Context: an optimization exercise on an open-source flow, tuned for small area, a short achievable clock period and few clock cycles. The choices shown serve that exercise and are no tape-out recipe. Where RTL was checked, it was by simulation tests only, not by an equivalence proof against the original. Some runs may be left out. An edit can pass the tests and still lose a function that they never use. No functional check of the RTL was part of runs 2 to 7.

### flow/config.mk
export PLATFORM = sky130hd
export DESIGN_NAME = CORDIC
export DESIGN_NICKNAME = CORDIC
export VERILOG_FILES = /design/flow/design.v
export SDC_FILE = /design/flow/constraint.sdc
export NUM_CORES = 4
export LEC_CHECK = 0
export CAP_MARGIN = 20
export CORE_MARGIN = 2
export CORE_UTILIZATION = 40
export SLEW_MARGIN = 20
### flow/constraint.sdc
create_clock -name core_clock -period 7.5 [get_ports {clk}]
set_input_delay 1.5000 -clock core_clock [delete_from_list [all_inputs] [get_ports {clk}]]
set_output_delay 1.5000 -clock core_clock [all_outputs]
set_load 0.01 [all_outputs]
### flow/design.v
module CORDIC #(parameter integer W = 32)
(
    input wire clk,
    input wire start,
    input wire signed [31:0] x,
    input wire signed [31:0] y,
    output wire signed [W-1:0]phi,
    output wire done
);
wire sigma;
wire signed [31:0] x_shift;
wire signed [31:0] y_shift;
reg [5:0] counter;
reg signed [31:0] x_reg;
reg signed [31:0] y_reg;
reg signed [31:0] z;
wire signed [31:0] atan_table [0:27];
assign atan_table[00] = 32'h3243f6a9; 
assign atan_table[01] = 32'h1dac6705;
assign atan_table[02] = 32'h0fadbafd;
assign atan_table[03] = 32'h07f56ea7;
assign atan_table[04] = 32'h03feab77;
assign atan_table[05] = 32'h01ffd55c;
assign atan_table[06] = 32'h00fffaab;
assign atan_table[07] = 32'h007fff55;
assign atan_table[08] = 32'h003fffeb;
assign atan_table[09] = 32'h001ffffd;
assign atan_table[10] = 32'h00100000;
assign atan_table[11] = 32'h00080000;
assign atan_table[12] = 32'h00040000;
assign atan_table[13] = 32'h00020000;
assign atan_table[14] = 32'h00010000;
assign atan_table[15] = 32'h00008000;
assign atan_table[16] = 32'h00004000;
assign atan_table[17] = 32'h00002000;
assign atan_table[18] = 32'h00001000;
assign atan_table[19] = 32'h00000800;
assign atan_table[20] = 32'h00000400;
assign atan_table[21] = 32'h00000200;
assign atan_table[22] = 32'h00000100;
assign atan_table[23] = 32'h00000080;
assign atan_table[24] = 32'h00000040;
assign atan_table[25] = 32'h00000020;
assign atan_table[26] = 32'h00000010;
assign atan_table[27] = 32'h00000008;
assign sigma = y_reg[31];
assign x_shift = y_reg >>> counter; 
assign y_shift = x_reg >>> counter; 
assign phi = z[31:31-W+1];
assign done = (counter == 28);
always @(posedge clk) begin
    if(start)begin
        x_reg <= x;
        y_reg <= y;
        z <= 0;
        counter <= 0;
    end
    else begin
        if(counter == 28) begin
            x_reg <= x_reg;
            y_reg <= y_reg;
            z <= z;
            counter <= counter;
        end
        else begin
            x_reg <= sigma ? (x_reg - x_shift) : (x_reg + x_shift);
            y_reg <= sigma ? (y_reg + y_shift) : (y_reg - y_shift);
            z <= sigma ? (z - atan_table[counter]) : (z + atan_table[counter]);
            counter <= counter + 1;
        end
    end
end
endmodule
### flow/run.sh
#!/bin/bash
# synth_recipe.tcl (not shown) runs the flow's synth.tcl, then flattens the netlist and writes it again
# the make line also repeats each setting of config.mk as NAME=value (left out here)
make -C /OpenROAD-flow-scripts/flow DESIGN_CONFIG=/design/flow/config.mk WORK_HOME=/design/flow/orfs CLKGATE_MAP_FILE= SYNTH_SCRIPT=/design/flow/synth_recipe.tcl finish
==> flow_metrics.env, run 1 <==
export IMPL_final_setup_tns_ps=0
export IMPL_worstHoldEndpoint="z[11]"
export IMPL_crit_arrival_ps=7110
export IMPL_synth_async_reset_ratio_pct=0
export IMPL_hold_worst_slack_ps=483
export IMPL_syn2layout_area_growth_pct=12.2
export IMPL_globalRoute_totalOverflow=0
export IMPL_post_dp_cell_area_um2=17900
export IMPL_drc_errors=0
export IMPL_report_final_slew_viol_count=0
export IMPL_status="no timing/DRC/antenna violations"
export IMPL_clk_pin_slew_ps=80
export IMPL_global_route_usage_total_pct=30.1
export IMPL_synth_cell_area_um2=16300
export IMPL_timing_critical_path_from_type="flop"
export IMPL_place_hpwl_mm=49.1
export IMPL_worstHoldStart="z[11]"
export IMPL_via_count=16800
export IMPL_timing_max_cap_violations=0
export IMPL_root_buffer="sky130_fd_sc_hd__clkbuf_16"
export IMPL_synth_seq_area_share_pct=16.5
export IMPL_ff2ff_setup_slack_ps=530
export IMPL_numCtsBuffers=9
export IMPL_postSynthCellCount=2020
export IMPL_synth_avg_cell_area_um2=8.05
export IMPL_worstReg2RegEnd="y_reg[31]"
export IMPL_critical_path_top_delay_family="compound AO/OA/AOI/OAI gates"
export IMPL_end_kind="flop"
export IMPL_first_global_vias=16000
export IMPL_postSynth_topFlopCell="sky130_fd_sc_hd__edfxtp_1"
export IMPL_report_final_hold_viol_count=0
export IMPL_final_layout_size_suffix_gt1_share_pct=12.1
export IMPL_worst_path_max_delay_cell="sky130_fd_sc_hd__dfxtp_4"
export IMPL_path_class_of_the_lowest_slack_min_delay_path="flop to flop"
export IMPL_largest_net_degree_at_the_start_of_global_routing=85
export IMPL_diodes=0
export IMPL_floorplan_die_area_um2=42300
export IMPL_worst_ep_required_time_ps=7640
export IMPL_dieHeight_um=206
export IMPL_min_period_ps=6970
export IMPL_layout_common_cells="231 x sky130_fd_sc_hd__nand2_1, 164 x sky130_fd_sc_hd__nor2_1, 162 x sky130_fd_sc_hd__a21oi_1"
export IMPL_clkSinkCount=102
export IMPL_core_rowCount=73
export IMPL_port_buffers=98
export IMPL_finalSetupViolCount=0
export IMPL_routed_wirelength_mm=63.9
export IMPL_path_buf_inv=2
export IMPL_drt_pass1_iter_count=5
export IMPL_timing_hold_worst_path_depth=2
export IMPL_die_w_um=206
export IMPL_fmax_mhz=143
export IMPL_distinct_cells_synth=102
export IMPL_io_pins=99
export IMPL_drt_antenna_violating_nets=0
export IMPL_reg2reg_from="counter[1]"
export IMPL_crit_path_frequent_cell="sky130_fd_sc_hd__o21ai_0"
export IMPL_final_nets=2248
export IMPL_grt_antenna_before_repair=1
export IMPL_insertion_delay_ps=410
export IMPL_cp_startpoint="counter[1]"
export IMPL_worst_relative_slew_slack_pct=22.4
export IMPL_start_util_pct=40.7
export IMPL_worstMarginPinSlew_ps=1150
export IMPL_routedWlPerCell_um=24.5
export IMPL_avgViaCountPerCell=6.44
export IMPL_final_common_cell="sky130_fd_sc_hd__nand2_1"
export IMPL_initial_drc_count=1536
export IMPL_delay_of_the_slowest_critical_path_stage_ps=610
export IMPL_reg2reg_depth=23
export IMPL_synth_seq_cells=102
export IMPL_routability_cong=0.987
export IMPL_finalCritPeriodShare_pct=92.9
export IMPL_crit_fanout=28
export IMPL_rsz_0062_raised_after_global_routing="no"
export IMPL_cp_cell_sequence="buf_4, mux4_2, mux2i_1, o21ai_0, a211oi_1, buf_4, and2_1, or4b_1, nand2b_1, nor2_1, a21oi_1, xnor2_1, ha_1, a2111oi_0, o21ai_0, o2111ai_1, nand2_1, a31oi_1, a21oi_1, a41oi_1, o21ai_0, xor2_1, o21ai_1"
export IMPL_setup_worst_path_class="flop to flop"
export IMPL_cts_tree="yes"
export IMPL_synth_edf_count=64
export IMPL_wire_length_of_the_first_global_routing_pass_mm=97.0
export IMPL_core_area_um2=39900
export IMPL_ctsLongestPathBuffers=2
export IMPL_final_design_area_no_fill_um2=18300
export IMPL_h_tree_levels=3
Testbench counts for the RTL of run 1, summed over its fixed seeds: cycles 23,200.
## run 1: layout make-up
type	instances	area, µm²
clock buffer	9	225
clock inverter	7	55.1
fill	3970	21700
inverter	51	191
multi-input combinational	1736	12800
sequential	102	2700
tap	525	657
timing repair buffer	178	1670
## run 1: metrics by stage
stage | utilization [%] | instances | setup WS [ps]
after floorplan | - | 2020 | 1070
after global placement | 44.8 | 2589 | -4.48
after detailed placement | 44.8 | 2589 | 20.7
after CTS | 45.5 | 2605 | 124
after global routing | 45.7 | 2608 | 18.9
final | 45.7 | 2608 | 530
## run 1: cells by family (layout without fill, tap and decap cells)
logic type	Yosys count	count (layout)	share of synthesized area [%]
simple gates	676	676	20.2
compound gates	649	649	26.5
buf+inv	182	245	5.24
mux	163	163	15.6
xor+xnor	144	144	7.89
fa+ha+maj	104	104	8.14
flops	102	102	16.5
## run 1: synth_stat cells, drive strengths merged (20+ instances only)
cell type | n | area [µm²]
mux2i | 53 | 531
a211oi | 27 | 203
nand2 | 232 | 873
mux4 | 63 | 1470
o21ai | 143 | 716
edfxtp | 64 | 1920
mux2 | 47 | 533
a31oi | 27 | 169
nand3 | 45 | 225
dfxtp | 38 | 761
xnor2 | 87 | 769
nor2b | 24 | 150
o21a | 30 | 225
o22ai | 26 | 163
clkbuf | 76 | 285
buf | 55 | 375
and2 | 20 | 125
nand2b | 30 | 188
nor3 | 47 | 252
o211ai | 23 | 173
inv | 47 | 176
or3 | 20 | 125
a21oi | 162 | 811
a21o | 26 | 195
nor2 | 166 | 623
ha | 101 | 1260
xor2 | 56 | 490
## run 1: worst max path at each step
stage               slack [ps]        end  cells past startpoint
floorplan                 1070  x_reg[31]                     26
CTS                        120  y_reg[31]                     24
detailed placement          20  y_reg[31]                     24
global placement            -4  y_reg[31]                     24
finish                     530  y_reg[31]                     23
global route                20  y_reg[31]                     23
## run 1: per-layer routing
layer	vias to the layer above	GRT usage [%]	wire (µm)
met1	8067	39.2	27100
met5	-	0	0
li1	7794	-	-
met3	168	5.54	4780
met4	0	13.1	2960
met2	777	48.5	29000
## run 1: what timing repair did
action | CTS | global route
gates resized for setup | 1 | 3
setup buffers | 0 | 3
pin swaps | 0 | 0
endpoints found under the setup margin | 1 | 6
Figure 1. Routed metal per tile (run 1).
Drawn at 2 px/µm. The die is cut into 21 by 21 equal tiles; black is low, pale yellow is high, scaled to the fullest tile. Values are wire area over tile area, all layers added.
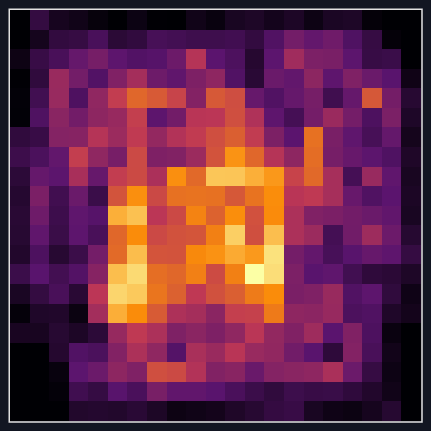
nearly empty tiles: 7.0%
fullest tile: 0.78
mean over tiles: 0.25
densest ninth of the die: centre

Figure 2. Sequential cells grouped by signal name (run 1).
Drawn at 2 px/µm.
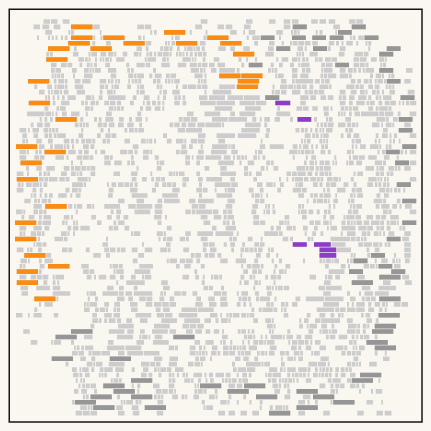
| netlist name | colour | sequential cells |
|---|---|---|
| counter | purple | 6 |
| x_reg | orange | 32 |
not coloured: 64

Figure 3. PDN straps and rails (run 1).
Drawn at 2 px/µm. Pins as bars on the die edge. Tap cells in grey.
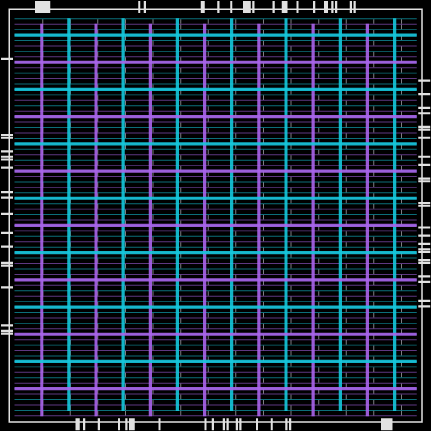
| net | colour |
|---|---|
| VSS | purple |
| VDD | cyan |
met1 rails: 74
met5 straps: 14
met4 straps: 14
signal pins: 99
tap cells: 525

==> run 2, diff against run 1 <==
==> flow/design.v (replaced) <==
module CORDIC #(parameter integer W = 32)
(
    input wire clk,
    input wire start,
    input wire signed [31:0] x,
    input wire signed [31:0] y,
    output wire signed [W-1:0]phi,
    output wire done
);
reg signed [31:0] xr;
reg signed [31:0] yr;
reg [31:0] z;
reg [4:0] cnt;
reg dn;
function [31:0] atan2x(input [4:0] i);
    case (i)
        5'd0: atan2x = 32'h6487ed52;
        5'd1: atan2x = 32'h3b58ce0a;
        5'd2: atan2x = 32'h1f5b75fa;
        5'd3: atan2x = 32'h0feadd4e;
        5'd4: atan2x = 32'h07fd56ee;
        5'd5: atan2x = 32'h03ffaab8;
        5'd6: atan2x = 32'h01fff556;
        5'd7: atan2x = 32'h00fffeaa;
        5'd8: atan2x = 32'h007fffd6;
        5'd9: atan2x = 32'h003ffffa;
        5'd10: atan2x = 32'h00200000;
        5'd11: atan2x = 32'h00100000;
        5'd12: atan2x = 32'h00080000;
        5'd13: atan2x = 32'h00040000;
        5'd14: atan2x = 32'h00020000;
        5'd15: atan2x = 32'h00010000;
        5'd16: atan2x = 32'h00008000;
        5'd17: atan2x = 32'h00004000;
        5'd18: atan2x = 32'h00002000;
        5'd19: atan2x = 32'h00001000;
        5'd20: atan2x = 32'h00000800;
        5'd21: atan2x = 32'h00000400;
        5'd22: atan2x = 32'h00000200;
        5'd23: atan2x = 32'h00000100;
        5'd24: atan2x = 32'h00000080;
        5'd25: atan2x = 32'h00000040;
        5'd26: atan2x = 32'h00000020;
        default: atan2x = 32'h00000000;
    endcase
endfunction
wire d = yr[31];
wire signed [31:0] xs = yr >>> cnt;
wire signed [31:0] ys = xr >>> cnt;
wire [31:0] a = (d | dn) ? 32'h0 : atan2x(cnt);
assign phi = {z[31:4] + {27'd0, ~yr[31]}, z[3:0]};
assign done = dn;
always @(posedge clk) begin
    if (start) begin
        xr  <= x;
        yr  <= y;
        z   <= 32'h906dfdfb;
        cnt <= 5'd0;
        dn  <= 1'b0;
    end else if (!dn) begin
        xr  <= xr + (xs ^ {32{d}}) + {31'd0, d};
        yr  <= yr + (ys ^ {32{~d}}) + {31'd0, ~d};
        z   <= z + a;
        cnt <= cnt + 5'd1;
        dn  <= (cnt == 5'd26);
    end
end
endmodule
--- a/flow/config.mk
+++ b/flow/config.mk
@@ -8,4 +8,5 @@
 export CAP_MARGIN = 20
 export CORE_MARGIN = 2
 export CORE_UTILIZATION = 40
+export SETUP_SLACK_MARGIN = 0
 export SLEW_MARGIN = 20
Figure 4. Placed standard cells (run 2).
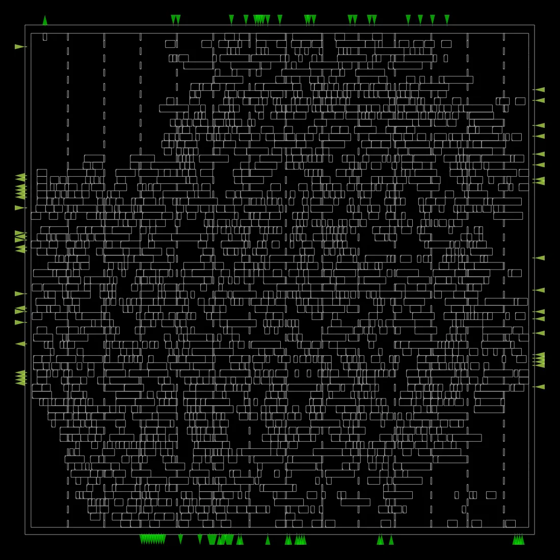
Placement Rows: 69
register share of the cell area: 20.2%
fillers: 3528
Post-Route Utilization: 45.6%

Figure 5. PDN straps and rails (run 2).
Drawn at 2 px/µm. Pins as bars on the die edge. Tap cells in grey.
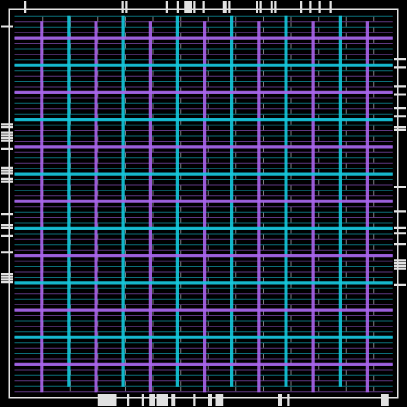
Die W: 194 µm
core box area: 35500 µm²
die height: 194 µm

Figure 6. Signal routing as the flow saved it (run 2).
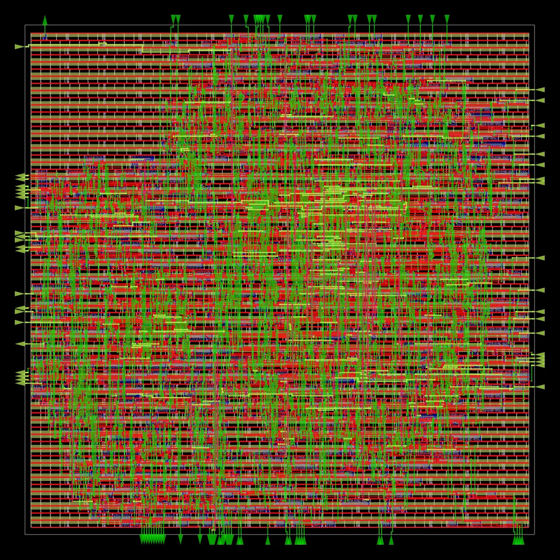
via count: 13200
total routed wire length on the met1 layer: 20.2 mm
GR Util All Layers: 23.3%

==> run 2 against run 1 <==
Effect of this change:
- still clean
- sequential share of layout area up 5.5 points
- clock skew increased by 3.0 ps
- final area shrank 11%
- setup slack improved by 910 ps
- maximum frequency rose by 15%
==> flow_metrics.env, run 2 <==
export IMPL_status="no timing/DRC/antenna violations"
export IMPL_synth_edf_count=64
export IMPL_post_dp_cell_area_um2=15600
export IMPL_ff2ff_setup_slack_ps=1440
export IMPL_port_buffers=97
export IMPL_finalSetupViolCount=0
export IMPL_synth_top_cell_area_share_pct=13.4
export IMPL_timing_max_cap_violations=0
export IMPL_timing_critical_path_from_type="flop"
export IMPL_routed_wirelength_mm=44.1
export IMPL_synth_most_common_cell="sky130_fd_sc_hd__nand2_1"
export IMPL_hold_worst_slack_ps=529
export IMPL_drc_errors=0
export IMPL_delay_of_the_slowest_critical_path_stage_ps=640
export IMPL_finalCritPeriodShare_pct=80.8
export IMPL_final_design_area_no_fill_um2=16200
export IMPL_postSynth_topFlopCell="sky130_fd_sc_hd__dfxtp_1"
export IMPL_setup_ws_ps=1440
export IMPL_crit_path_frequent_cell="sky130_fd_sc_hd__o21ai_0"
export IMPL_clk_pin_slew_ps=70
export IMPL_path_class_of_the_lowest_slack_min_delay_path="flop to flop"
export IMPL_numPlacedInstances=2241
export IMPL_crit_arrival_ps=6390
export IMPL_ctsResizeCount=0
export IMPL_fmax_mhz=165
export IMPL_layout_common_cells="242 x sky130_fd_sc_hd__nand2_1, 157 x sky130_fd_sc_hd__o21ai_0, 145 x sky130_fd_sc_hd__nor2_1"
export IMPL_worstReg2RegEnd="yr[26]"
export IMPL_first_global_vias=12600
export IMPL_reg2reg_depth=19
export IMPL_synth_avg_cell_area_um2=8.10
export IMPL_synth_largest_area_cell="sky130_fd_sc_hd__edfxtp_1"
export IMPL_reg2reg_from="cnt[0]"
export IMPL_worst_ep_required_time_ps=7830
export IMPL_postSynthCellCount=1775
export IMPL_wire_length_of_the_first_global_routing_pass_mm=70.2
export IMPL_postCtsSetupBuffers=0
export IMPL_numCtsBuffers=17
export IMPL_syn2layout_area_growth_pct=12.6
export IMPL_final_layout_size_suffix_gt1_share_pct=7.67
-- run 2: cell types whose count changed after synthesis, moves of 20 or more --
cell,delta
sky130_fd_sc_hd__buf_2,-24
sky130_fd_sc_hd__nor2_1,-20
sky130_fd_sc_hd__xnor2_1,+49
sky130_fd_sc_hd__mux2_2,-29
sky130_fd_sc_hd__a21oi_1,-25
sky130_fd_sc_hd__nor3_1,-26
sky130_fd_sc_hd__dfxtp_1,+29
sky130_fd_sc_hd__a21o_1,+21
-- run 2: worst max-delay path by stage --
stage | from | end | slack, ps | depth (start not counted)
after detailed placement | cnt[0] | yr[26] | 1530 | 19
final | cnt[0] | yr[26] | 1440 | 19
after CTS | cnt[0] | yr[26] | 1450 | 19
after global routing | cnt[0] | yr[26] | 1030 | 19
after floorplan | cnt[0] | xr[30] | 1980 | 22
after global placement | cnt[1] | yr[26] | 1680 | 20
-- run 2: critical path, delay by kind of cell, from the launching register on --
family,cells,cell delay [ps]
and+or+nand+nor,5,1010
xor gates and xnor gates,1,160
buffers and inverters,1,570
adders and majority gates,1,350
muxes,1,600
AOI/OAI and AO/OA,10,2570
DFF,1,640
-- run 2: metal layers --
layer	routed length, µm	vias up	part of all wire (%)	global-route usage (%)
met3	1940	68	4.4	3.38
met4	1210	0	2.8	7.86
li1	-	6484	-	-
met2	20700	350	47	37.8
met1	20200	6326	46	31.9
met5	0	-	0	0
-- run 2: logic make-up (layout without fill, tap and decap cells) --
group | Yosys count | after routing | synth area share (%)
AOI/OAI and AO/OA | 514 | 514 | 22.3
xor gates and xnor gates | 172 | 172 | 10.5
adders and majority gates | 108 | 108 | 9.56
buffers and inverters | 153 | 190 | 4.38
DFF | 131 | 131 | 22.7
muxes | 125 | 125 | 12.8
other | 1 | 2 | 0.0261
and+or+nand+nor | 571 | 571 | 17.7
-- run 2: cell type report --
cell class                 count  area, µm²  share of cell area (%)
antenna                        1       2.50                  0.0155
clock buffer                  18        439                    2.71
clock inverter                14        140                   0.866
inverter                      45        169                    1.04
multi-input combinational   1491      10500                    64.8
sequential                   131       3280                    20.2
tap                          461        577                    3.56
timing repair buffer         113       1100                    6.80
==> run 3, diff against run 2 <==
--- a/flow/config.mk
+++ b/flow/config.mk
@@ -8,5 +8,5 @@
 export CAP_MARGIN = 20
 export CORE_MARGIN = 2
 export CORE_UTILIZATION = 40
-export SETUP_SLACK_MARGIN = 0
+export SETUP_SLACK_MARGIN = 3
 export SLEW_MARGIN = 20
Figure 7. Placed standard cells (run 3).
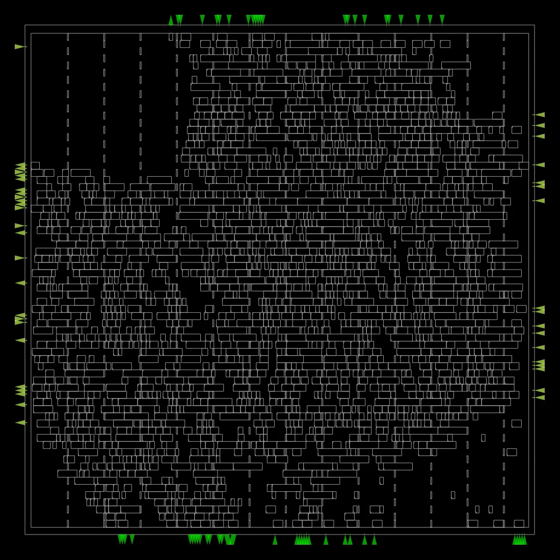
fillers: 3320
Tap Cells: 461

Figure 8. Signal routing as the flow saved it (run 3).
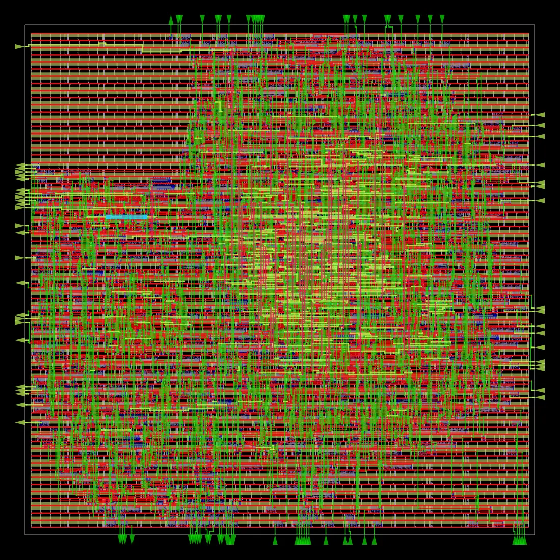
GR Util All Layers: 24.2%
length of routed met3 wiring: 3.19 mm
total routed wire length on the met1 layer: 20.0 mm
WL/cell: 20.1 µm

Figure 9. PDN straps and rails (run 3).
Drawn at 2 px/µm. Pins as bars on the die edge. Tap cells in grey.
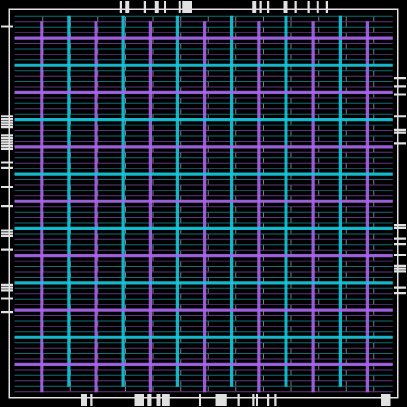

==> run 3 against run 2 <==
Effect of this change:
- still clean on timing, DRC and antenna
- final area increased by 12%
- global-route usage is 0.86 points higher
- sequential cell count unchanged
- cell count increased by 4.7%
- synthesized area did not move
- synthesized cell count unchanged
- non-clock buffer count increased by 108
- critical endpoint is now xr[30]
==> flow_metrics.env, run 3 <==
export IMPL_status="no timing/DRC/antenna violations"
export IMPL_wire_length_of_the_first_global_routing_pass_mm=72.8
export IMPL_io_pins=99
export IMPL_worst_path_max_delay_cell="sky130_fd_sc_hd__mux4_2"
export IMPL_synth_edf_count=64
export IMPL_fmax_mhz=207
export IMPL_cp_startpoint="cnt[0]"
export IMPL_final_util_pct=51.0
export IMPL_core_rowCount=69
export IMPL_finalSetupViolCount=0
export IMPL_reg2reg_from="cnt[0]"
export IMPL_first_global_vias=13200
export IMPL_via_count=14200
export IMPL_path_buf_inv=1
export IMPL_global_route_peak_usage_layer="met2"
export IMPL_netlist_top_cells_count="242 x sky130_fd_sc_hd__nand2_1, 157 x sky130_fd_sc_hd__o21ai_0, 146 x sky130_fd_sc_hd__nor2_1"
export IMPL_ctsHoldBuffers=0
export IMPL_layout_common_cells="236 x sky130_fd_sc_hd__nand2_1, 139 x sky130_fd_sc_hd__nor2_1, 127 x sky130_fd_sc_hd__xnor2_1"
export IMPL_clk_pin_slew_ps=70
export IMPL_critical_path_depth=18
export IMPL_top_layer_used="met5"
export IMPL_globalRoute_totalOverflow=0
export IMPL_worst_ep_required_time_ps=7710
export IMPL_post_dp_cell_area_um2=15600
export IMPL_avgViaCountPerCell=5.96
export IMPL_core_area_um2=35500
export IMPL_met2_wirelength_mm=22.9
export IMPL_delay_of_the_slowest_critical_path_stage_ps=510
export IMPL_timing_max_cap_violations=0
export IMPL_syn2layout_area_growth_pct=25.8
export IMPL_global_route_usage_met1_pct=31.0
export IMPL_reg2reg_depth=18
export IMPL_multiInputGateArea_um2=11200
export IMPL_drc_errors=0
export IMPL_crit_fanout=7
export IMPL_worstReg2RegEnd="xr[30]"
export IMPL_routed_wirelength_mm=47.8
export IMPL_timing_clock_skew_ps=19.6
export IMPL_critical_path_sink="xr[30]"
export IMPL_grt_antenna_before_repair=1
export IMPL_synth_largest_area_cell="sky130_fd_sc_hd__edfxtp_1"
export IMPL_timing_critical_path_from_type="flop"
export IMPL_dieHeight_um=194
export IMPL_postSynth_topFlopCell="sky130_fd_sc_hd__dfxtp_1"
export IMPL_path_class_of_the_lowest_slack_min_delay_path="flop to flop"
export IMPL_port_buffers=97
export IMPL_ff2ff_setup_slack_ps=2670
export IMPL_numPlacedInstances=2241
export IMPL_die_w_um=194
export IMPL_postSynthCellCount=1775
export IMPL_crit_arrival_ps=5040
export IMPL_synth_most_common_cell="sky130_fd_sc_hd__nand2_1"
export IMPL_critical_path_top_delay_family="compound AO/OA/AOI/OAI gates"
export IMPL_diodes=0
export IMPL_seq_area_um2=3280
export IMPL_final_design_area_no_fill_um2=18100
export IMPL_gr_usage_met2_pct=40.6
export IMPL_finalCritPeriodShare_pct=64.4
export IMPL_initial_drc_count=1503
export IMPL_numCtsBuffers=17
export IMPL_synth_top_cell_area_share_pct=13.4
export IMPL_use_met3_pct=4.48
-- run 3: kinds of logic (layout without fill, tap and decap cells) --
kind of cell / count (synthesis) / in the layout / share of synthesized area [%]
AND/OR/NAND/NOR: 571 / 571 / 17.7
AO/OA/AOI/OAI: 514 / 514 / 22.3
XOR/XNOR: 172 / 172 / 10.5
buffers and inverters: 153 / 299 / 4.38
flip-flops: 131 / 131 / 22.7
multiplexers: 125 / 125 / 12.8
adder cells (fa/ha/maj): 108 / 108 / 9.56
other: 1 / 1 / 0.0261
-- run 3: final cells by class --
| class | count | share of cell area, % |
|---|---|---|
| multi-input combinational | 1491 | 62.1 |
| sequential | 131 | 18.1 |
| timing repair buffer | 221 | 12.4 |
| tap | 461 | 3.19 |
| clock buffer | 19 | 2.39 |
| inverter | 45 | 1.00 |
| clock inverter | 13 | 0.706 |
| timing repair inverter | 1 | 0.0415 |
-- run 3: metrics by stage --
stage | worst slack [ps] | hold WS, ps
final | 2670 | 518
after CTS | 2770 | 524
after global routing | 2500 | 547
after global placement | 1890 | 491
after floorplan | 2770 | 473
after detailed placement | 1870 | 508
-- run 3: worst reg2reg max path, stage by stage (launching register included) --
cell and delay, ps:
sky130_fd_sc_hd__dfxtp_4 470, sky130_fd_sc_hd__buf_12 160, sky130_fd_sc_hd__mux4_2 520, sky130_fd_sc_hd__and2_1 180, sky130_fd_sc_hd__a311oi_2 230, sky130_fd_sc_hd__a21oi_1 80, sky130_fd_sc_hd__nor2_2 190, sky130_fd_sc_hd__a21oi_1 70
sky130_fd_sc_hd__xnor2_1 290, sky130_fd_sc_hd__ha_1 290, sky130_fd_sc_hd__a21boi_2 190, sky130_fd_sc_hd__o31ai_4 340, sky130_fd_sc_hd__a211oi_2 130, sky130_fd_sc_hd__o31a_1 340, sky130_fd_sc_hd__o21ai_2 170, sky130_fd_sc_hd__a311oi_2 140
sky130_fd_sc_hd__o31a_1 270, sky130_fd_sc_hd__or3_1 310, sky130_fd_sc_hd__a31o_2 230
-- run 3: what timing repair did --
item,in CTS,in global routing
pin swaps,59,37
setup endpoints to repair,71,47
setup buffers,65,34
cloned,5,5
resized for setup,109,111
==> run 4: a larger rewrite; changed files in full <==
==> flow/design.v <==
module CORDIC #(parameter integer W = 32)
(
    input wire clk,
    input wire start,
    input wire signed [31:0] x,
    input wire signed [31:0] y,
    output wire signed [W-1:0]phi,
    output wire done
);
reg [31:0] xr;
reg [31:0] yr;
reg [31:0] z;
reg [4:0] cnt;
reg [4:0] cntn;   
reg dn;
reg b27;
wire d = yr[31];
wire [31:0] xs, ys, xn, yn, za, zn;
cordic_shr u_shx (.a(yr), .s(cnt), .o(xs));
cordic_shr u_shy (.a(xr), .s(~cntn), .o(ys));
cordic_addsub u_addx (.a(xr), .b(xs), .inv(d), .o(xn));
cordic_addsub u_addy (.a(yr), .b(ys), .inv(~d), .o(yn));
cordic_ztab u_tab (.i(cnt), .d(d), .dn(dn), .o(za));
cordic_add u_addz (.a(z), .b(za), .o(zn));
cordic_fin u_fin (.a(z), .b(b27), .o(phi));
assign done = dn;
always @(posedge clk) begin
    if (start) begin
        xr  <= x;
        yr  <= y;
        z   <= 32'h906dfdfb;
    end else begin
        xr  <= xn;
        yr  <= yn;
        z   <= zn;
    end
    if (start) begin
        cnt <= 5'd0;
        cntn <= 5'h1f;
        dn  <= 1'b0;
    end else if (!dn) begin
        cnt <= cnt + 5'd1;
        cntn <= ~(cnt + 5'd1);
        dn  <= (cnt == 5'd26);
        b27 <= ~yn[31];
    end
end
endmodule
module cordic_pg (input wire [31:0] a, input wire [31:0] b, input wire cin, output wire [31:0] p, output wire [31:0] g);
assign p = a ^ b;
assign g = {a[31:1] & b[31:1], (a[0] & b[0]) | ((a[0] ^ b[0]) & cin)};
endmodule
module cordic_sum (input wire [31:0] p, input wire [31:0] c, input wire cin, output wire [31:0] o);
assign o = p ^ {c[30:0], cin};
endmodule
module cordic_sumn (input wire [31:0] p, input wire [31:0] c, input wire cin, output wire [31:0] o);
assign o = p ^ {~c[30:0], cin};
endmodule
module cordic_xor (input wire [31:0] a, input wire s, output wire [31:0] o);
assign o = a ^ {32{s}};
endmodule
module cordic_shr (input wire [31:0] a, input wire [4:0] s, output wire [31:0] o);
wire [31:0] l0 = s[0] ? {{1{a[31]}}, a[31:1]} : a;
wire [31:0] l1 = s[1] ? {{2{l0[31]}}, l0[31:2]} : l0;
wire [31:0] l2 = s[2] ? {{4{l1[31]}}, l1[31:4]} : l1;
wire [31:0] l3 = s[3] ? {{8{l2[31]}}, l2[31:8]} : l2;
wire [31:0] l4 = s[4] ? {{16{l3[31]}}, l3[31:16]} : l3;
assign o = l4;
endmodule
module cordic_sk_lv0 (input wire [31:0] gi, input wire [31:0] pi, output wire [31:0] go, output wire [31:0] po);
assign go[0] = ~gi[0];
assign po[0] = ~pi[0];
assign go[1] = ~(gi[1] | (pi[1] & gi[0]));
assign po[1] = ~(pi[1] & pi[0]);
assign go[2] = ~gi[2];
assign po[2] = ~pi[2];
assign go[3] = ~(gi[3] | (pi[3] & gi[2]));
assign po[3] = ~(pi[3] & pi[2]);
assign go[4] = ~gi[4];
assign po[4] = ~pi[4];
assign go[5] = ~(gi[5] | (pi[5] & gi[4]));
assign po[5] = ~(pi[5] & pi[4]);
assign go[6] = ~gi[6];
assign po[6] = ~pi[6];
assign go[7] = ~(gi[7] | (pi[7] & gi[6]));
assign po[7] = ~(pi[7] & pi[6]);
assign go[8] = ~gi[8];
assign po[8] = ~pi[8];
assign go[9] = ~(gi[9] | (pi[9] & gi[8]));
assign po[9] = ~(pi[9] & pi[8]);
assign go[10] = ~gi[10];
assign po[10] = ~pi[10];
assign go[11] = ~(gi[11] | (pi[11] & gi[10]));
assign po[11] = ~(pi[11] & pi[10]);
assign go[12] = ~gi[12];
assign po[12] = ~pi[12];
assign go[13] = ~(gi[13] | (pi[13] & gi[12]));
assign po[13] = ~(pi[13] & pi[12]);
assign go[14] = ~gi[14];
assign po[14] = ~pi[14];
assign go[15] = ~(gi[15] | (pi[15] & gi[14]));
assign po[15] = ~(pi[15] & pi[14]);
assign go[16] = ~gi[16];
assign po[16] = ~pi[16];
assign go[17] = ~(gi[17] | (pi[17] & gi[16]));
assign po[17] = ~(pi[17] & pi[16]);
assign go[18] = ~gi[18];
assign po[18] = ~pi[18];
assign go[19] = ~(gi[19] | (pi[19] & gi[18]));
assign po[19] = ~(pi[19] & pi[18]);
assign go[20] = ~gi[20];
assign po[20] = ~pi[20];
assign go[21] = ~(gi[21] | (pi[21] & gi[20]));
assign po[21] = ~(pi[21] & pi[20]);
assign go[22] = ~gi[22];
assign po[22] = ~pi[22];
assign go[23] = ~(gi[23] | (pi[23] & gi[22]));
assign po[23] = ~(pi[23] & pi[22]);
assign go[24] = ~gi[24];
assign po[24] = ~pi[24];
assign go[25] = ~(gi[25] | (pi[25] & gi[24]));
assign po[25] = ~(pi[25] & pi[24]);
assign go[26] = ~gi[26];
assign po[26] = ~pi[26];
assign go[27] = ~(gi[27] | (pi[27] & gi[26]));
assign po[27] = ~(pi[27] & pi[26]);
assign go[28] = ~gi[28];
assign po[28] = ~pi[28];
assign go[29] = ~(gi[29] | (pi[29] & gi[28]));
assign po[29] = ~(pi[29] & pi[28]);
assign go[30] = ~gi[30];
assign po[30] = ~pi[30];
assign go[31] = ~(gi[31] | (pi[31] & gi[30]));
assign po[31] = ~(pi[31] & pi[30]);
endmodule
module cordic_sk_lv1 (input wire [31:0] gi, input wire [31:0] pi, output wire [31:0] go, output wire [31:0] po);
assign go[0] = ~gi[0];
assign po[0] = ~pi[0];
assign go[1] = ~gi[1];
assign po[1] = ~pi[1];
assign go[2] = ~(gi[2] & (pi[2] | gi[1]));
assign po[2] = ~(pi[2] | pi[1]);
assign go[3] = ~(gi[3] & (pi[3] | gi[1]));
assign po[3] = ~(pi[3] | pi[1]);
assign go[4] = ~gi[4];
assign po[4] = ~pi[4];
assign go[5] = ~gi[5];
assign po[5] = ~pi[5];
assign go[6] = ~(gi[6] & (pi[6] | gi[5]));
assign po[6] = ~(pi[6] | pi[5]);
assign go[7] = ~(gi[7] & (pi[7] | gi[5]));
assign po[7] = ~(pi[7] | pi[5]);
assign go[8] = ~gi[8];
assign po[8] = ~pi[8];
assign go[9] = ~gi[9];
assign po[9] = ~pi[9];
assign go[10] = ~(gi[10] & (pi[10] | gi[9]));
assign po[10] = ~(pi[10] | pi[9]);
assign go[11] = ~(gi[11] & (pi[11] | gi[9]));
assign po[11] = ~(pi[11] | pi[9]);
assign go[12] = ~gi[12];
assign po[12] = ~pi[12];
assign go[13] = ~gi[13];
assign po[13] = ~pi[13];
assign go[14] = ~(gi[14] & (pi[14] | gi[13]));
assign po[14] = ~(pi[14] | pi[13]);
assign go[15] = ~(gi[15] & (pi[15] | gi[13]));
assign po[15] = ~(pi[15] | pi[13]);
assign go[16] = ~gi[16];
assign po[16] = ~pi[16];
assign go[17] = ~gi[17];
assign po[17] = ~pi[17];
assign go[18] = ~(gi[18] & (pi[18] | gi[17]));
assign po[18] = ~(pi[18] | pi[17]);
assign go[19] = ~(gi[19] & (pi[19] | gi[17]));
assign po[19] = ~(pi[19] | pi[17]);
assign go[20] = ~gi[20];
assign po[20] = ~pi[20];
assign go[21] = ~gi[21];
assign po[21] = ~pi[21];
assign go[22] = ~(gi[22] & (pi[22] | gi[21]));
assign po[22] = ~(pi[22] | pi[21]);
assign go[23] = ~(gi[23] & (pi[23] | gi[21]));
assign po[23] = ~(pi[23] | pi[21]);
assign go[24] = ~gi[24];
assign po[24] = ~pi[24];
assign go[25] = ~gi[25];
assign po[25] = ~pi[25];
assign go[26] = ~(gi[26] & (pi[26] | gi[25]));
assign po[26] = ~(pi[26] | pi[25]);
assign go[27] = ~(gi[27] & (pi[27] | gi[25]));
assign po[27] = ~(pi[27] | pi[25]);
assign go[28] = ~gi[28];
assign po[28] = ~pi[28];
assign go[29] = ~gi[29];
assign po[29] = ~pi[29];
assign go[30] = ~(gi[30] & (pi[30] | gi[29]));
assign po[30] = ~(pi[30] | pi[29]);
assign go[31] = ~(gi[31] & (pi[31] | gi[29]));
assign po[31] = ~(pi[31] | pi[29]);
endmodule
module cordic_sk_lv2 (input wire [31:0] gi, input wire [31:0] pi, output wire [31:0] go, output wire [31:0] po);
assign go[0] = ~gi[0];
assign po[0] = ~pi[0];
assign go[1] = ~gi[1];
assign po[1] = ~pi[1];
assign go[2] = ~gi[2];
assign po[2] = ~pi[2];
assign go[3] = ~gi[3];
assign po[3] = ~pi[3];
assign go[4] = ~(gi[4] | (pi[4] & gi[3]));
assign po[4] = ~(pi[4] & pi[3]);
assign go[5] = ~(gi[5] | (pi[5] & gi[3]));
assign po[5] = ~(pi[5] & pi[3]);
assign go[6] = ~(gi[6] | (pi[6] & gi[3]));
assign po[6] = ~(pi[6] & pi[3]);
assign go[7] = ~(gi[7] | (pi[7] & gi[3]));
assign po[7] = ~(pi[7] & pi[3]);
assign go[8] = ~gi[8];
assign po[8] = ~pi[8];
assign go[9] = ~gi[9];
assign po[9] = ~pi[9];
assign go[10] = ~gi[10];
assign po[10] = ~pi[10];
assign go[11] = ~gi[11];
assign po[11] = ~pi[11];
assign go[12] = ~(gi[12] | (pi[12] & gi[11]));
assign po[12] = ~(pi[12] & pi[11]);
assign go[13] = ~(gi[13] | (pi[13] & gi[11]));
assign po[13] = ~(pi[13] & pi[11]);
assign go[14] = ~(gi[14] | (pi[14] & gi[11]));
assign po[14] = ~(pi[14] & pi[11]);
assign go[15] = ~(gi[15] | (pi[15] & gi[11]));
assign po[15] = ~(pi[15] & pi[11]);
assign go[16] = ~gi[16];
assign po[16] = ~pi[16];
assign go[17] = ~gi[17];
assign po[17] = ~pi[17];
assign go[18] = ~gi[18];
assign po[18] = ~pi[18];
assign go[19] = ~gi[19];
assign po[19] = ~pi[19];
assign go[20] = ~(gi[20] | (pi[20] & gi[19]));
assign po[20] = ~(pi[20] & pi[19]);
assign go[21] = ~(gi[21] | (pi[21] & gi[19]));
assign po[21] = ~(pi[21] & pi[19]);
assign go[22] = ~(gi[22] | (pi[22] & gi[19]));
assign po[22] = ~(pi[22] & pi[19]);
assign go[23] = ~(gi[23] | (pi[23] & gi[19]));
assign po[23] = ~(pi[23] & pi[19]);
assign go[24] = ~gi[24];
assign po[24] = ~pi[24];
assign go[25] = ~gi[25];
assign po[25] = ~pi[25];
assign go[26] = ~gi[26];
assign po[26] = ~pi[26];
assign go[27] = ~gi[27];
assign po[27] = ~pi[27];
assign go[28] = ~(gi[28] | (pi[28] & gi[27]));
assign po[28] = ~(pi[28] & pi[27]);
assign go[29] = ~(gi[29] | (pi[29] & gi[27]));
assign po[29] = ~(pi[29] & pi[27]);
assign go[30] = ~(gi[30] | (pi[30] & gi[27]));
assign po[30] = ~(pi[30] & pi[27]);
assign go[31] = ~(gi[31] | (pi[31] & gi[27]));
assign po[31] = ~(pi[31] & pi[27]);
endmodule
module cordic_sk_lv3 (input wire [31:0] gi, input wire [31:0] pi, output wire [31:0] go, output wire [31:0] po);
assign go[0] = ~gi[0];
assign po[0] = ~pi[0];
assign go[1] = ~gi[1];
assign po[1] = ~pi[1];
assign go[2] = ~gi[2];
assign po[2] = ~pi[2];
assign go[3] = ~gi[3];
assign po[3] = ~pi[3];
assign go[4] = ~gi[4];
assign po[4] = ~pi[4];
assign go[5] = ~gi[5];
assign po[5] = ~pi[5];
assign go[6] = ~gi[6];
assign po[6] = ~pi[6];
assign go[7] = ~gi[7];
assign po[7] = ~pi[7];
assign go[8] = ~(gi[8] & (pi[8] | gi[7]));
assign po[8] = ~(pi[8] | pi[7]);
assign go[9] = ~(gi[9] & (pi[9] | gi[7]));
assign po[9] = ~(pi[9] | pi[7]);
assign go[10] = ~(gi[10] & (pi[10] | gi[7]));
assign po[10] = ~(pi[10] | pi[7]);
assign go[11] = ~(gi[11] & (pi[11] | gi[7]));
assign po[11] = ~(pi[11] | pi[7]);
assign go[12] = ~(gi[12] & (pi[12] | gi[7]));
assign po[12] = ~(pi[12] | pi[7]);
assign go[13] = ~(gi[13] & (pi[13] | gi[7]));
assign po[13] = ~(pi[13] | pi[7]);
assign go[14] = ~(gi[14] & (pi[14] | gi[7]));
assign po[14] = ~(pi[14] | pi[7]);
assign go[15] = ~(gi[15] & (pi[15] | gi[7]));
assign po[15] = ~(pi[15] | pi[7]);
assign go[16] = ~gi[16];
assign po[16] = ~pi[16];
assign go[17] = ~gi[17];
assign po[17] = ~pi[17];
assign go[18] = ~gi[18];
assign po[18] = ~pi[18];
assign go[19] = ~gi[19];
assign po[19] = ~pi[19];
assign go[20] = ~gi[20];
assign po[20] = ~pi[20];
assign go[21] = ~gi[21];
assign po[21] = ~pi[21];
assign go[22] = ~gi[22];
assign po[22] = ~pi[22];
assign go[23] = ~gi[23];
assign po[23] = ~pi[23];
assign go[24] = ~(gi[24] & (pi[24] | gi[23]));
assign po[24] = ~(pi[24] | pi[23]);
assign go[25] = ~(gi[25] & (pi[25] | gi[23]));
assign po[25] = ~(pi[25] | pi[23]);
assign go[26] = ~(gi[26] & (pi[26] | gi[23]));
assign po[26] = ~(pi[26] | pi[23]);
assign go[27] = ~(gi[27] & (pi[27] | gi[23]));
assign po[27] = ~(pi[27] | pi[23]);
assign go[28] = ~(gi[28] & (pi[28] | gi[23]));
assign po[28] = ~(pi[28] | pi[23]);
assign go[29] = ~(gi[29] & (pi[29] | gi[23]));
assign po[29] = ~(pi[29] | pi[23]);
assign go[30] = ~(gi[30] & (pi[30] | gi[23]));
assign po[30] = ~(pi[30] | pi[23]);
assign go[31] = ~(gi[31] & (pi[31] | gi[23]));
assign po[31] = ~(pi[31] | pi[23]);
endmodule
module cordic_sk_lv4 (input wire [31:0] gi, input wire [31:0] pi, output wire [31:0] go, output wire [31:0] po);
assign go[0] = ~gi[0];
assign po[0] = ~pi[0];
assign go[1] = ~gi[1];
assign po[1] = ~pi[1];
assign go[2] = ~gi[2];
assign po[2] = ~pi[2];
assign go[3] = ~gi[3];
assign po[3] = ~pi[3];
assign go[4] = ~gi[4];
assign po[4] = ~pi[4];
assign go[5] = ~gi[5];
assign po[5] = ~pi[5];
assign go[6] = ~gi[6];
assign po[6] = ~pi[6];
assign go[7] = ~gi[7];
assign po[7] = ~pi[7];
assign go[8] = ~gi[8];
assign po[8] = ~pi[8];
assign go[9] = ~gi[9];
assign po[9] = ~pi[9];
assign go[10] = ~gi[10];
assign po[10] = ~pi[10];
assign go[11] = ~gi[11];
assign po[11] = ~pi[11];
assign go[12] = ~gi[12];
assign po[12] = ~pi[12];
assign go[13] = ~gi[13];
assign po[13] = ~pi[13];
assign go[14] = ~gi[14];
assign po[14] = ~pi[14];
assign go[15] = ~gi[15];
assign po[15] = ~pi[15];
assign go[16] = ~(gi[16] | (pi[16] & gi[15]));
assign po[16] = ~(pi[16] & pi[15]);
assign go[17] = ~(gi[17] | (pi[17] & gi[15]));
assign po[17] = ~(pi[17] & pi[15]);
assign go[18] = ~(gi[18] | (pi[18] & gi[15]));
assign po[18] = ~(pi[18] & pi[15]);
assign go[19] = ~(gi[19] | (pi[19] & gi[15]));
assign po[19] = ~(pi[19] & pi[15]);
assign go[20] = ~(gi[20] | (pi[20] & gi[15]));
assign po[20] = ~(pi[20] & pi[15]);
assign go[21] = ~(gi[21] | (pi[21] & gi[15]));
assign po[21] = ~(pi[21] & pi[15]);
assign go[22] = ~(gi[22] | (pi[22] & gi[15]));
assign po[22] = ~(pi[22] & pi[15]);
assign go[23] = ~(gi[23] | (pi[23] & gi[15]));
assign po[23] = ~(pi[23] & pi[15]);
assign go[24] = ~(gi[24] | (pi[24] & gi[15]));
assign po[24] = ~(pi[24] & pi[15]);
assign go[25] = ~(gi[25] | (pi[25] & gi[15]));
assign po[25] = ~(pi[25] & pi[15]);
assign go[26] = ~(gi[26] | (pi[26] & gi[15]));
assign po[26] = ~(pi[26] & pi[15]);
assign go[27] = ~(gi[27] | (pi[27] & gi[15]));
assign po[27] = ~(pi[27] & pi[15]);
assign go[28] = ~(gi[28] | (pi[28] & gi[15]));
assign po[28] = ~(pi[28] & pi[15]);
assign go[29] = ~(gi[29] | (pi[29] & gi[15]));
assign po[29] = ~(pi[29] & pi[15]);
assign go[30] = ~(gi[30] | (pi[30] & gi[15]));
assign po[30] = ~(pi[30] & pi[15]);
assign go[31] = ~(gi[31] | (pi[31] & gi[15]));
assign po[31] = ~(pi[31] & pi[15]);
endmodule
module cordic_addsub (input wire [31:0] a, input wire [31:0] b, input wire inv, output wire [31:0] o);
wire [31:0] bx;
cordic_xor u_x (.a(b), .s(inv), .o(bx));
wire [31:0] p, g0;
cordic_pg u_pg (.a(a), .b(bx), .cin(inv), .p(p), .g(g0));
wire [31:0] g1, p1;
cordic_sk_lv0 u_l0 (.gi(g0), .pi(p), .go(g1), .po(p1));
wire [31:0] g2, p2;
cordic_sk_lv1 u_l1 (.gi(g1), .pi(p1), .go(g2), .po(p2));
wire [31:0] g3, p3;
cordic_sk_lv2 u_l2 (.gi(g2), .pi(p2), .go(g3), .po(p3));
wire [31:0] g4, p4;
cordic_sk_lv3 u_l3 (.gi(g3), .pi(p3), .go(g4), .po(p4));
wire [31:0] g5, p5;
cordic_sk_lv4 u_l4 (.gi(g4), .pi(p4), .go(g5), .po(p5));
cordic_sumn u_s (.p(p), .c(g5), .cin(inv), .o(o));
endmodule
module cordic_add (input wire [31:0] a, input wire [31:0] b, output wire [31:0] o);
wire [31:0] bx = b;
wire [31:0] p, g0;
cordic_pg u_pg (.a(a), .b(bx), .cin(1'b0), .p(p), .g(g0));
wire [31:0] g1, p1;
cordic_sk_lv0 u_l0 (.gi(g0), .pi(p), .go(g1), .po(p1));
wire [31:0] g2, p2;
cordic_sk_lv1 u_l1 (.gi(g1), .pi(p1), .go(g2), .po(p2));
wire [31:0] g3, p3;
cordic_sk_lv2 u_l2 (.gi(g2), .pi(p2), .go(g3), .po(p3));
wire [31:0] g4, p4;
cordic_sk_lv3 u_l3 (.gi(g3), .pi(p3), .go(g4), .po(p4));
wire [31:0] g5, p5;
cordic_sk_lv4 u_l4 (.gi(g4), .pi(p4), .go(g5), .po(p5));
cordic_sumn u_s (.p(p), .c(g5), .cin(1'b0), .o(o));
endmodule
module cordic_ztab (input wire [4:0] i, input wire d, input wire dn, output wire [31:0] o);
wire [31:0] t =
    ({32{i == 5'd0}} & 32'h6487ed52) |
    ({32{i == 5'd1}} & 32'h3b58ce0a) |
    ({32{i == 5'd2}} & 32'h1f5b75fa) |
    ({32{i == 5'd3}} & 32'h0feadd4e) |
    ({32{i == 5'd4}} & 32'h07fd56ee) |
    ({32{i == 5'd5}} & 32'h03ffaab8) |
    ({32{i == 5'd6}} & 32'h01fff556) |
    ({32{i == 5'd7}} & 32'h00fffeaa) |
    ({32{i == 5'd8}} & 32'h007fffd6) |
    ({32{i == 5'd9}} & 32'h003ffffa) |
    ({32{i == 5'd10}} & 32'h00200000) |
    ({32{i == 5'd11}} & 32'h00100000) |
    ({32{i == 5'd12}} & 32'h00080000) |
    ({32{i == 5'd13}} & 32'h00040000) |
    ({32{i == 5'd14}} & 32'h00020000) |
    ({32{i == 5'd15}} & 32'h00010000) |
    ({32{i == 5'd16}} & 32'h00008000) |
    ({32{i == 5'd17}} & 32'h00004000) |
    ({32{i == 5'd18}} & 32'h00002000) |
    ({32{i == 5'd19}} & 32'h00001000) |
    ({32{i == 5'd20}} & 32'h00000800) |
    ({32{i == 5'd21}} & 32'h00000400) |
    ({32{i == 5'd22}} & 32'h00000200) |
    ({32{i == 5'd23}} & 32'h00000100) |
    ({32{i == 5'd24}} & 32'h00000080) |
    ({32{i == 5'd25}} & 32'h00000040) |
    ({32{i == 5'd26}} & 32'h00000020);
assign o = (d | dn) ? 32'h0 : t;
endmodule
module cordic_fin (input wire [31:0] a, input wire b, output wire [31:0] o);
assign o = {a[31:4] + {27'd0, b}, a[3:0]};
endmodule
==> flow/config.mk <==
export PLATFORM = sky130hd
export DESIGN_NAME = CORDIC
export DESIGN_NICKNAME = CORDIC
export VERILOG_FILES = /design/flow/design.v
export SDC_FILE = /design/flow/constraint.sdc
export NUM_CORES = 4
export LEC_CHECK = 0
export ABC_AREA = 0
export CAP_MARGIN = 20
export CORE_MARGIN = 2
export CORE_UTILIZATION = 40
export SETUP_SLACK_MARGIN = 4
export SLEW_MARGIN = 20
export SYNTH_HIERARCHICAL = 1
export SYNTH_MINIMUM_KEEP_SIZE = 0
Figure 10. Placed standard cells (run 4).
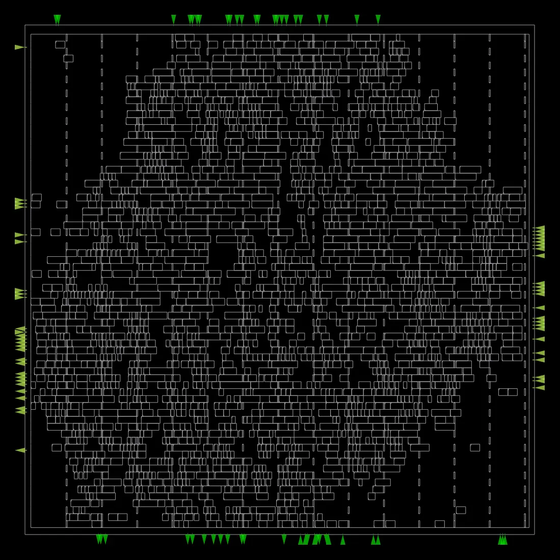
final sequential cell count: 108
register share of the cell area: 11.9%
Placement Rows: 71

Figure 11. Signal routing as the flow saved it (run 4).
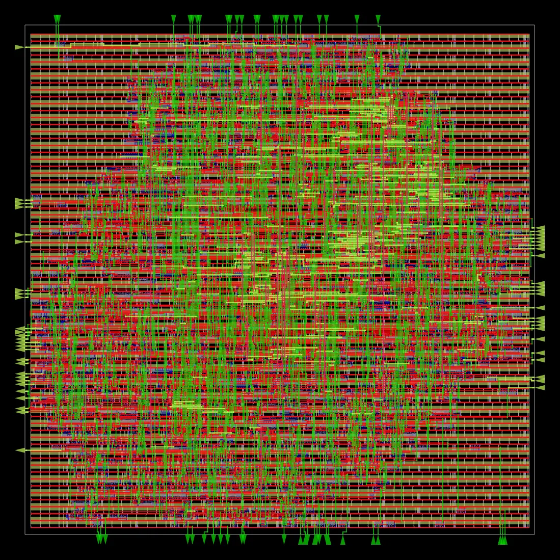
top routing layer used: met4
detailed route wirelength on metal2: 22.5 mm
total routed wire length on the met1 layer: 22.0 mm
GR Util All Layers: 24.0%
via count: 14100

Figure 12. Sizing map (run 4).
Drawn at 2 px/µm.
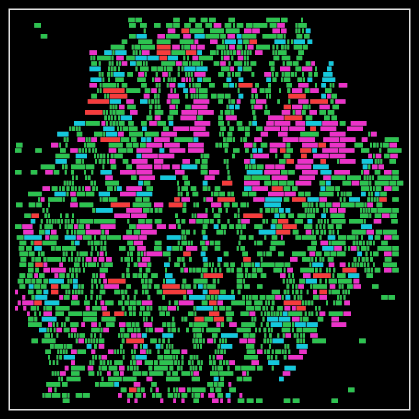
| size | colour | cells | share |
|---|---|---|---|
| _2 cells | magenta | 348 | 17% |
| _3 and _4 cells | cyan | 155 | 7.5% |
| _0 and _1 cells | green | 1499 | 73% |
| _6 and larger | red | 61 | 3.0% |

==> run 4 against run 3 <==
Effect of this change:
- still clean
- non-clock buffer count is 17 lower
- wire length is 1.7% higher
- global-route usage is 0.14 points lower
- die area is 6.2% higher
- critical path depth is 1 lower
- hold slack worse by 30 ps
- maximum frequency is 26% higher
- register-to-register slack better by 980 ps
- final area is 2.9% higher
==> flow_metrics.env, run 4 <==
export IMPL_status="no timing/DRC/antenna violations"
export IMPL_h_tree_levels=3
export IMPL_finalSetupViolCount=0
export IMPL_report_final_hold_viol_count=0
export IMPL_routedWlPerCell_um=18.9
export IMPL_cts_tree="yes"
export IMPL_path_buf_inv=3
export IMPL_min_period_ps=3850
export IMPL_worst_ep_required_time_ps=7780
export IMPL_start_util_pct=40.6
export IMPL_postSynthCellCount=1938
export IMPL_floorplan_die_area_um2=39800
export IMPL_syn2layout_area_growth_pct=21.8
export IMPL_globalRoute_totalOverflow=0
export IMPL_first_global_vias=13500
export IMPL_worstMarginPinSlew_ps=804
export IMPL_crit_arrival_ps=4130
export IMPL_timing_max_cap_violations=0
export IMPL_clkSinkCount=108
export IMPL_wire_length_of_the_first_global_routing_pass_mm=74.4
export IMPL_drt_antenna_violating_nets=0
export IMPL_die_w_um=199
export IMPL_worst_path_max_delay_cell="sky130_fd_sc_hd__mux4_2"
export IMPL_place_hpwl_mm=33.8
export IMPL_dieHeight_um=199
export IMPL_final_nets=2226
export IMPL_port_buffers=98
export IMPL_clk_pin_slew_ps=80
export IMPL_drc_errors=0
export IMPL_root_buffer="sky130_fd_sc_hd__clkbuf_16"
export IMPL_post_dp_cell_area_um2=16300
export IMPL_ctsLongestPathBuffers=2
export IMPL_crit_fanout=8
export IMPL_report_final_slew_viol_count=0
export IMPL_critical_path_top_delay_family="compound AO/OA/AOI/OAI gates"
export IMPL_grt_antenna_before_repair=0
export IMPL_timing_critical_path_from_type="flop"
export IMPL_insertion_delay_ps=400
export IMPL_synth_cell_area_um2=15300
export IMPL_synth_avg_cell_area_um2=7.88
export IMPL_worst_relative_slew_slack_pct=46.4
export IMPL_final_setup_tns_ps=0
export IMPL_end_kind="flop"
export IMPL_layout_common_cells="394 x sky130_fd_sc_hd__inv_1, 130 x sky130_fd_sc_hd__nand2_1, 111 x sky130_fd_sc_hd__xnor2_1"
export IMPL_cp_cell_sequence="buf_12, buf_4, mux4_2, mux2_2, nand2_1, o211ai_1, xor2_1, ha_1, a21o_1, a21oi_4, o21ai_4, a21oi_4, o21ai_4, buf_12, a21oi_4, xnor2_1, mux2_2"
export IMPL_numCtsBuffers=9
export IMPL_fmax_mhz=260
export IMPL_yosysWarnings=7
export IMPL_path_class_of_the_lowest_slack_min_delay_path="flop to flop"
export IMPL_ctsHoldBuffers=0
export IMPL_finalCritPeriodShare_pct=51.3
export IMPL_routed_wirelength_mm=48.6
export IMPL_largest_net_degree_at_the_start_of_global_routing=64
export IMPL_routability_cong=0.908
export IMPL_final_common_cell="sky130_fd_sc_hd__inv_1"
export IMPL_setup_worst_path_class="flop to flop"
export IMPL_io_pins=99
export IMPL_avgViaCountPerCell=5.48
export IMPL_delay_of_the_slowest_critical_path_stage_ps=530
export IMPL_crit_path_frequent_cell="sky130_fd_sc_hd__a21oi_4"
export IMPL_diodes=0
export IMPL_drt_pass1_iter_count=5
export IMPL_timing_clock_skew_ps=11.4
export IMPL_final_layout_size_suffix_gt1_share_pct=27.3
export IMPL_initial_drc_count=1029
export IMPL_final_design_area_no_fill_um2=18600
export IMPL_core_area_um2=37700
export IMPL_rsz_0062_raised_after_global_routing="yes"
-- run 4: worst min-delay path: stages (launching register included) --
cell	delay (ps)
sky130_fd_sc_hd__dfxtp_1	340
sky130_fd_sc_hd__a21oi_1	60
sky130_fd_sc_hd__o21ai_0	60
-- run 4: area by class of cell --
type / count / area [µm²]
Tap cell: 511 / 639
Multi-Input combinational cell: 1323 / 11800
Clock buffer: 11 / 253
Timing Repair Buffer: 204 / 2020
Sequential cell: 108 / 2210
Fill cell: 3567 / 19100
Timing Repair inverter: 5 / 53.8
Clock inverter: 4 / 80.1
Inverter: 408 / 1590
-- run 4: routing by layer --
metal | vias up | part of all wire (%) | track usage, %
li1 | 6740 | - | -
met1 | 6783 | 45 | 33.0
met2 | 487 | 46 | 39.0
met3 | 94 | 5.7 | 3.24
met4 | 0 | 2.8 | 7.57
met5 | - | 0 | 0
-- run 4: worst paths after layout --
| path | slack [ps] | depth (start not counted) | endpoint | startpoint |
|---|---|---|---|---|
| max | 3650 | 17 | xr[26] | cnt[1] |
| min | 490 | 2 | cntn[4] | cntn[4] |
| max reg2reg | 3650 | 17 | xr[26] | cnt[1] |
| min reg2reg | 490 | 2 | cntn[4] | cntn[4] |
-- run 4: timing repair --
action / 4_1_cts / 5_1_grt
endpoints found under the setup margin: 111 / 92
gates cloned: 7 / 4
pin swaps: 42 / 55
resized for setup: 217 / 133
setup buffers: 57 / 30
-- run 4: per-stage QoR --
stage | cells | setup WS [ps] | hold WS (ps) | utilization [%]
after CTS | 2540 | 3730 | 484 | 47.1
after detailed placement | 2461 | 2790 | 461 | 43.3
final | 2574 | 3650 | 488 | 49.4
after floorplan | 1940 | 3760 | 439 | -
after global placement | 2461 | 2540 | 454 | 43.3
after global routing | 2574 | 3530 | 539 | 49.4
==> run 5, diff against run 4 <==
--- a/flow/design.v
+++ b/flow/design.v
@@ -11,15 +11,14 @@
 reg [31:0] yr;
 reg [31:0] z;
 reg [4:0] cnt;
-reg [4:0] cntn;   
 reg dn;
 reg b27;
 wire d = yr[31];
 wire [31:0] xs, ys, xn, yn, za, zn;
 cordic_shr u_shx (.a(yr), .s(cnt), .o(xs));
-cordic_shr u_shy (.a(xr), .s(~cntn), .o(ys));
-cordic_addsub u_addx (.a(xr), .b(xs), .inv(d), .o(xn));
-cordic_addsub u_addy (.a(yr), .b(ys), .inv(~d), .o(yn));
+cordic_shr u_shy (.a(xr), .s(cnt), .o(ys));
+cordic_addsub u_addx (.a(xr), .bn(xs), .inv(d), .o(xn));
+cordic_addsub u_addy (.a(yr), .bn(ys), .inv(~d), .o(yn));
 cordic_ztab u_tab (.i(cnt), .d(d), .dn(dn), .o(za));
 cordic_add u_addz (.a(z), .b(za), .o(zn));
 cordic_fin u_fin (.a(z), .b(b27), .o(phi));
@@ -36,11 +35,9 @@
     end
     if (start) begin
         cnt <= 5'd0;
-        cntn <= 5'h1f;
         dn  <= 1'b0;
     end else if (!dn) begin
         cnt <= cnt + 5'd1;
-        cntn <= ~(cnt + 5'd1);
         dn  <= (cnt == 5'd26);
         b27 <= ~yn[31];
     end
@@ -56,15 +53,45 @@
 module cordic_sumn (input wire [31:0] p, input wire [31:0] c, input wire cin, output wire [31:0] o);
 assign o = p ^ {~c[30:0], cin};
 endmodule
+module cordic_pre (input wire [31:0] a, input wire s, output wire [31:0] ax, output wire [31:0] an, output wire [31:0] ad);
+assign ax = a ^ {32{s}};
+assign an = a & ~{32{s}};
+assign ad = a & {32{s}};
+endmodule
+module cordic_pgx (input wire [31:0] ax, input wire [31:0] an, input wire [31:0] ad, input wire [31:0] bn, input wire cin, output wire [31:0] p, output wire [31:0] g);
+wire [31:0] g1 = (bn & ad) | (~bn & an);
+assign p = ~(ax ^ bn);
+assign g = {g1[31:1], g1[0] | (p[0] & cin)};
+endmodule
 module cordic_xor (input wire [31:0] a, input wire s, output wire [31:0] o);
 assign o = a ^ {32{s}};
 endmodule
+module cordic_shl0 (input wire [31:0] a, input wire s, output wire [31:0] o);
+assign o = ~(s ? {{1{a[31]}}, a[31:1]} : a);
+endmodule
+module cordic_shl1 (input wire [31:0] a, input wire s, output wire [31:0] o);
+assign o = ~(s ? {{2{a[31]}}, a[31:2]} : a);
+endmodule
+module cordic_shl2 (input wire [31:0] a, input wire s, output wire [31:0] o);
+assign o = ~(s ? {{4{a[31]}}, a[31:4]} : a);
+endmodule
+module cordic_shl3 (input wire [31:0] a, input wire s, output wire [31:0] o);
+assign o = ~(s ? {{8{a[31]}}, a[31:8]} : a);
+endmodule
+module cordic_shl4 (input wire [31:0] a, input wire s, output wire [31:0] o);
+assign o = ~(s ? {{16{a[31]}}, a[31:16]} : a);
+endmodule
 module cordic_shr (input wire [31:0] a, input wire [4:0] s, output wire [31:0] o);
-wire [31:0] l0 = s[0] ? {{1{a[31]}}, a[31:1]} : a;
-wire [31:0] l1 = s[1] ? {{2{l0[31]}}, l0[31:2]} : l0;
-wire [31:0] l2 = s[2] ? {{4{l1[31]}}, l1[31:4]} : l1;
-wire [31:0] l3 = s[3] ? {{8{l2[31]}}, l2[31:8]} : l2;
-wire [31:0] l4 = s[4] ? {{16{l3[31]}}, l3[31:16]} : l3;
+wire [31:0] l0;
+cordic_shl0 u_l0 (.a(a), .s(s[0]), .o(l0));
+wire [31:0] l1;
+cordic_shl1 u_l1 (.a(l0), .s(s[1]), .o(l1));
+wire [31:0] l2;
+cordic_shl2 u_l2 (.a(l1), .s(s[2]), .o(l2));
+wire [31:0] l3;
+cordic_shl3 u_l3 (.a(l2), .s(s[3]), .o(l3));
+wire [31:0] l4;
+cordic_shl4 u_l4 (.a(l3), .s(s[4]), .o(l4));
 assign o = l4;
 endmodule
 module cordic_sk_lv0 (input wire [31:0] gi, input wire [31:0] pi, output wire [31:0] go, output wire [31:0] po);
@@ -397,11 +424,11 @@
 assign go[31] = ~(gi[31] | (pi[31] & gi[15]));
 assign po[31] = ~(pi[31] & pi[15]);
 endmodule
-module cordic_addsub (input wire [31:0] a, input wire [31:0] b, input wire inv, output wire [31:0] o);
-wire [31:0] bx;
-cordic_xor u_x (.a(b), .s(inv), .o(bx));
+module cordic_addsub (input wire [31:0] a, input wire [31:0] bn, input wire inv, output wire [31:0] o);
+wire [31:0] ax, an, ad;
+cordic_pre u_pre (.a(a), .s(inv), .ax(ax), .an(an), .ad(ad));
 wire [31:0] p, g0;
-cordic_pg u_pg (.a(a), .b(bx), .cin(inv), .p(p), .g(g0));
+cordic_pgx u_pg (.ax(ax), .an(an), .ad(ad), .bn(bn), .cin(inv), .p(p), .g(g0));
 wire [31:0] g1, p1;
 cordic_sk_lv0 u_l0 (.gi(g0), .pi(p), .go(g1), .po(p1));
 wire [31:0] g2, p2;
@@ -415,9 +442,8 @@
 cordic_sumn u_s (.p(p), .c(g5), .cin(inv), .o(o));
 endmodule
 module cordic_add (input wire [31:0] a, input wire [31:0] b, output wire [31:0] o);
-wire [31:0] bx = b;
 wire [31:0] p, g0;
-cordic_pg u_pg (.a(a), .b(bx), .cin(1'b0), .p(p), .g(g0));
+cordic_pg u_pg (.a(a), .b(b), .cin(1'b0), .p(p), .g(g0));
 wire [31:0] g1, p1;
 cordic_sk_lv0 u_l0 (.gi(g0), .pi(p), .go(g1), .po(p1));
 wire [31:0] g2, p2;
Figure 13. Routed metal per tile (run 5).
Drawn at 2 px/µm. The die is cut into 21 by 21 equal tiles; black is low, pale yellow is high, scaled to the fullest tile. Values are wire area over tile area, all layers added.
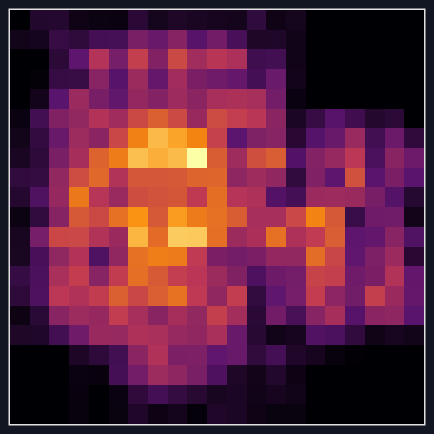
densest ninth of the die: centre
fullest tile: 0.60
mean over tiles: 0.17
nearly empty tiles: 17%
emptiest ninth of the die: upper right

Figure 14. PDN straps and rails (run 5).
Drawn at 2 px/µm. Pins as bars on the die edge. Tap cells in grey.
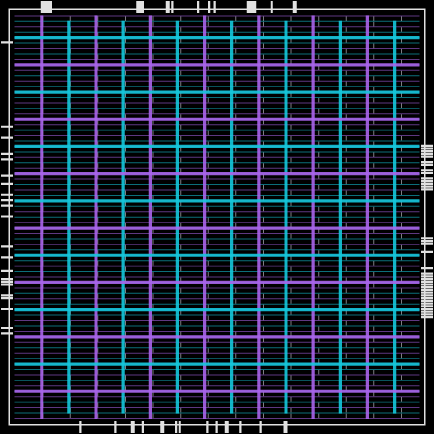
| net | colour |
|---|---|
| VSS | purple |
| VDD | cyan |
tap cells: 532
met5 straps: 14
rows: 74
met1 rails: 75
signal pins: 99

Figure 15. Sizing map (run 5).
Drawn at 2 px/µm.
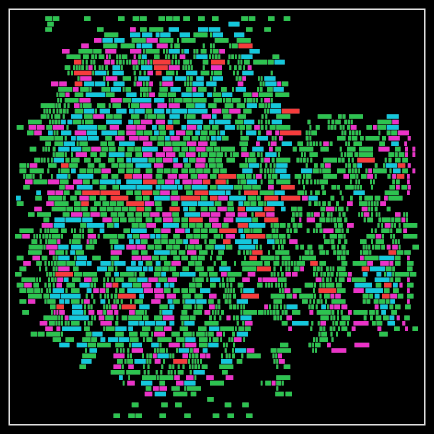
| size | colour | cells | share |
|---|---|---|---|
| _6 and larger | red | 60 | 2.8% |
| _3 and _4 cells | cyan | 288 | 13% |
| _2 cells | magenta | 309 | 14% |
| _0 and _1 cells | green | 1510 | 70% |

==> run 5 against run 4 <==
Effect of this change:
- clock skew increased by 5.4 ps
- cell count up 4.9%
- register-to-register slack gained 140 ps
- setup slack improved by 140 ps
- count of clock-buffer cells in the layout down 2
- synthesized area increased by 7.8%
- die area grew 7.7%
- critical path type unchanged
==> flow_metrics.env, run 5 <==
export IMPL_status="no timing/DRC/antenna violations"
export IMPL_timing_critical_path_from_type="flop"
export IMPL_numCtsBuffers=9
export IMPL_critical_path_top_delay_family="multiplexers"
export IMPL_root_buffer="sky130_fd_sc_hd__clkbuf_16"
export IMPL_layout_common_cells="458 x sky130_fd_sc_hd__inv_1, 201 x sky130_fd_sc_hd__mux2i_1, 159 x sky130_fd_sc_hd__ha_1"
export IMPL_finalSetupViolCount=0
export IMPL_final_common_cell="sky130_fd_sc_hd__inv_1"
export IMPL_avgViaCountPerCell=5.05
export IMPL_crit_fanout=8
export IMPL_place_hpwl_mm=30.8
export IMPL_insertion_delay_ps=400
export IMPL_final_setup_tns_ps=0
export IMPL_die_w_um=207
export IMPL_port_buffers=98
export IMPL_cp_cell_sequence="buf_8, buf_16, mux2i_1, mux2i_1, mux2i_1, buf_4, mux2i_1, mux2i_2, xnor2_2, nand2_2, nor2_4, nand2_1, o21ai_4, buf_12, a21oi_2, xnor2_1, mux2_4"
export IMPL_core_area_um2=40700
export IMPL_diodes=0
export IMPL_worstMarginPinSlew_ps=814
export IMPL_report_final_hold_viol_count=0
export IMPL_fmax_mhz=269
export IMPL_end_kind="flop"
export IMPL_final_layout_size_suffix_gt1_share_pct=30.3
export IMPL_globalRoute_totalOverflow=0
export IMPL_top_layer_used="met4"
export IMPL_crit_path_frequent_cell="sky130_fd_sc_hd__mux2i_1"
export IMPL_floorplan_die_area_um2=42800
export IMPL_core_rowCount=74
export IMPL_finalCritPeriodShare_pct=49.5
export IMPL_postSynthCellCount=2014
export IMPL_drc_errors=0
export IMPL_via_count=13600
export IMPL_detail_route_wirelength_met1_mm=19.4
export IMPL_worstReg2RegEnd="xr[18]"
export IMPL_grt_antenna_before_repair=0
export IMPL_worst_relative_slew_slack_pct=45.7
export IMPL_initial_drc_count=742
export IMPL_wl_met3_mm=1.72
export IMPL_worstHoldStart="dn"
export IMPL_io_pins=99
export IMPL_path_buf_inv=4
export IMPL_cts_tree="yes"
export IMPL_first_global_vias=12800
export IMPL_wire_length_of_the_first_global_routing_pass_mm=67.4
export IMPL_drt_antenna_violating_nets=0
export IMPL_worst_path_max_delay_cell="sky130_fd_sc_hd__dfxtp_4"
export IMPL_report_final_slew_viol_count=0
export IMPL_final_nets=2391
export IMPL_start_util_pct=40.4
export IMPL_timing_hold_worst_path_depth=2
export IMPL_rsz_0062_raised_after_global_routing="yes"
export IMPL_ctsLongestPathBuffers=2
export IMPL_routedWlPerCell_um=16.8
export IMPL_reg2reg_from="cnt[0]"
export IMPL_hold_worst_slack_ps=756
export IMPL_routed_wirelength_mm=45.5
export IMPL_ff2ff_setup_slack_ps=3790
export IMPL_clk_pin_slew_ps=80
export IMPL_reg2reg_depth=17
export IMPL_largest_net_degree_at_the_start_of_global_routing=63
export IMPL_h_tree_levels=3
export IMPL_dieHeight_um=207
export IMPL_met2_wirelength_mm=22.9
export IMPL_drt_pass1_iter_count=5
export IMPL_synth_avg_cell_area_um2=8.18
export IMPL_delay_of_the_slowest_critical_path_stage_ps=470
export IMPL_setup_worst_path_class="flop to flop"
export IMPL_synth_cell_area_um2=16500
export IMPL_yosysWarnings=7
export IMPL_timing_clock_skew_ps=16.8
export IMPL_crit_arrival_ps=3990
export IMPL_clkSinkCount=103
export IMPL_path_class_of_the_lowest_slack_min_delay_path="flop to flop"
export IMPL_worst_ep_required_time_ps=7780
export IMPL_syn2layout_area_growth_pct=25.6
export IMPL_worstHoldEndpoint="cnt[1]"
-- run 5: cell types whose count changed in the layout (fill, tap and decap cells not counted), moves of 52 or more --
cell / previous run / this run
sky130_fd_sc_hd__mux2i_1: 33 / 201
sky130_fd_sc_hd__mux2_4: 3 / 85
sky130_fd_sc_hd__mux2i_2: 9 / 77
sky130_fd_sc_hd__mux4_2: 66 / 0
sky130_fd_sc_hd__inv_1: 394 / 458
sky130_fd_sc_hd__ha_1: 98 / 159
sky130_fd_sc_hd__xor2_1: 77 / 16
sky130_fd_sc_hd__nand2_1: 130 / 78
-- run 5: repair_timing --
action / CTS / global route
buffers inserted: 50 / 55
pin swaps: 27 / 49
hold buffers: 0 / 0
resized for setup: 213 / 309
gates cloned: 4 / 6
setup endpoints to repair: 111 / 86
-- run 5: layout make-up --
| class | instances | area (µm²) | area share [%] |
|---|---|---|---|
| inverter | 471 | 1790 | 8.64 |
| multi-input combinational | 1354 | 13600 | 65.6 |
| sequential | 103 | 2100 | 10.2 |
| timing repair buffer | 221 | 2230 | 10.8 |
| timing repair inverter | 2 | 15.0 | 0.0726 |
| clock buffer | 9 | 225 | 1.09 |
| tap | 532 | 666 | 3.22 |
| clock inverter | 7 | 78.8 | 0.381 |
-- run 5: per-layer routing --
layer / track usage, % / vias up
li1: - / 6774
met1: 24.8 / 6478
met2: 35.7 / 318
met3: 3.09 / 71
met4: 5.65 / 0
met5: 0 / -
-- run 5: worst max path at each step --
stage          startpoint  endpoint  slack, ps  cells after the start
2_1_floorplan      yr[31]    yr[17]       3840                     15
3_3_place_gp       cnt[0]    xr[30]       2780                     16
3_5_place_dp       cnt[0]    xr[30]       2710                     16
4_1_cts               b27   phi[24]       3760                      8
5_1_grt            cnt[0]    xr[18]       3640                     17
6_report           cnt[0]    xr[18]       3790                     17
-- run 5: per-stage QoR --
| step | util, % | area (µm²) | setup WS [ps] | std cells |
|---|---|---|---|---|
| after floorplan | - | 16500 | 3840 | 2016 |
| after global placement | 42.5 | 17300 | 2780 | 2568 |
| after detailed placement | 42.5 | 17300 | 2710 | 2568 |
| after CTS | 45.9 | 18700 | 3760 | 2638 |
| after global routing | 50.8 | 20700 | 3640 | 2699 |
| final | 50.8 | 20700 | 3790 | 2699 |
## Run 6: large edit since run 5, in outline
flow/design.v: 492 -> 1071 lines; modules unchanged: 11
  CORDIC: edited, 45 -> 51 lines
  cordic_shr: edited, 13 -> 8 lines
  cordic_addsub: edited, 17 -> 17 lines
  cordic_bk_lv0: new, 66 lines
  cordic_bk_lv1: new, 66 lines
  cordic_bk_lv2: new, 66 lines
  cordic_bk_lv3: new, 66 lines
  cordic_bk_lv4: new, 66 lines
  cordic_bk_lv5: new, 66 lines
  cordic_bk_lv6: new, 66 lines
  cordic_bk_lv7: new, 66 lines
  cordic_bk_lv8: new, 66 lines
  cordic_add: edited, 15 -> 24 lines
  removed: cordic_pre, cordic_pgx, cordic_shl0, cordic_shl1, cordic_shl2, cordic_shl3, cordic_shl4
==> module cordic_bk_lv0 as of run 6 <==
module cordic_bk_lv0 (input wire [31:0] gi, input wire [31:0] pi, output wire [31:0] go, output wire [31:0] po);
assign go[0] = ~gi[0];
assign po[0] = ~pi[0];
assign go[1] = ~(gi[1] | (pi[1] & gi[0]));
assign po[1] = ~(pi[1] & pi[0]);
assign go[2] = ~gi[2];
assign po[2] = ~pi[2];
assign go[3] = ~(gi[3] | (pi[3] & gi[2]));
assign po[3] = ~(pi[3] & pi[2]);
assign go[4] = ~gi[4];
assign po[4] = ~pi[4];
assign go[5] = ~(gi[5] | (pi[5] & gi[4]));
assign po[5] = ~(pi[5] & pi[4]);
assign go[6] = ~gi[6];
assign po[6] = ~pi[6];
assign go[7] = ~(gi[7] | (pi[7] & gi[6]));
assign po[7] = ~(pi[7] & pi[6]);
assign go[8] = ~gi[8];
assign po[8] = ~pi[8];
assign go[9] = ~(gi[9] | (pi[9] & gi[8]));
assign po[9] = ~(pi[9] & pi[8]);
assign go[10] = ~gi[10];
assign po[10] = ~pi[10];
assign go[11] = ~(gi[11] | (pi[11] & gi[10]));
assign po[11] = ~(pi[11] & pi[10]);
assign go[12] = ~gi[12];
assign po[12] = ~pi[12];
assign go[13] = ~(gi[13] | (pi[13] & gi[12]));
assign po[13] = ~(pi[13] & pi[12]);
assign go[14] = ~gi[14];
assign po[14] = ~pi[14];
assign go[15] = ~(gi[15] | (pi[15] & gi[14]));
assign po[15] = ~(pi[15] & pi[14]);
assign go[16] = ~gi[16];
assign po[16] = ~pi[16];
assign go[17] = ~(gi[17] | (pi[17] & gi[16]));
assign po[17] = ~(pi[17] & pi[16]);
assign go[18] = ~gi[18];
assign po[18] = ~pi[18];
assign go[19] = ~(gi[19] | (pi[19] & gi[18]));
assign po[19] = ~(pi[19] & pi[18]);
assign go[20] = ~gi[20];
assign po[20] = ~pi[20];
assign go[21] = ~(gi[21] | (pi[21] & gi[20]));
assign po[21] = ~(pi[21] & pi[20]);
assign go[22] = ~gi[22];
assign po[22] = ~pi[22];
assign go[23] = ~(gi[23] | (pi[23] & gi[22]));
assign po[23] = ~(pi[23] & pi[22]);
assign go[24] = ~gi[24];
assign po[24] = ~pi[24];
assign go[25] = ~(gi[25] | (pi[25] & gi[24]));
assign po[25] = ~(pi[25] & pi[24]);
assign go[26] = ~gi[26];
assign po[26] = ~pi[26];
assign go[27] = ~(gi[27] | (pi[27] & gi[26]));
assign po[27] = ~(pi[27] & pi[26]);
assign go[28] = ~gi[28];
assign po[28] = ~pi[28];
assign go[29] = ~(gi[29] | (pi[29] & gi[28]));
assign po[29] = ~(pi[29] & pi[28]);
assign go[30] = ~gi[30];
assign po[30] = ~pi[30];
assign go[31] = ~(gi[31] | (pi[31] & gi[30]));
assign po[31] = ~(pi[31] & pi[30]);
endmodule
==> module CORDIC as of run 6 <==
module CORDIC #(parameter integer W = 32)
(
    input wire clk,
    input wire start,
    input wire signed [31:0] x,
    input wire signed [31:0] y,
    output wire signed [W-1:0]phi,
    output wire done
);
reg [31:0] xr;
reg [31:0] yr;
reg [31:0] z;
reg [4:0] cnt;
reg [4:0] cntn;   
reg [4:0] csx;    
reg dn;
reg b27;
wire d = yr[31];
wire [31:0] xs, ys, xn, yn, za, zn;
cordic_shr u_shx (.a(yr), .s(csx), .o(xs));
cordic_shr u_shy (.a(xr), .s(~cntn), .o(ys));
cordic_addsub u_addx (.a(xr), .b(xs), .inv(d), .o(xn));
cordic_addsub u_addy (.a(yr), .b(ys), .inv(~d), .o(yn));
cordic_ztab u_tab (.i(cnt), .d(d), .dn(dn), .o(za));
cordic_add u_addz (.a(z), .b(za), .o(zn));
cordic_fin u_fin (.a(z), .b(b27), .o(phi));
assign done = dn;
always @(posedge clk) begin
    if (start) begin
        xr  <= x;
        yr  <= y;
        z   <= 32'h906dfdfb;
    end else begin
        xr  <= xn;
        yr  <= yn;
        z   <= zn;
    end
    if (start) begin
        cnt <= 5'd0;
        cntn <= 5'h1f;
        csx <= 5'd0;
        dn  <= 1'b0;
    end else if (!dn) begin
        cnt <= cnt + 5'd1;
        cntn <= ~(cnt + 5'd1);
        csx <= csx + 5'd1;
        dn  <= (cnt == 5'd26);
        b27 <= ~yn[31];
    end
end
endmodule
==> module cordic_bk_lv3 as of run 6 <==
module cordic_bk_lv3 (input wire [31:0] gi, input wire [31:0] pi, output wire [31:0] go, output wire [31:0] po);
assign go[0] = ~gi[0];
assign po[0] = ~pi[0];
assign go[1] = ~gi[1];
assign po[1] = ~pi[1];
assign go[2] = ~gi[2];
assign po[2] = ~pi[2];
assign go[3] = ~gi[3];
assign po[3] = ~pi[3];
assign go[4] = ~gi[4];
assign po[4] = ~pi[4];
assign go[5] = ~gi[5];
assign po[5] = ~pi[5];
assign go[6] = ~gi[6];
assign po[6] = ~pi[6];
assign go[7] = ~gi[7];
assign po[7] = ~pi[7];
assign go[8] = ~gi[8];
assign po[8] = ~pi[8];
assign go[9] = ~gi[9];
assign po[9] = ~pi[9];
assign go[10] = ~gi[10];
assign po[10] = ~pi[10];
assign go[11] = ~gi[11];
assign po[11] = ~pi[11];
assign go[12] = ~gi[12];
assign po[12] = ~pi[12];
assign go[13] = ~gi[13];
assign po[13] = ~pi[13];
assign go[14] = ~gi[14];
assign po[14] = ~pi[14];
assign go[15] = ~(gi[15] & (pi[15] | gi[7]));
assign po[15] = ~(pi[15] | pi[7]);
assign go[16] = ~gi[16];
assign po[16] = ~pi[16];
assign go[17] = ~gi[17];
assign po[17] = ~pi[17];
assign go[18] = ~gi[18];
assign po[18] = ~pi[18];
assign go[19] = ~gi[19];
assign po[19] = ~pi[19];
assign go[20] = ~gi[20];
assign po[20] = ~pi[20];
assign go[21] = ~gi[21];
assign po[21] = ~pi[21];
assign go[22] = ~gi[22];
assign po[22] = ~pi[22];
assign go[23] = ~gi[23];
assign po[23] = ~pi[23];
assign go[24] = ~gi[24];
assign po[24] = ~pi[24];
assign go[25] = ~gi[25];
assign po[25] = ~pi[25];
assign go[26] = ~gi[26];
assign po[26] = ~pi[26];
assign go[27] = ~gi[27];
assign po[27] = ~pi[27];
assign go[28] = ~gi[28];
assign po[28] = ~pi[28];
assign go[29] = ~gi[29];
assign po[29] = ~pi[29];
assign go[30] = ~gi[30];
assign po[30] = ~pi[30];
assign go[31] = ~(gi[31] & (pi[31] | gi[23]));
assign po[31] = ~(pi[31] | pi[23]);
endmodule
==> module cordic_bk_lv4 as of run 6 <==
module cordic_bk_lv4 (input wire [31:0] gi, input wire [31:0] pi, output wire [31:0] go, output wire [31:0] po);
assign go[0] = ~gi[0];
assign po[0] = ~pi[0];
assign go[1] = ~gi[1];
assign po[1] = ~pi[1];
assign go[2] = ~gi[2];
assign po[2] = ~pi[2];
assign go[3] = ~gi[3];
assign po[3] = ~pi[3];
assign go[4] = ~gi[4];
assign po[4] = ~pi[4];
assign go[5] = ~gi[5];
assign po[5] = ~pi[5];
assign go[6] = ~gi[6];
assign po[6] = ~pi[6];
assign go[7] = ~gi[7];
assign po[7] = ~pi[7];
assign go[8] = ~gi[8];
assign po[8] = ~pi[8];
assign go[9] = ~gi[9];
assign po[9] = ~pi[9];
assign go[10] = ~gi[10];
assign po[10] = ~pi[10];
assign go[11] = ~gi[11];
assign po[11] = ~pi[11];
assign go[12] = ~gi[12];
assign po[12] = ~pi[12];
assign go[13] = ~gi[13];
assign po[13] = ~pi[13];
assign go[14] = ~gi[14];
assign po[14] = ~pi[14];
assign go[15] = ~gi[15];
assign po[15] = ~pi[15];
assign go[16] = ~gi[16];
assign po[16] = ~pi[16];
assign go[17] = ~gi[17];
assign po[17] = ~pi[17];
assign go[18] = ~gi[18];
assign po[18] = ~pi[18];
assign go[19] = ~gi[19];
assign po[19] = ~pi[19];
assign go[20] = ~gi[20];
assign po[20] = ~pi[20];
assign go[21] = ~gi[21];
assign po[21] = ~pi[21];
assign go[22] = ~gi[22];
assign po[22] = ~pi[22];
assign go[23] = ~gi[23];
assign po[23] = ~pi[23];
assign go[24] = ~gi[24];
assign po[24] = ~pi[24];
assign go[25] = ~gi[25];
assign po[25] = ~pi[25];
assign go[26] = ~gi[26];
assign po[26] = ~pi[26];
assign go[27] = ~gi[27];
assign po[27] = ~pi[27];
assign go[28] = ~gi[28];
assign po[28] = ~pi[28];
assign go[29] = ~gi[29];
assign po[29] = ~pi[29];
assign go[30] = ~gi[30];
assign po[30] = ~pi[30];
assign go[31] = ~(gi[31] | (pi[31] & gi[15]));
assign po[31] = ~(pi[31] & pi[15]);
endmodule
==> module cordic_bk_lv5 as of run 6 <==
module cordic_bk_lv5 (input wire [31:0] gi, input wire [31:0] pi, output wire [31:0] go, output wire [31:0] po);
assign go[0] = ~gi[0];
assign po[0] = ~pi[0];
assign go[1] = ~gi[1];
assign po[1] = ~pi[1];
assign go[2] = ~gi[2];
assign po[2] = ~pi[2];
assign go[3] = ~gi[3];
assign po[3] = ~pi[3];
assign go[4] = ~gi[4];
assign po[4] = ~pi[4];
assign go[5] = ~gi[5];
assign po[5] = ~pi[5];
assign go[6] = ~gi[6];
assign po[6] = ~pi[6];
assign go[7] = ~gi[7];
assign po[7] = ~pi[7];
assign go[8] = ~gi[8];
assign po[8] = ~pi[8];
assign go[9] = ~gi[9];
assign po[9] = ~pi[9];
assign go[10] = ~gi[10];
assign po[10] = ~pi[10];
assign go[11] = ~gi[11];
assign po[11] = ~pi[11];
assign go[12] = ~gi[12];
assign po[12] = ~pi[12];
assign go[13] = ~gi[13];
assign po[13] = ~pi[13];
assign go[14] = ~gi[14];
assign po[14] = ~pi[14];
assign go[15] = ~gi[15];
assign po[15] = ~pi[15];
assign go[16] = ~gi[16];
assign po[16] = ~pi[16];
assign go[17] = ~gi[17];
assign po[17] = ~pi[17];
assign go[18] = ~gi[18];
assign po[18] = ~pi[18];
assign go[19] = ~gi[19];
assign po[19] = ~pi[19];
assign go[20] = ~gi[20];
assign po[20] = ~pi[20];
assign go[21] = ~gi[21];
assign po[21] = ~pi[21];
assign go[22] = ~gi[22];
assign po[22] = ~pi[22];
assign go[23] = ~(gi[23] & (pi[23] | gi[15]));
assign po[23] = ~(pi[23] | pi[15]);
assign go[24] = ~gi[24];
assign po[24] = ~pi[24];
assign go[25] = ~gi[25];
assign po[25] = ~pi[25];
assign go[26] = ~gi[26];
assign po[26] = ~pi[26];
assign go[27] = ~gi[27];
assign po[27] = ~pi[27];
assign go[28] = ~gi[28];
assign po[28] = ~pi[28];
assign go[29] = ~gi[29];
assign po[29] = ~pi[29];
assign go[30] = ~gi[30];
assign po[30] = ~pi[30];
assign go[31] = ~gi[31];
assign po[31] = ~pi[31];
endmodule
==> module cordic_addsub as of run 6 <==
module cordic_addsub (input wire [31:0] a, input wire [31:0] b, input wire inv, output wire [31:0] o);
wire [31:0] bx;
cordic_xor u_x (.a(b), .s(inv), .o(bx));
wire [31:0] p, g0;
cordic_pg u_pg (.a(a), .b(bx), .cin(inv), .p(p), .g(g0));
wire [31:0] g1, p1;
cordic_sk_lv0 u_l0 (.gi(g0), .pi(p), .go(g1), .po(p1));
wire [31:0] g2, p2;
cordic_sk_lv1 u_l1 (.gi(g1), .pi(p1), .go(g2), .po(p2));
wire [31:0] g3, p3;
cordic_sk_lv2 u_l2 (.gi(g2), .pi(p2), .go(g3), .po(p3));
wire [31:0] g4, p4;
cordic_sk_lv3 u_l3 (.gi(g3), .pi(p3), .go(g4), .po(p4));
wire [31:0] g5, p5;
cordic_sk_lv4 u_l4 (.gi(g4), .pi(p4), .go(g5), .po(p5));
cordic_sumn u_s (.p(p), .c(g5), .cin(inv), .o(o));
endmodule
Figure 16. Placed standard cells (run 6).
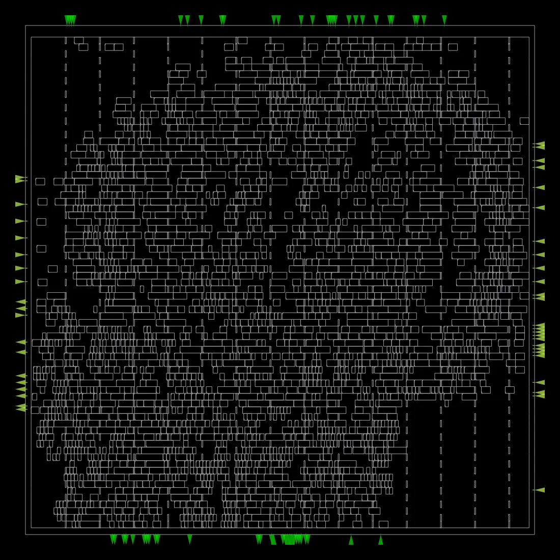
Final Non-Filler Cells: 2865
Tap Cells: 525

Figure 17. Signal routing as the flow saved it (run 6).
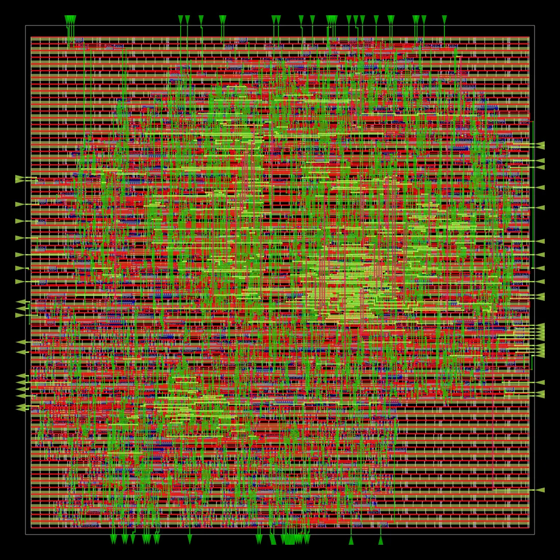
total routed wire length on the met1 layer: 22.5 mm
detailed route wirelength on metal2: 23.7 mm
GR Util All Layers: 23.5%
length of routed met3 wiring: 3.54 mm

Figure 18. Sizing map (run 6).
Drawn at 2 px/µm.
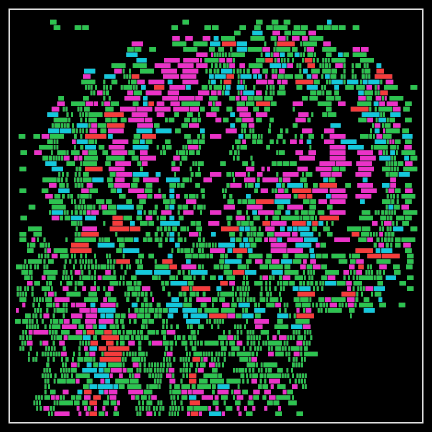
| size | colour | cells | share |
|---|---|---|---|
| _3 and _4 cells | cyan | 190 | 8.1% |
| _6 and larger | red | 73 | 3.1% |
| _0 and _1 cells | green | 1684 | 72% |
| _2 cells | magenta | 392 | 17% |

==> run 6 against run 5 <==
Effect of this change:
- clock skew hardly changed
- via count is 9.9% higher
- sequential cell count grew 10
- wire length is 12% higher
- global-route usage up 3.5 points
- utilization is essentially flat
- cell count is 6.2% higher
- register-to-register slack got worse by 230 ps
- final area shrank 1.8%
- critical endpoint is now xr[23]
- highest routed layer unchanged
==> flow_metrics.env, run 6 <==
export IMPL_place_hpwl_mm=36.1
export IMPL_reg2reg_from="csx[0]"
export IMPL_wire_length_of_the_first_global_routing_pass_mm=77.2
export IMPL_path_class_of_the_lowest_slack_min_delay_path="flop to flop"
export IMPL_drt_antenna_violating_nets=0
export IMPL_clkSinkCount=113
export IMPL_synth_cell_area_um2=16300
export IMPL_core_area_um2=40000
export IMPL_final_nets=2494
export IMPL_report_final_hold_viol_count=0
export IMPL_dieHeight_um=206
export IMPL_port_buffers=98
export IMPL_crit_arrival_ps=4270
export IMPL_die_w_um=206
export IMPL_cts_tree="yes"
export IMPL_start_util_pct=40.8
export IMPL_synth_avg_cell_area_um2=7.48
export IMPL_reg2reg_depth=15
export IMPL_worstMarginPinSlew_ps=1000
export IMPL_io_pins=99
export IMPL_final_setup_tns_ps=0
export IMPL_rsz_0062_raised_after_global_routing="yes"
export IMPL_drc_errors=0
export IMPL_insertion_delay_ps=460
export IMPL_ctsHoldBuffers=0
export IMPL_yosysWarnings=7
export IMPL_cp_cell_sequence="buf_8, mux4_2, a32oi_1, o311a_1, o221ai_1, xor2_1, ha_1, nand2_1, o21ai_4, a21oi_4, o21ai_4, buf_12, a21oi_2, xnor2_1, mux2_2"
export IMPL_finalCritPeriodShare_pct=52.5
export IMPL_setup_worst_path_class="flop to flop"
export IMPL_final_common_cell="sky130_fd_sc_hd__inv_1"
export IMPL_path_buf_inv=2
export IMPL_worst_relative_slew_slack_pct=33.1
export IMPL_crit_fanout=8
export IMPL_fmax_mhz=254
export IMPL_finalSetupViolCount=0
export IMPL_status="no timing/DRC/antenna violations"
export IMPL_postSynthCellCount=2183
export IMPL_numCtsBuffers=17
export IMPL_report_final_slew_viol_count=0
export IMPL_via_count=15000
export IMPL_drt_pass1_iter_count=5
export IMPL_worstHoldStart="cntn[2]"
export IMPL_root_buffer="sky130_fd_sc_hd__clkbuf_16"
export IMPL_timing_clock_skew_ps=17.0
export IMPL_timing_hold_worst_path_depth=1
export IMPL_worstHoldEndpoint="cntn[2]"
export IMPL_first_global_vias=14000
export IMPL_routed_wirelength_mm=51.1
export IMPL_end_kind="flop"
export IMPL_final_layout_size_suffix_gt1_share_pct=28.0
export IMPL_worstReg2RegEnd="xr[23]"
export IMPL_timing_critical_path_from_type="flop"
export IMPL_core_rowCount=73
export IMPL_globalRoute_totalOverflow=0
export IMPL_worst_ep_required_time_ps=7830
export IMPL_clk_pin_slew_ps=60
export IMPL_routedWlPerCell_um=17.8
export IMPL_numPlacedInstances=2718
run 6: what timing repair did:
item                       4_1_cts  5_1_grt
setup buffers                   68       35
setup endpoints to repair      111       91
resized for setup              292      164
gates cloned                     9        2
pin swaps                       59       57
run 6: metal layers:
layer,vias up,wire length [µm],track usage [%]
met2,544,23700,38.0
met4,0,1270,7.30
li1,7251,-,-
met3,101,3540,4.16
met5,-,0,0
met1,7090,22500,31.7
run 6: cell type report:
class | instances | area, µm² | area share, %
well taps | 525 | 657 | 3.23
clock buffers | 19 | 433 | 2.13
flip-flops and latches | 113 | 2330 | 11.5
diodes | 1 | 2.50 | 0.0123
clock inverters | 13 | 186 | 0.917
repair buffers | 215 | 2070 | 10.2
repair inverters | 5 | 38.8 | 0.191
multi-input cells | 1292 | 12000 | 58.9
inverters | 682 | 2640 | 13.0
run 6: worst register-to-register path: stages (launching register included):
cell                       delay (ps)
sky130_fd_sc_hd__dfxtp_4          440
sky130_fd_sc_hd__buf_8            160
sky130_fd_sc_hd__mux4_2           590
sky130_fd_sc_hd__a32oi_1          260
sky130_fd_sc_hd__o311a_1          190
sky130_fd_sc_hd__o221ai_1         180
sky130_fd_sc_hd__xor2_1           430
sky130_fd_sc_hd__ha_1             360
sky130_fd_sc_hd__nand2_1          120
sky130_fd_sc_hd__o21ai_4           80
sky130_fd_sc_hd__a21oi_4          240
sky130_fd_sc_hd__o21ai_4          110
sky130_fd_sc_hd__buf_12           170
sky130_fd_sc_hd__a21oi_2          130
sky130_fd_sc_hd__xnor2_1           80
sky130_fd_sc_hd__mux2_2           260
run 6: worst max-delay path by stage:
stage,endpoint,slack [ps],cells past startpoint
final,xr[23],3560,15
after CTS,phi[24],3620,9
after global routing,xr[23],3520,16
after floorplan,xr[24],3780,18
after global placement,yr[28],2530,15
after detailed placement,xr[25],2580,13
run 6: stage by stage:
| step | worst slack [ps] | hold slack [ps] | util (%) | cell area (µm²) |
|---|---|---|---|---|
| after floorplan | 3780 | 439 | - | 16400 |
| after global placement | 2530 | 453 | 43.3 | 17300 |
| after detailed placement | 2580 | 466 | 43.3 | 17300 |
| after CTS | 3620 | 480 | 48.7 | 19500 |
| after global routing | 3520 | 519 | 50.8 | 20300 |
| final | 3560 | 473 | 50.8 | 20300 |
## Run 7: large edit since run 6, in outline
flow/design.v: 1071 -> 822 lines; modules unchanged: 11
  CORDIC: edited, 51 -> 45 lines
  cordic_pre: new, 5 lines
  cordic_pgx: new, 5 lines
  cordic_shl0: new, 3 lines
  cordic_shl1: new, 3 lines
  cordic_shl2: new, 3 lines
  cordic_shl3: new, 3 lines
  cordic_shl4: new, 3 lines
  cordic_shr: edited, 8 -> 13 lines
  cordic_ks_lv0: new, 66 lines
  cordic_ks_lv1: new, 66 lines
  cordic_ks_lv2: new, 66 lines
  cordic_ks_lv3: new, 66 lines
  cordic_ks_lv4: new, 66 lines
  cordic_addsub: edited, 17 -> 17 lines
  cordic_add: edited, 24 -> 15 lines
  removed: cordic_bk_lv0, cordic_bk_lv1, cordic_bk_lv2, cordic_bk_lv3, cordic_bk_lv4, cordic_bk_lv5, cordic_bk_lv6, cordic_bk_lv7, cordic_bk_lv8
==> module cordic_shl2 as of run 7 <==
module cordic_shl2 (input wire [31:0] a, input wire s, output wire [31:0] o);
assign o = ~(s ? {{4{a[31]}}, a[31:4]} : a);
endmodule
==> module CORDIC as of run 7 <==
module CORDIC #(parameter integer W = 32)
(
    input wire clk,
    input wire start,
    input wire signed [31:0] x,
    input wire signed [31:0] y,
    output wire signed [W-1:0]phi,
    output wire done
);
reg [31:0] xr;
reg [31:0] yr;
reg [31:0] z;
reg [4:0] cnt;
reg dn;
reg b27;
wire d = yr[31];
wire [31:0] xs, ys, xn, yn, za, zn;
cordic_shr u_shx (.a(yr), .s(cnt), .o(xs));
cordic_shr u_shy (.a(xr), .s(cnt), .o(ys));
cordic_addsub u_addx (.a(xr), .bn(xs), .inv(d), .o(xn));
cordic_addsub u_addy (.a(yr), .bn(ys), .inv(~d), .o(yn));
cordic_ztab u_tab (.i(cnt), .d(d), .dn(dn), .o(za));
cordic_add u_addz (.a(z), .b(za), .o(zn));
cordic_fin u_fin (.a(z), .b(b27), .o(phi));
assign done = dn;
always @(posedge clk) begin
    if (start) begin
        xr  <= x;
        yr  <= y;
        z   <= 32'h906dfdfb;
    end else begin
        xr  <= xn;
        yr  <= yn;
        z   <= zn;
    end
    if (start) begin
        cnt <= 5'd0;
        dn  <= 1'b0;
    end else if (!dn) begin
        cnt <= cnt + 5'd1;
        dn  <= (cnt == 5'd26);
        b27 <= ~yn[31];
    end
end
endmodule
==> module cordic_addsub as of run 7 <==
module cordic_addsub (input wire [31:0] a, input wire [31:0] bn, input wire inv, output wire [31:0] o);
wire [31:0] ax, an, ad;
cordic_pre u_pre (.a(a), .s(inv), .ax(ax), .an(an), .ad(ad));
wire [31:0] p, g0;
cordic_pgx u_pg (.ax(ax), .an(an), .ad(ad), .bn(bn), .cin(inv), .p(p), .g(g0));
wire [31:0] g1, p1;
cordic_ks_lv0 u_l0 (.gi(g0), .pi(p), .go(g1), .po(p1));
wire [31:0] g2, p2;
cordic_ks_lv1 u_l1 (.gi(g1), .pi(p1), .go(g2), .po(p2));
wire [31:0] g3, p3;
cordic_ks_lv2 u_l2 (.gi(g2), .pi(p2), .go(g3), .po(p3));
wire [31:0] g4, p4;
cordic_ks_lv3 u_l3 (.gi(g3), .pi(p3), .go(g4), .po(p4));
wire [31:0] g5, p5;
cordic_ks_lv4 u_l4 (.gi(g4), .pi(p4), .go(g5), .po(p5));
cordic_sumn u_s (.p(p), .c(g5), .cin(inv), .o(o));
endmodule
==> module cordic_ks_lv2 as of run 7 <==
module cordic_ks_lv2 (input wire [31:0] gi, input wire [31:0] pi, output wire [31:0] go, output wire [31:0] po);
assign go[0] = ~gi[0];
assign po[0] = ~pi[0];
assign go[1] = ~gi[1];
assign po[1] = ~pi[1];
assign go[2] = ~gi[2];
assign po[2] = ~pi[2];
assign go[3] = ~gi[3];
assign po[3] = ~pi[3];
assign go[4] = ~(gi[4] | (pi[4] & gi[0]));
assign po[4] = ~(pi[4] & pi[0]);
assign go[5] = ~(gi[5] | (pi[5] & gi[1]));
assign po[5] = ~(pi[5] & pi[1]);
assign go[6] = ~(gi[6] | (pi[6] & gi[2]));
assign po[6] = ~(pi[6] & pi[2]);
assign go[7] = ~(gi[7] | (pi[7] & gi[3]));
assign po[7] = ~(pi[7] & pi[3]);
assign go[8] = ~(gi[8] | (pi[8] & gi[4]));
assign po[8] = ~(pi[8] & pi[4]);
assign go[9] = ~(gi[9] | (pi[9] & gi[5]));
assign po[9] = ~(pi[9] & pi[5]);
assign go[10] = ~(gi[10] | (pi[10] & gi[6]));
assign po[10] = ~(pi[10] & pi[6]);
assign go[11] = ~(gi[11] | (pi[11] & gi[7]));
assign po[11] = ~(pi[11] & pi[7]);
assign go[12] = ~(gi[12] | (pi[12] & gi[8]));
assign po[12] = ~(pi[12] & pi[8]);
assign go[13] = ~(gi[13] | (pi[13] & gi[9]));
assign po[13] = ~(pi[13] & pi[9]);
assign go[14] = ~(gi[14] | (pi[14] & gi[10]));
assign po[14] = ~(pi[14] & pi[10]);
assign go[15] = ~(gi[15] | (pi[15] & gi[11]));
assign po[15] = ~(pi[15] & pi[11]);
assign go[16] = ~(gi[16] | (pi[16] & gi[12]));
assign po[16] = ~(pi[16] & pi[12]);
assign go[17] = ~(gi[17] | (pi[17] & gi[13]));
assign po[17] = ~(pi[17] & pi[13]);
assign go[18] = ~(gi[18] | (pi[18] & gi[14]));
assign po[18] = ~(pi[18] & pi[14]);
assign go[19] = ~(gi[19] | (pi[19] & gi[15]));
assign po[19] = ~(pi[19] & pi[15]);
assign go[20] = ~(gi[20] | (pi[20] & gi[16]));
assign po[20] = ~(pi[20] & pi[16]);
assign go[21] = ~(gi[21] | (pi[21] & gi[17]));
assign po[21] = ~(pi[21] & pi[17]);
assign go[22] = ~(gi[22] | (pi[22] & gi[18]));
assign po[22] = ~(pi[22] & pi[18]);
assign go[23] = ~(gi[23] | (pi[23] & gi[19]));
assign po[23] = ~(pi[23] & pi[19]);
assign go[24] = ~(gi[24] | (pi[24] & gi[20]));
assign po[24] = ~(pi[24] & pi[20]);
assign go[25] = ~(gi[25] | (pi[25] & gi[21]));
assign po[25] = ~(pi[25] & pi[21]);
assign go[26] = ~(gi[26] | (pi[26] & gi[22]));
assign po[26] = ~(pi[26] & pi[22]);
assign go[27] = ~(gi[27] | (pi[27] & gi[23]));
assign po[27] = ~(pi[27] & pi[23]);
assign go[28] = ~(gi[28] | (pi[28] & gi[24]));
assign po[28] = ~(pi[28] & pi[24]);
assign go[29] = ~(gi[29] | (pi[29] & gi[25]));
assign po[29] = ~(pi[29] & pi[25]);
assign go[30] = ~(gi[30] | (pi[30] & gi[26]));
assign po[30] = ~(pi[30] & pi[26]);
assign go[31] = ~(gi[31] | (pi[31] & gi[27]));
assign po[31] = ~(pi[31] & pi[27]);
endmodule
==> module cordic_shl4 as of run 7 <==
module cordic_shl4 (input wire [31:0] a, input wire s, output wire [31:0] o);
assign o = ~(s ? {{16{a[31]}}, a[31:16]} : a);
endmodule
==> module cordic_pgx as of run 7 <==
module cordic_pgx (input wire [31:0] ax, input wire [31:0] an, input wire [31:0] ad, input wire [31:0] bn, input wire cin, output wire [31:0] p, output wire [31:0] g);
wire [31:0] g1 = (bn & ad) | (~bn & an);
assign p = ~(ax ^ bn);
assign g = {g1[31:1], g1[0] | (p[0] & cin)};
endmodule
==> module cordic_shl0 as of run 7 <==
module cordic_shl0 (input wire [31:0] a, input wire s, output wire [31:0] o);
assign o = ~(s ? {{1{a[31]}}, a[31:1]} : a);
endmodule
==> module cordic_shl3 as of run 7 <==
module cordic_shl3 (input wire [31:0] a, input wire s, output wire [31:0] o);
assign o = ~(s ? {{8{a[31]}}, a[31:8]} : a);
endmodule
Figure 19. Routed metal per tile (run 7).
Drawn at 2 px/µm. The die is cut into 21 by 21 equal tiles; black is low, pale yellow is high, scaled to the fullest tile. Values are wire area over tile area, all layers added.
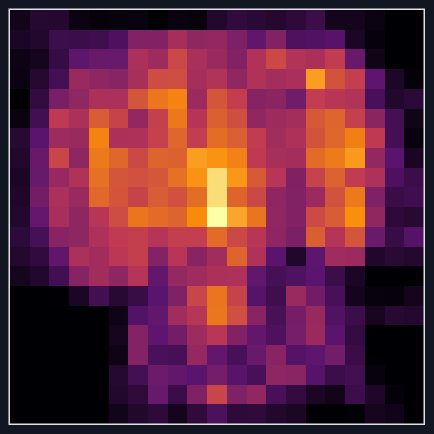
via count: 15300
GR Util All Layers: 24.3%
WL/cell: 21.5 µm

Figure 20. Sizing map (run 7).
Drawn at 2 px/µm.
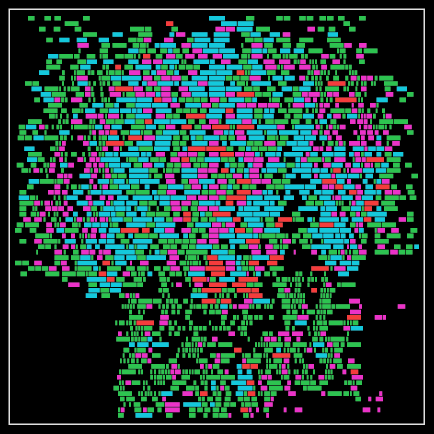
| size | colour | cells | share |
|---|---|---|---|
| _0 and _1 cells | green | 1259 | 57% |
| _3 and _4 cells | cyan | 424 | 19% |
| _6 and larger | red | 80 | 3.6% |
| _2 cells | magenta | 441 | 20% |

Figure 21. Signal routing as the flow saved it (run 7).
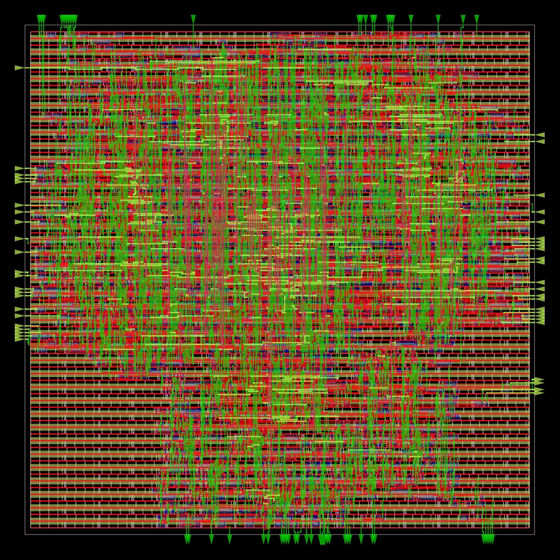
drt total wl: 59.0 mm
length of routed met3 wiring: 3.14 mm
total routed wire length on the met1 layer: 24.7 mm
detailed route wirelength on metal2: 28.2 mm

==> run 7 against run 6 <==
Effect of this change:
- still clean
- maximum frequency is 4.1% higher
- synthesized area increased by 0.77%
- via count grew 2.3%
- register-to-register slack better by 160 ps
- critical path depth up 1
- clock skew barely moved
- setup slack better by 160 ps
- utilization is 6.3 points higher
- largest cell class unchanged
==> flow_metrics.env, run 7 <==
export IMPL_status="no timing/DRC/antenna violations"
export IMPL_start_util_pct=40.4
export IMPL_seq_area_um2=2110
export IMPL_worst_ep_required_time_ps=7790
export IMPL_final_nets=2428
export IMPL_worstReg2RegEnd="yr[17]"
export IMPL_multiInputGateArea_um2=16400
export IMPL_setup_worst_path_class="flop to flop"
export IMPL_cts_tree="yes"
export IMPL_core_rowCount=74
export IMPL_clk_pin_slew_ps=90
export IMPL_worst_relative_slew_slack_pct=37.3
export IMPL_critical_path_sink="yr[17]"
export IMPL_timing_critical_path_from_type="flop"
export IMPL_first_global_vias=14300
export IMPL_crit_fanout=6
export IMPL_port_buffers=98
export IMPL_diodes=0
export IMPL_postSynthCellCount=2008
export IMPL_finalCritPeriodShare_pct=50.5
export IMPL_dieHeight_um=207
export IMPL_report_final_slew_viol_count=0
export IMPL_fmax_mhz=264
export IMPL_worstMarginPinSlew_ps=940
export IMPL_insertion_delay_ps=400
export IMPL_stdcell_count=2736
export IMPL_numCtsBuffers=9
export IMPL_drt_antenna_violating_nets=0
export IMPL_wire_length_of_the_first_global_routing_pass_mm=80.0
export IMPL_synth_avg_cell_area_um2=8.19
export IMPL_rsz_0062_raised_after_global_routing="yes"
export IMPL_report_final_hold_viol_count=0
export IMPL_crit_arrival_ps=4080
export IMPL_ctsHoldBuffers=0
export IMPL_reg2reg_depth=16
export IMPL_worstHoldStart="dn"
export IMPL_final_setup_tns_ps=0
export IMPL_io_pins=99
export IMPL_final_layout_size_suffix_gt1_share_pct=42.9
export IMPL_clkSinkCount=103
export IMPL_numPlacedInstances=2565
export IMPL_end_kind="flop"
export IMPL_finalSetupViolCount=0
export IMPL_synth_cell_area_um2=16400
export IMPL_final_common_cell="sky130_fd_sc_hd__inv_1"
export IMPL_path_class_of_the_lowest_slack_min_delay_path="flop to flop"
export IMPL_routability_cong=0.973
export IMPL_drt_pass1_iter_count=6
export IMPL_root_buffer="sky130_fd_sc_hd__clkbuf_16"
==> run 7: what timing repair did <==
item | CTS | global route
hold endpoints to repair | 0 | 0
cloned | 5 | 6
buffers inserted | 59 | 85
endpoints found under the setup margin | 113 | 95
gates resized for setup | 341 | 548
pin swaps | 25 | 150
==> run 7: layer usage <==
metal	share of wire (%)	global-route usage (%)	wire, µm
met4	5.0	9.73	2930
met1	42	32.4	24700
met5	0	0	0
met3	5.3	2.54	3140
met2	48	40.1	28200
==> run 7: worst max-delay path, stage by stage, from the launching register on <==
cell and delay, ps:
sky130_fd_sc_hd__dfxtp_4 440, sky130_fd_sc_hd__buf_6 140, sky130_fd_sc_hd__clkbuf_16 150, sky130_fd_sc_hd__buf_6 100, sky130_fd_sc_hd__mux2i_2 260, sky130_fd_sc_hd__mux2i_1 170, sky130_fd_sc_hd__mux2i_1 280, sky130_fd_sc_hd__mux2i_1 180
sky130_fd_sc_hd__mux2i_4 300, sky130_fd_sc_hd__mux2_4 370, sky130_fd_sc_hd__a21oi_4 190, sky130_fd_sc_hd__o21ai_2 120, sky130_fd_sc_hd__a21oi_2 260, sky130_fd_sc_hd__o21ai_1 140, sky130_fd_sc_hd__a21oi_2 170, sky130_fd_sc_hd__xnor2_2 90
sky130_fd_sc_hd__mux2_4 280
==> run 7: how the worst min path moves through the flow <==
stage,endpoint,slack [ps],cells past startpoint
finish,cnt[1],650,2
global route,cnt[1],680,2
CTS,cnt[4],680,2
detailed placement,cnt[4],660,2
global placement,cnt[4],650,2
floorplan,cnt[3],590,2
==> run 7: layout make-up <==
cell class | count | share of cell area, %
Multi-Input combinational cell | 1550 | 70.6
Clock inverter | 7 | 0.345
Timing Repair Buffer | 258 | 11.6
Sequential cell | 103 | 9.06
Inverter | 275 | 4.51
Clock buffer | 9 | 0.969
Tap cell | 532 | 2.86
Timing Repair inverter | 2 | 0.0646
==> run 7: stage by stage <==
stage               util, %  area (µm²)  hold WS (ps)  setup slack, ps
floorplan                 -       16500           591             4210
global placement       42.5       17300           652             2800
detailed placement     42.5       17300           664             2850
CTS                    48.1       19600           678             3680
global route           57.1       23200           684             3630
finish                 57.1       23200           647             3720
==> run 8: too many edits to list; what changed since run 7 <==
flow/design.v: 822 -> 321 lines; modules unchanged: 0
  CORDIC: edited, 45 -> 74 lines
  cordic_shr: edited, 13 -> 9 lines
  cordic_addsub: edited, 17 -> 6 lines
  cordic_pg: edited, 4 -> 4 lines
  cordic_pfx: new, 137 lines
  cordic_add: edited, 15 -> 91 lines
  removed: cordic_sum, cordic_sumn, cordic_pre, cordic_pgx, cordic_xor, cordic_shl0, cordic_shl1, cordic_shl2, cordic_shl3, cordic_shl4, cordic_ks_lv0, cordic_ks_lv1, cordic_ks_lv2, cordic_ks_lv3, cordic_ks_lv4, cordic_sk_lv0, cordic_sk_lv1, cordic_sk_lv2, cordic_sk_lv3, cordic_sk_lv4, cordic_ztab, cordic_fin
==> module cordic_addsub as of run 8 <==
module cordic_addsub (input wire [31:0] a, input wire [31:0] b, input wire inv, output wire [31:0] o);
wire [31:0] bx = b ^ {32{inv}};
wire [31:0] p, g;
cordic_pg u_pg (.a(a), .b(bx), .p(p), .g(g));
cordic_pfx u_pfx (.p(p), .g(g), .cin(inv), .o(o));
endmodule
==> module cordic_shr as of run 8 <==
module cordic_shr (input wire [31:0] a, input wire [4:0] s, output wire [31:0] o);
wire [31:0] r_l0 = s[0] ? {{1{a[31]}}, a[31:1]} : a;
wire [31:0] r_l1 = s[1] ? {{2{r_l0[31]}}, r_l0[31:2]} : r_l0;
wire [31:0] r_l2 = s[2] ? {{4{r_l1[31]}}, r_l1[31:4]} : r_l1;
wire [31:0] r_l3 = s[3] ? {{8{r_l2[31]}}, r_l2[31:8]} : r_l2;
wire [31:0] r_l4 = s[4] ? {{16{r_l3[31]}}, r_l3[31:16]} : r_l3;
wire [31:0] r = r_l4;
assign o = r;
endmodule
==> module cordic_pg as of run 8 <==
module cordic_pg (input wire [31:0] a, input wire [31:0] b, output wire [31:0] p, output wire [31:0] g);
assign p = a ^ b;
assign g = a & b;
endmodule
Figure 22. PDN straps and rails (run 8).
Drawn at 2 px/µm. Pins as bars on the die edge. Tap cells in grey.
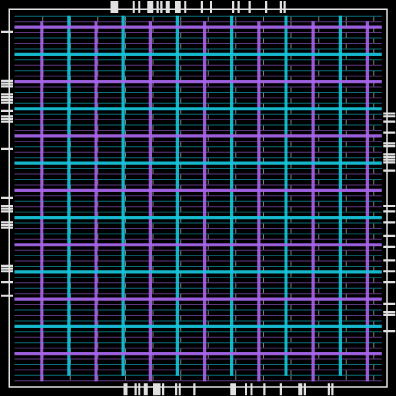
| net | colour |
|---|---|
| VSS | purple |
| VDD | cyan |
met4 straps: 13
met5 straps: 13
rows: 67
tap cells: 448
met1 rails: 68

Figure 23. Routed metal per tile (run 8).
Drawn at 2 px/µm. The die is cut into 38 by 38 equal tiles; black is low, pale yellow is high, scaled to the fullest tile. Values are wire area over tile area, all layers added.
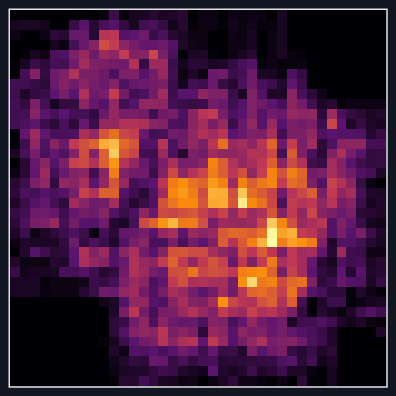
densest ninth of the die: centre
tiles over half the peak: 13%
emptiest ninth of the die: lower left
fullest tile: 0.80
nearly empty tiles: 18%
mean over tiles: 0.20

Figure 24. Placed standard cells (run 8).
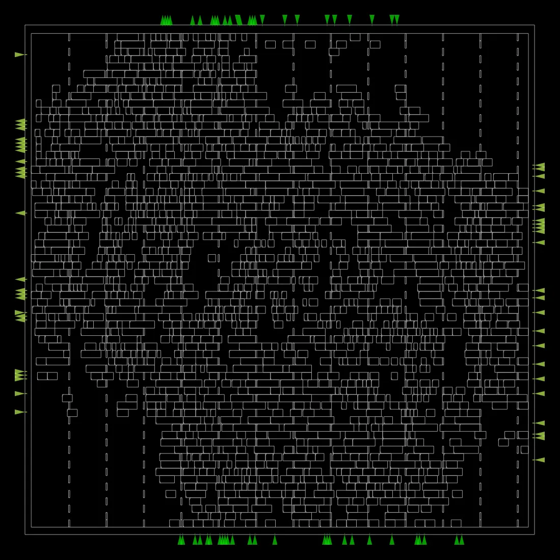
Tap Cells: 448
Post-Route Utilization: 50.8%
final sequential cell count: 103

==> run 8 against run 7 <==
Effect of this change:
- still clean on timing, DRC and antenna
- final area fell by 27%
- critical path depth rose by 1
- synthesized area fell by 18%
- highest routed layer unchanged
==> flow_metrics.env, run 8 <==
export IMPL_io_pins=99
export IMPL_final_layout_size_suffix_gt1_share_pct=33.6
export IMPL_crit_path_frequent_cell="sky130_fd_sc_hd__o211ai_1"
export IMPL_routability_cong=0.954
export IMPL_timing_critical_path_from_type="flop"
export IMPL_synth_avg_cell_area_um2=9.21
export IMPL_grt_antenna_before_repair=0
export IMPL_cp_cell_sequence="mux4_2, mux2i_4, o211ai_1, xor2_1, ha_1, ha_2, or2_4, ha_4, o211ai_1, a21oi_2, buf_4, o21ai_4, a21oi_4, o21ai_2, or4b_4, o311ai_2, mux2_4"
export IMPL_via_count=12400
export IMPL_rsz_0062_raised_after_global_routing="yes"
export IMPL_stdcell_count=2067
export IMPL_fmax_mhz=221
export IMPL_global_route_usage_total_pct=24.0
export IMPL_numPlacedInstances=1937
export IMPL_worst_path_max_delay_cell="sky130_fd_sc_hd__mux4_2"
export IMPL_start_util_pct=40.5
export IMPL_report_final_slew_viol_count=0
export IMPL_path_class_of_the_lowest_slack_min_delay_path="flop to flop"
export IMPL_cts_tree="yes"
export IMPL_synth_most_common_cell="sky130_fd_sc_hd__ha_1"
export IMPL_final_setup_tns_ps=0
export IMPL_worstReg2RegEnd="yr[14]"
export IMPL_setup_worst_path_class="flop to flop"
export IMPL_drt_antenna_violating_nets=0
export IMPL_dp_worst_setup_slack_ps=2270
export IMPL_end_kind="flop"
export IMPL_routed_wirelength_mm=43.2
export IMPL_timing_hold_worst_path_depth=2
export IMPL_numCtsBuffers=9
export IMPL_reg2reg_depth=17
export IMPL_wire_length_of_the_first_global_routing_pass_mm=67.5
export IMPL_drt_pass1_iter_count=8
export IMPL_core_rowCount=67
export IMPL_routedWlPerCell_um=20.9
export IMPL_finalSetupViolCount=0
export IMPL_postSynthCellCount=1472
export IMPL_report_final_hold_viol_count=0
export IMPL_worst_ep_required_time_ps=7840
export IMPL_post_dp_cell_area_um2=14800
export IMPL_worstHoldEndpoint="z[0]"
export IMPL_port_buffers=98
export IMPL_netlist_top_cells_count="112 x sky130_fd_sc_hd__ha_1, 102 x sky130_fd_sc_hd__dfxtp_1, 102 x sky130_fd_sc_hd__nand2_1"
export IMPL_dieHeight_um=188
export IMPL_delay_of_the_slowest_critical_path_stage_ps=600
export IMPL_clk_pin_slew_ps=80
export IMPL_crit_arrival_ps=4870
export IMPL_final_design_area_no_fill_um2=17000
export IMPL_path_buf_inv=1
export IMPL_crit_fanout=19
export IMPL_final_common_cell="sky130_fd_sc_hd__xor2_1"
export IMPL_final_nets=1808
export IMPL_status="no timing/DRC/antenna violations"
export IMPL_first_global_vias=11900
export IMPL_synth_cell_area_um2=13600
export IMPL_insertion_delay_ps=380
export IMPL_finalCritPeriodShare_pct=60.4
export IMPL_hold_worst_slack_ps=574
export IMPL_worst_relative_slew_slack_pct=46.3
export IMPL_timing_clock_skew_ps=10.4
export IMPL_critical_path_top_delay_family="compound AO/OA/AOI/OAI gates"
export IMPL_clkSinkCount=103
export IMPL_ctsHoldBuffers=0
export IMPL_setup_ws_ps=2970
export IMPL_root_buffer="sky130_fd_sc_hd__clkbuf_16"
Testbench counts for the RTL of run 8, summed over its fixed seeds: cycles 22,400.
run 8: cell count changes in the layout (fill, tap and decap cells not counted), sizes merged, moves of 70 or more:
cell and delta:
mux4 +70, o21ai -86, xor2 +80, a21oi -119, mux2i -259, xnor2 -118
inv -213
run 8: timing repair:
action                     CTS  global route
pin swaps                   67            81
setup buffers               73            38
setup endpoints to repair  118           107
gates resized for setup    212           111
cloned                       3             0
run 8: Yosys stat by module, one instance, submodules excluded:
module	flops+latches	cells	times used
cordic_pfx	0	138	2
cordic_addsub	0	36	2
cordic_pg	0	32	2
cordic_add	0	156	1
cordic_shr	0	225	2
CORDIC	103	454	1
run 8: worst max path at each step:
stage / to / depth (start not counted)
after floorplan: xr[31] / 19
after global placement: xr[31] / 18
after detailed placement: xr[31] / 18
after CTS: xr[31] / 20
after global routing: yr[14] / 19
final: yr[14] / 17
run 8: area by class of cell:
class | instances | area, µm²
clock buffers | 10 | 229
clock inverters | 6 | 45.0
fillers | 3058 | 16400
inverters | 60 | 241
multi-input cells | 1219 | 11600
flip-flops and latches | 103 | 2140
well taps | 448 | 561
repair buffers | 221 | 2200
run 8: cells by family after synthesis:
group / Yosys count / share of synthesized area [%]
fa+ha+maj: 128 / 12.7
compound gates: 356 / 19.3
mux: 200 / 22.3
flops: 103 / 15.3
xor+xnor: 154 / 9.95
other cells: 1 / 0.0277
simple gates: 379 / 14.4
buf+inv: 151 / 6.15
run 8: per-layer routing:
metal	wire [µm]	share of wire, %	vias to the layer above	global-route usage (%)
li1	-	-	5771	-
met1	19000	44	6080	32.6
met2	20200	47	470	38.8
met3	2640	6.1	76	3.84
met4	1430	3.3	0	8.09
met5	0	0	-	0
run 8: worst min-delay path: stages (launching register included):
cell and delay (ps):
sky130_fd_sc_hd__dfxtp_1 340, sky130_fd_sc_hd__ha_1 120, sky130_fd_sc_hd__or2_2 90

==> gallery <==
Sequential cells grouped by signal name.
Drawn at 2 px/µm.
image #1
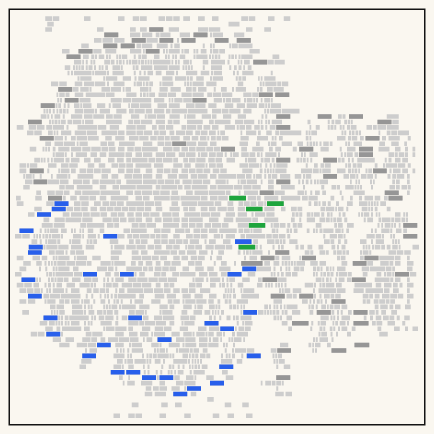
image #2
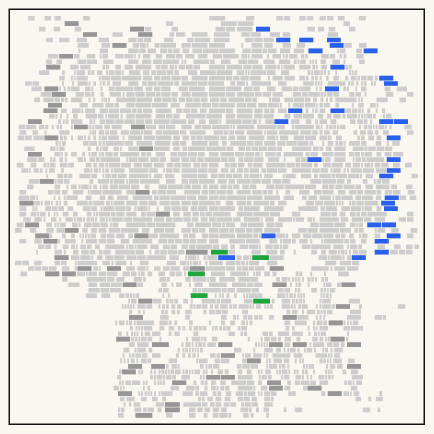
image #3
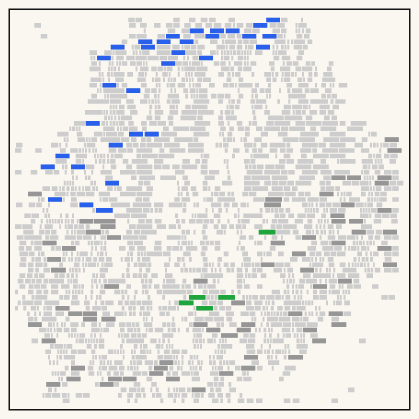
image #4
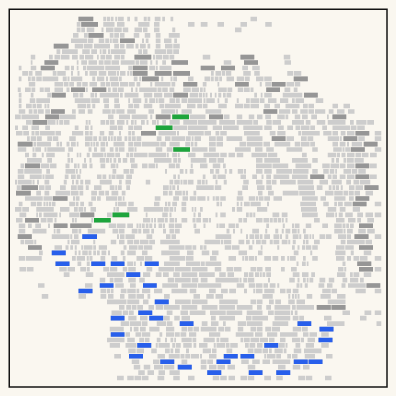
image #5
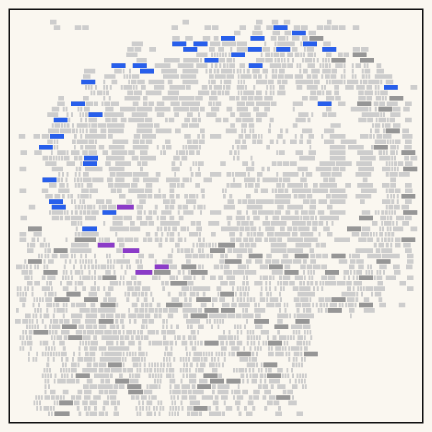
image #5: run 6
image #2: run 7
image #3: run 4
image #4: run 8
image #1: run 5
- fewest cells: image #4


==> gallery <==
Routed metal per tile.
picture 1
Drawn at 2 px/µm. The die is cut into 21 by 21 equal tiles; black is low, pale yellow is high, scaled to the fullest tile. Values are wire area over tile area, all layers added.
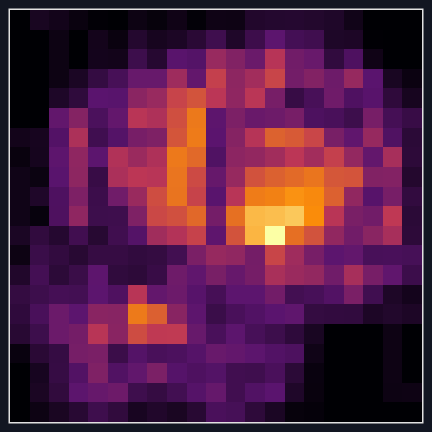
picture 2
Drawn at 2 px/µm. The die is cut into 39 by 39 equal tiles; black is low, pale yellow is high, scaled to the fullest tile. Values are wire area over tile area, all layers added.
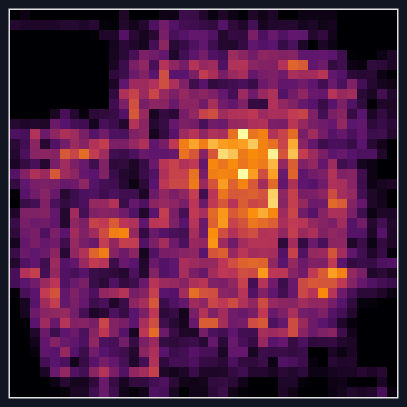
picture 3
Drawn at 2 px/µm. The die is cut into 40 by 40 equal tiles; black is low, pale yellow is high, scaled to the fullest tile. Values are wire area over tile area, all layers added.
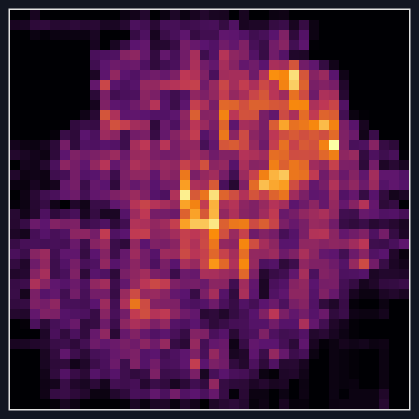
picture 3: run 4
picture 1: run 6
picture 2: run 2

[re-timing with driven ports]
The flow's constraints put no driver on any port. The routed layouts listed below were extracted and timed again, unchanged, in two steps. Step 1, drivers: a clkbuf_16 drives clk and a buf_2 each remaining input, both assumed. Step 2 also shifts input and output timing later by t, the mid clock arrival at the registers, as if the neighbouring blocks saw the same clock. a / b / c = ideal ports / drivers / drivers and shift; a / b = the first two.
run	shift t [ns]	setup WS [ns]	hold slack, ns
run 1	0.462	0.530 / 0.530 / 0.530	0.483 / 0.483 / 0.483
run 2	0.508	1.442 / 1.442 / 1.442	0.529 / 0.529 / 0.529
run 3	0.503	2.668 / 2.668 / 2.668	0.518 / 0.519 / 0.519
run 4	0.443	3.651 / 3.651 / 3.651	0.488 / 0.488 / 0.488
run 5	0.452	3.787 / 3.738 / 3.787	0.756 / 0.756 / 0.756
run 6	0.504	3.560 / 3.560 / 3.560	0.473 / 0.473 / 0.473
run 7	0.450	3.716 / 3.664 / 3.716	0.647 / 0.647 / 0.647
run 8	0.432	2.969 / 2.969 / 2.969	0.574 / 0.574 / 0.574
After both steps setup and hold are still met in every run listed.
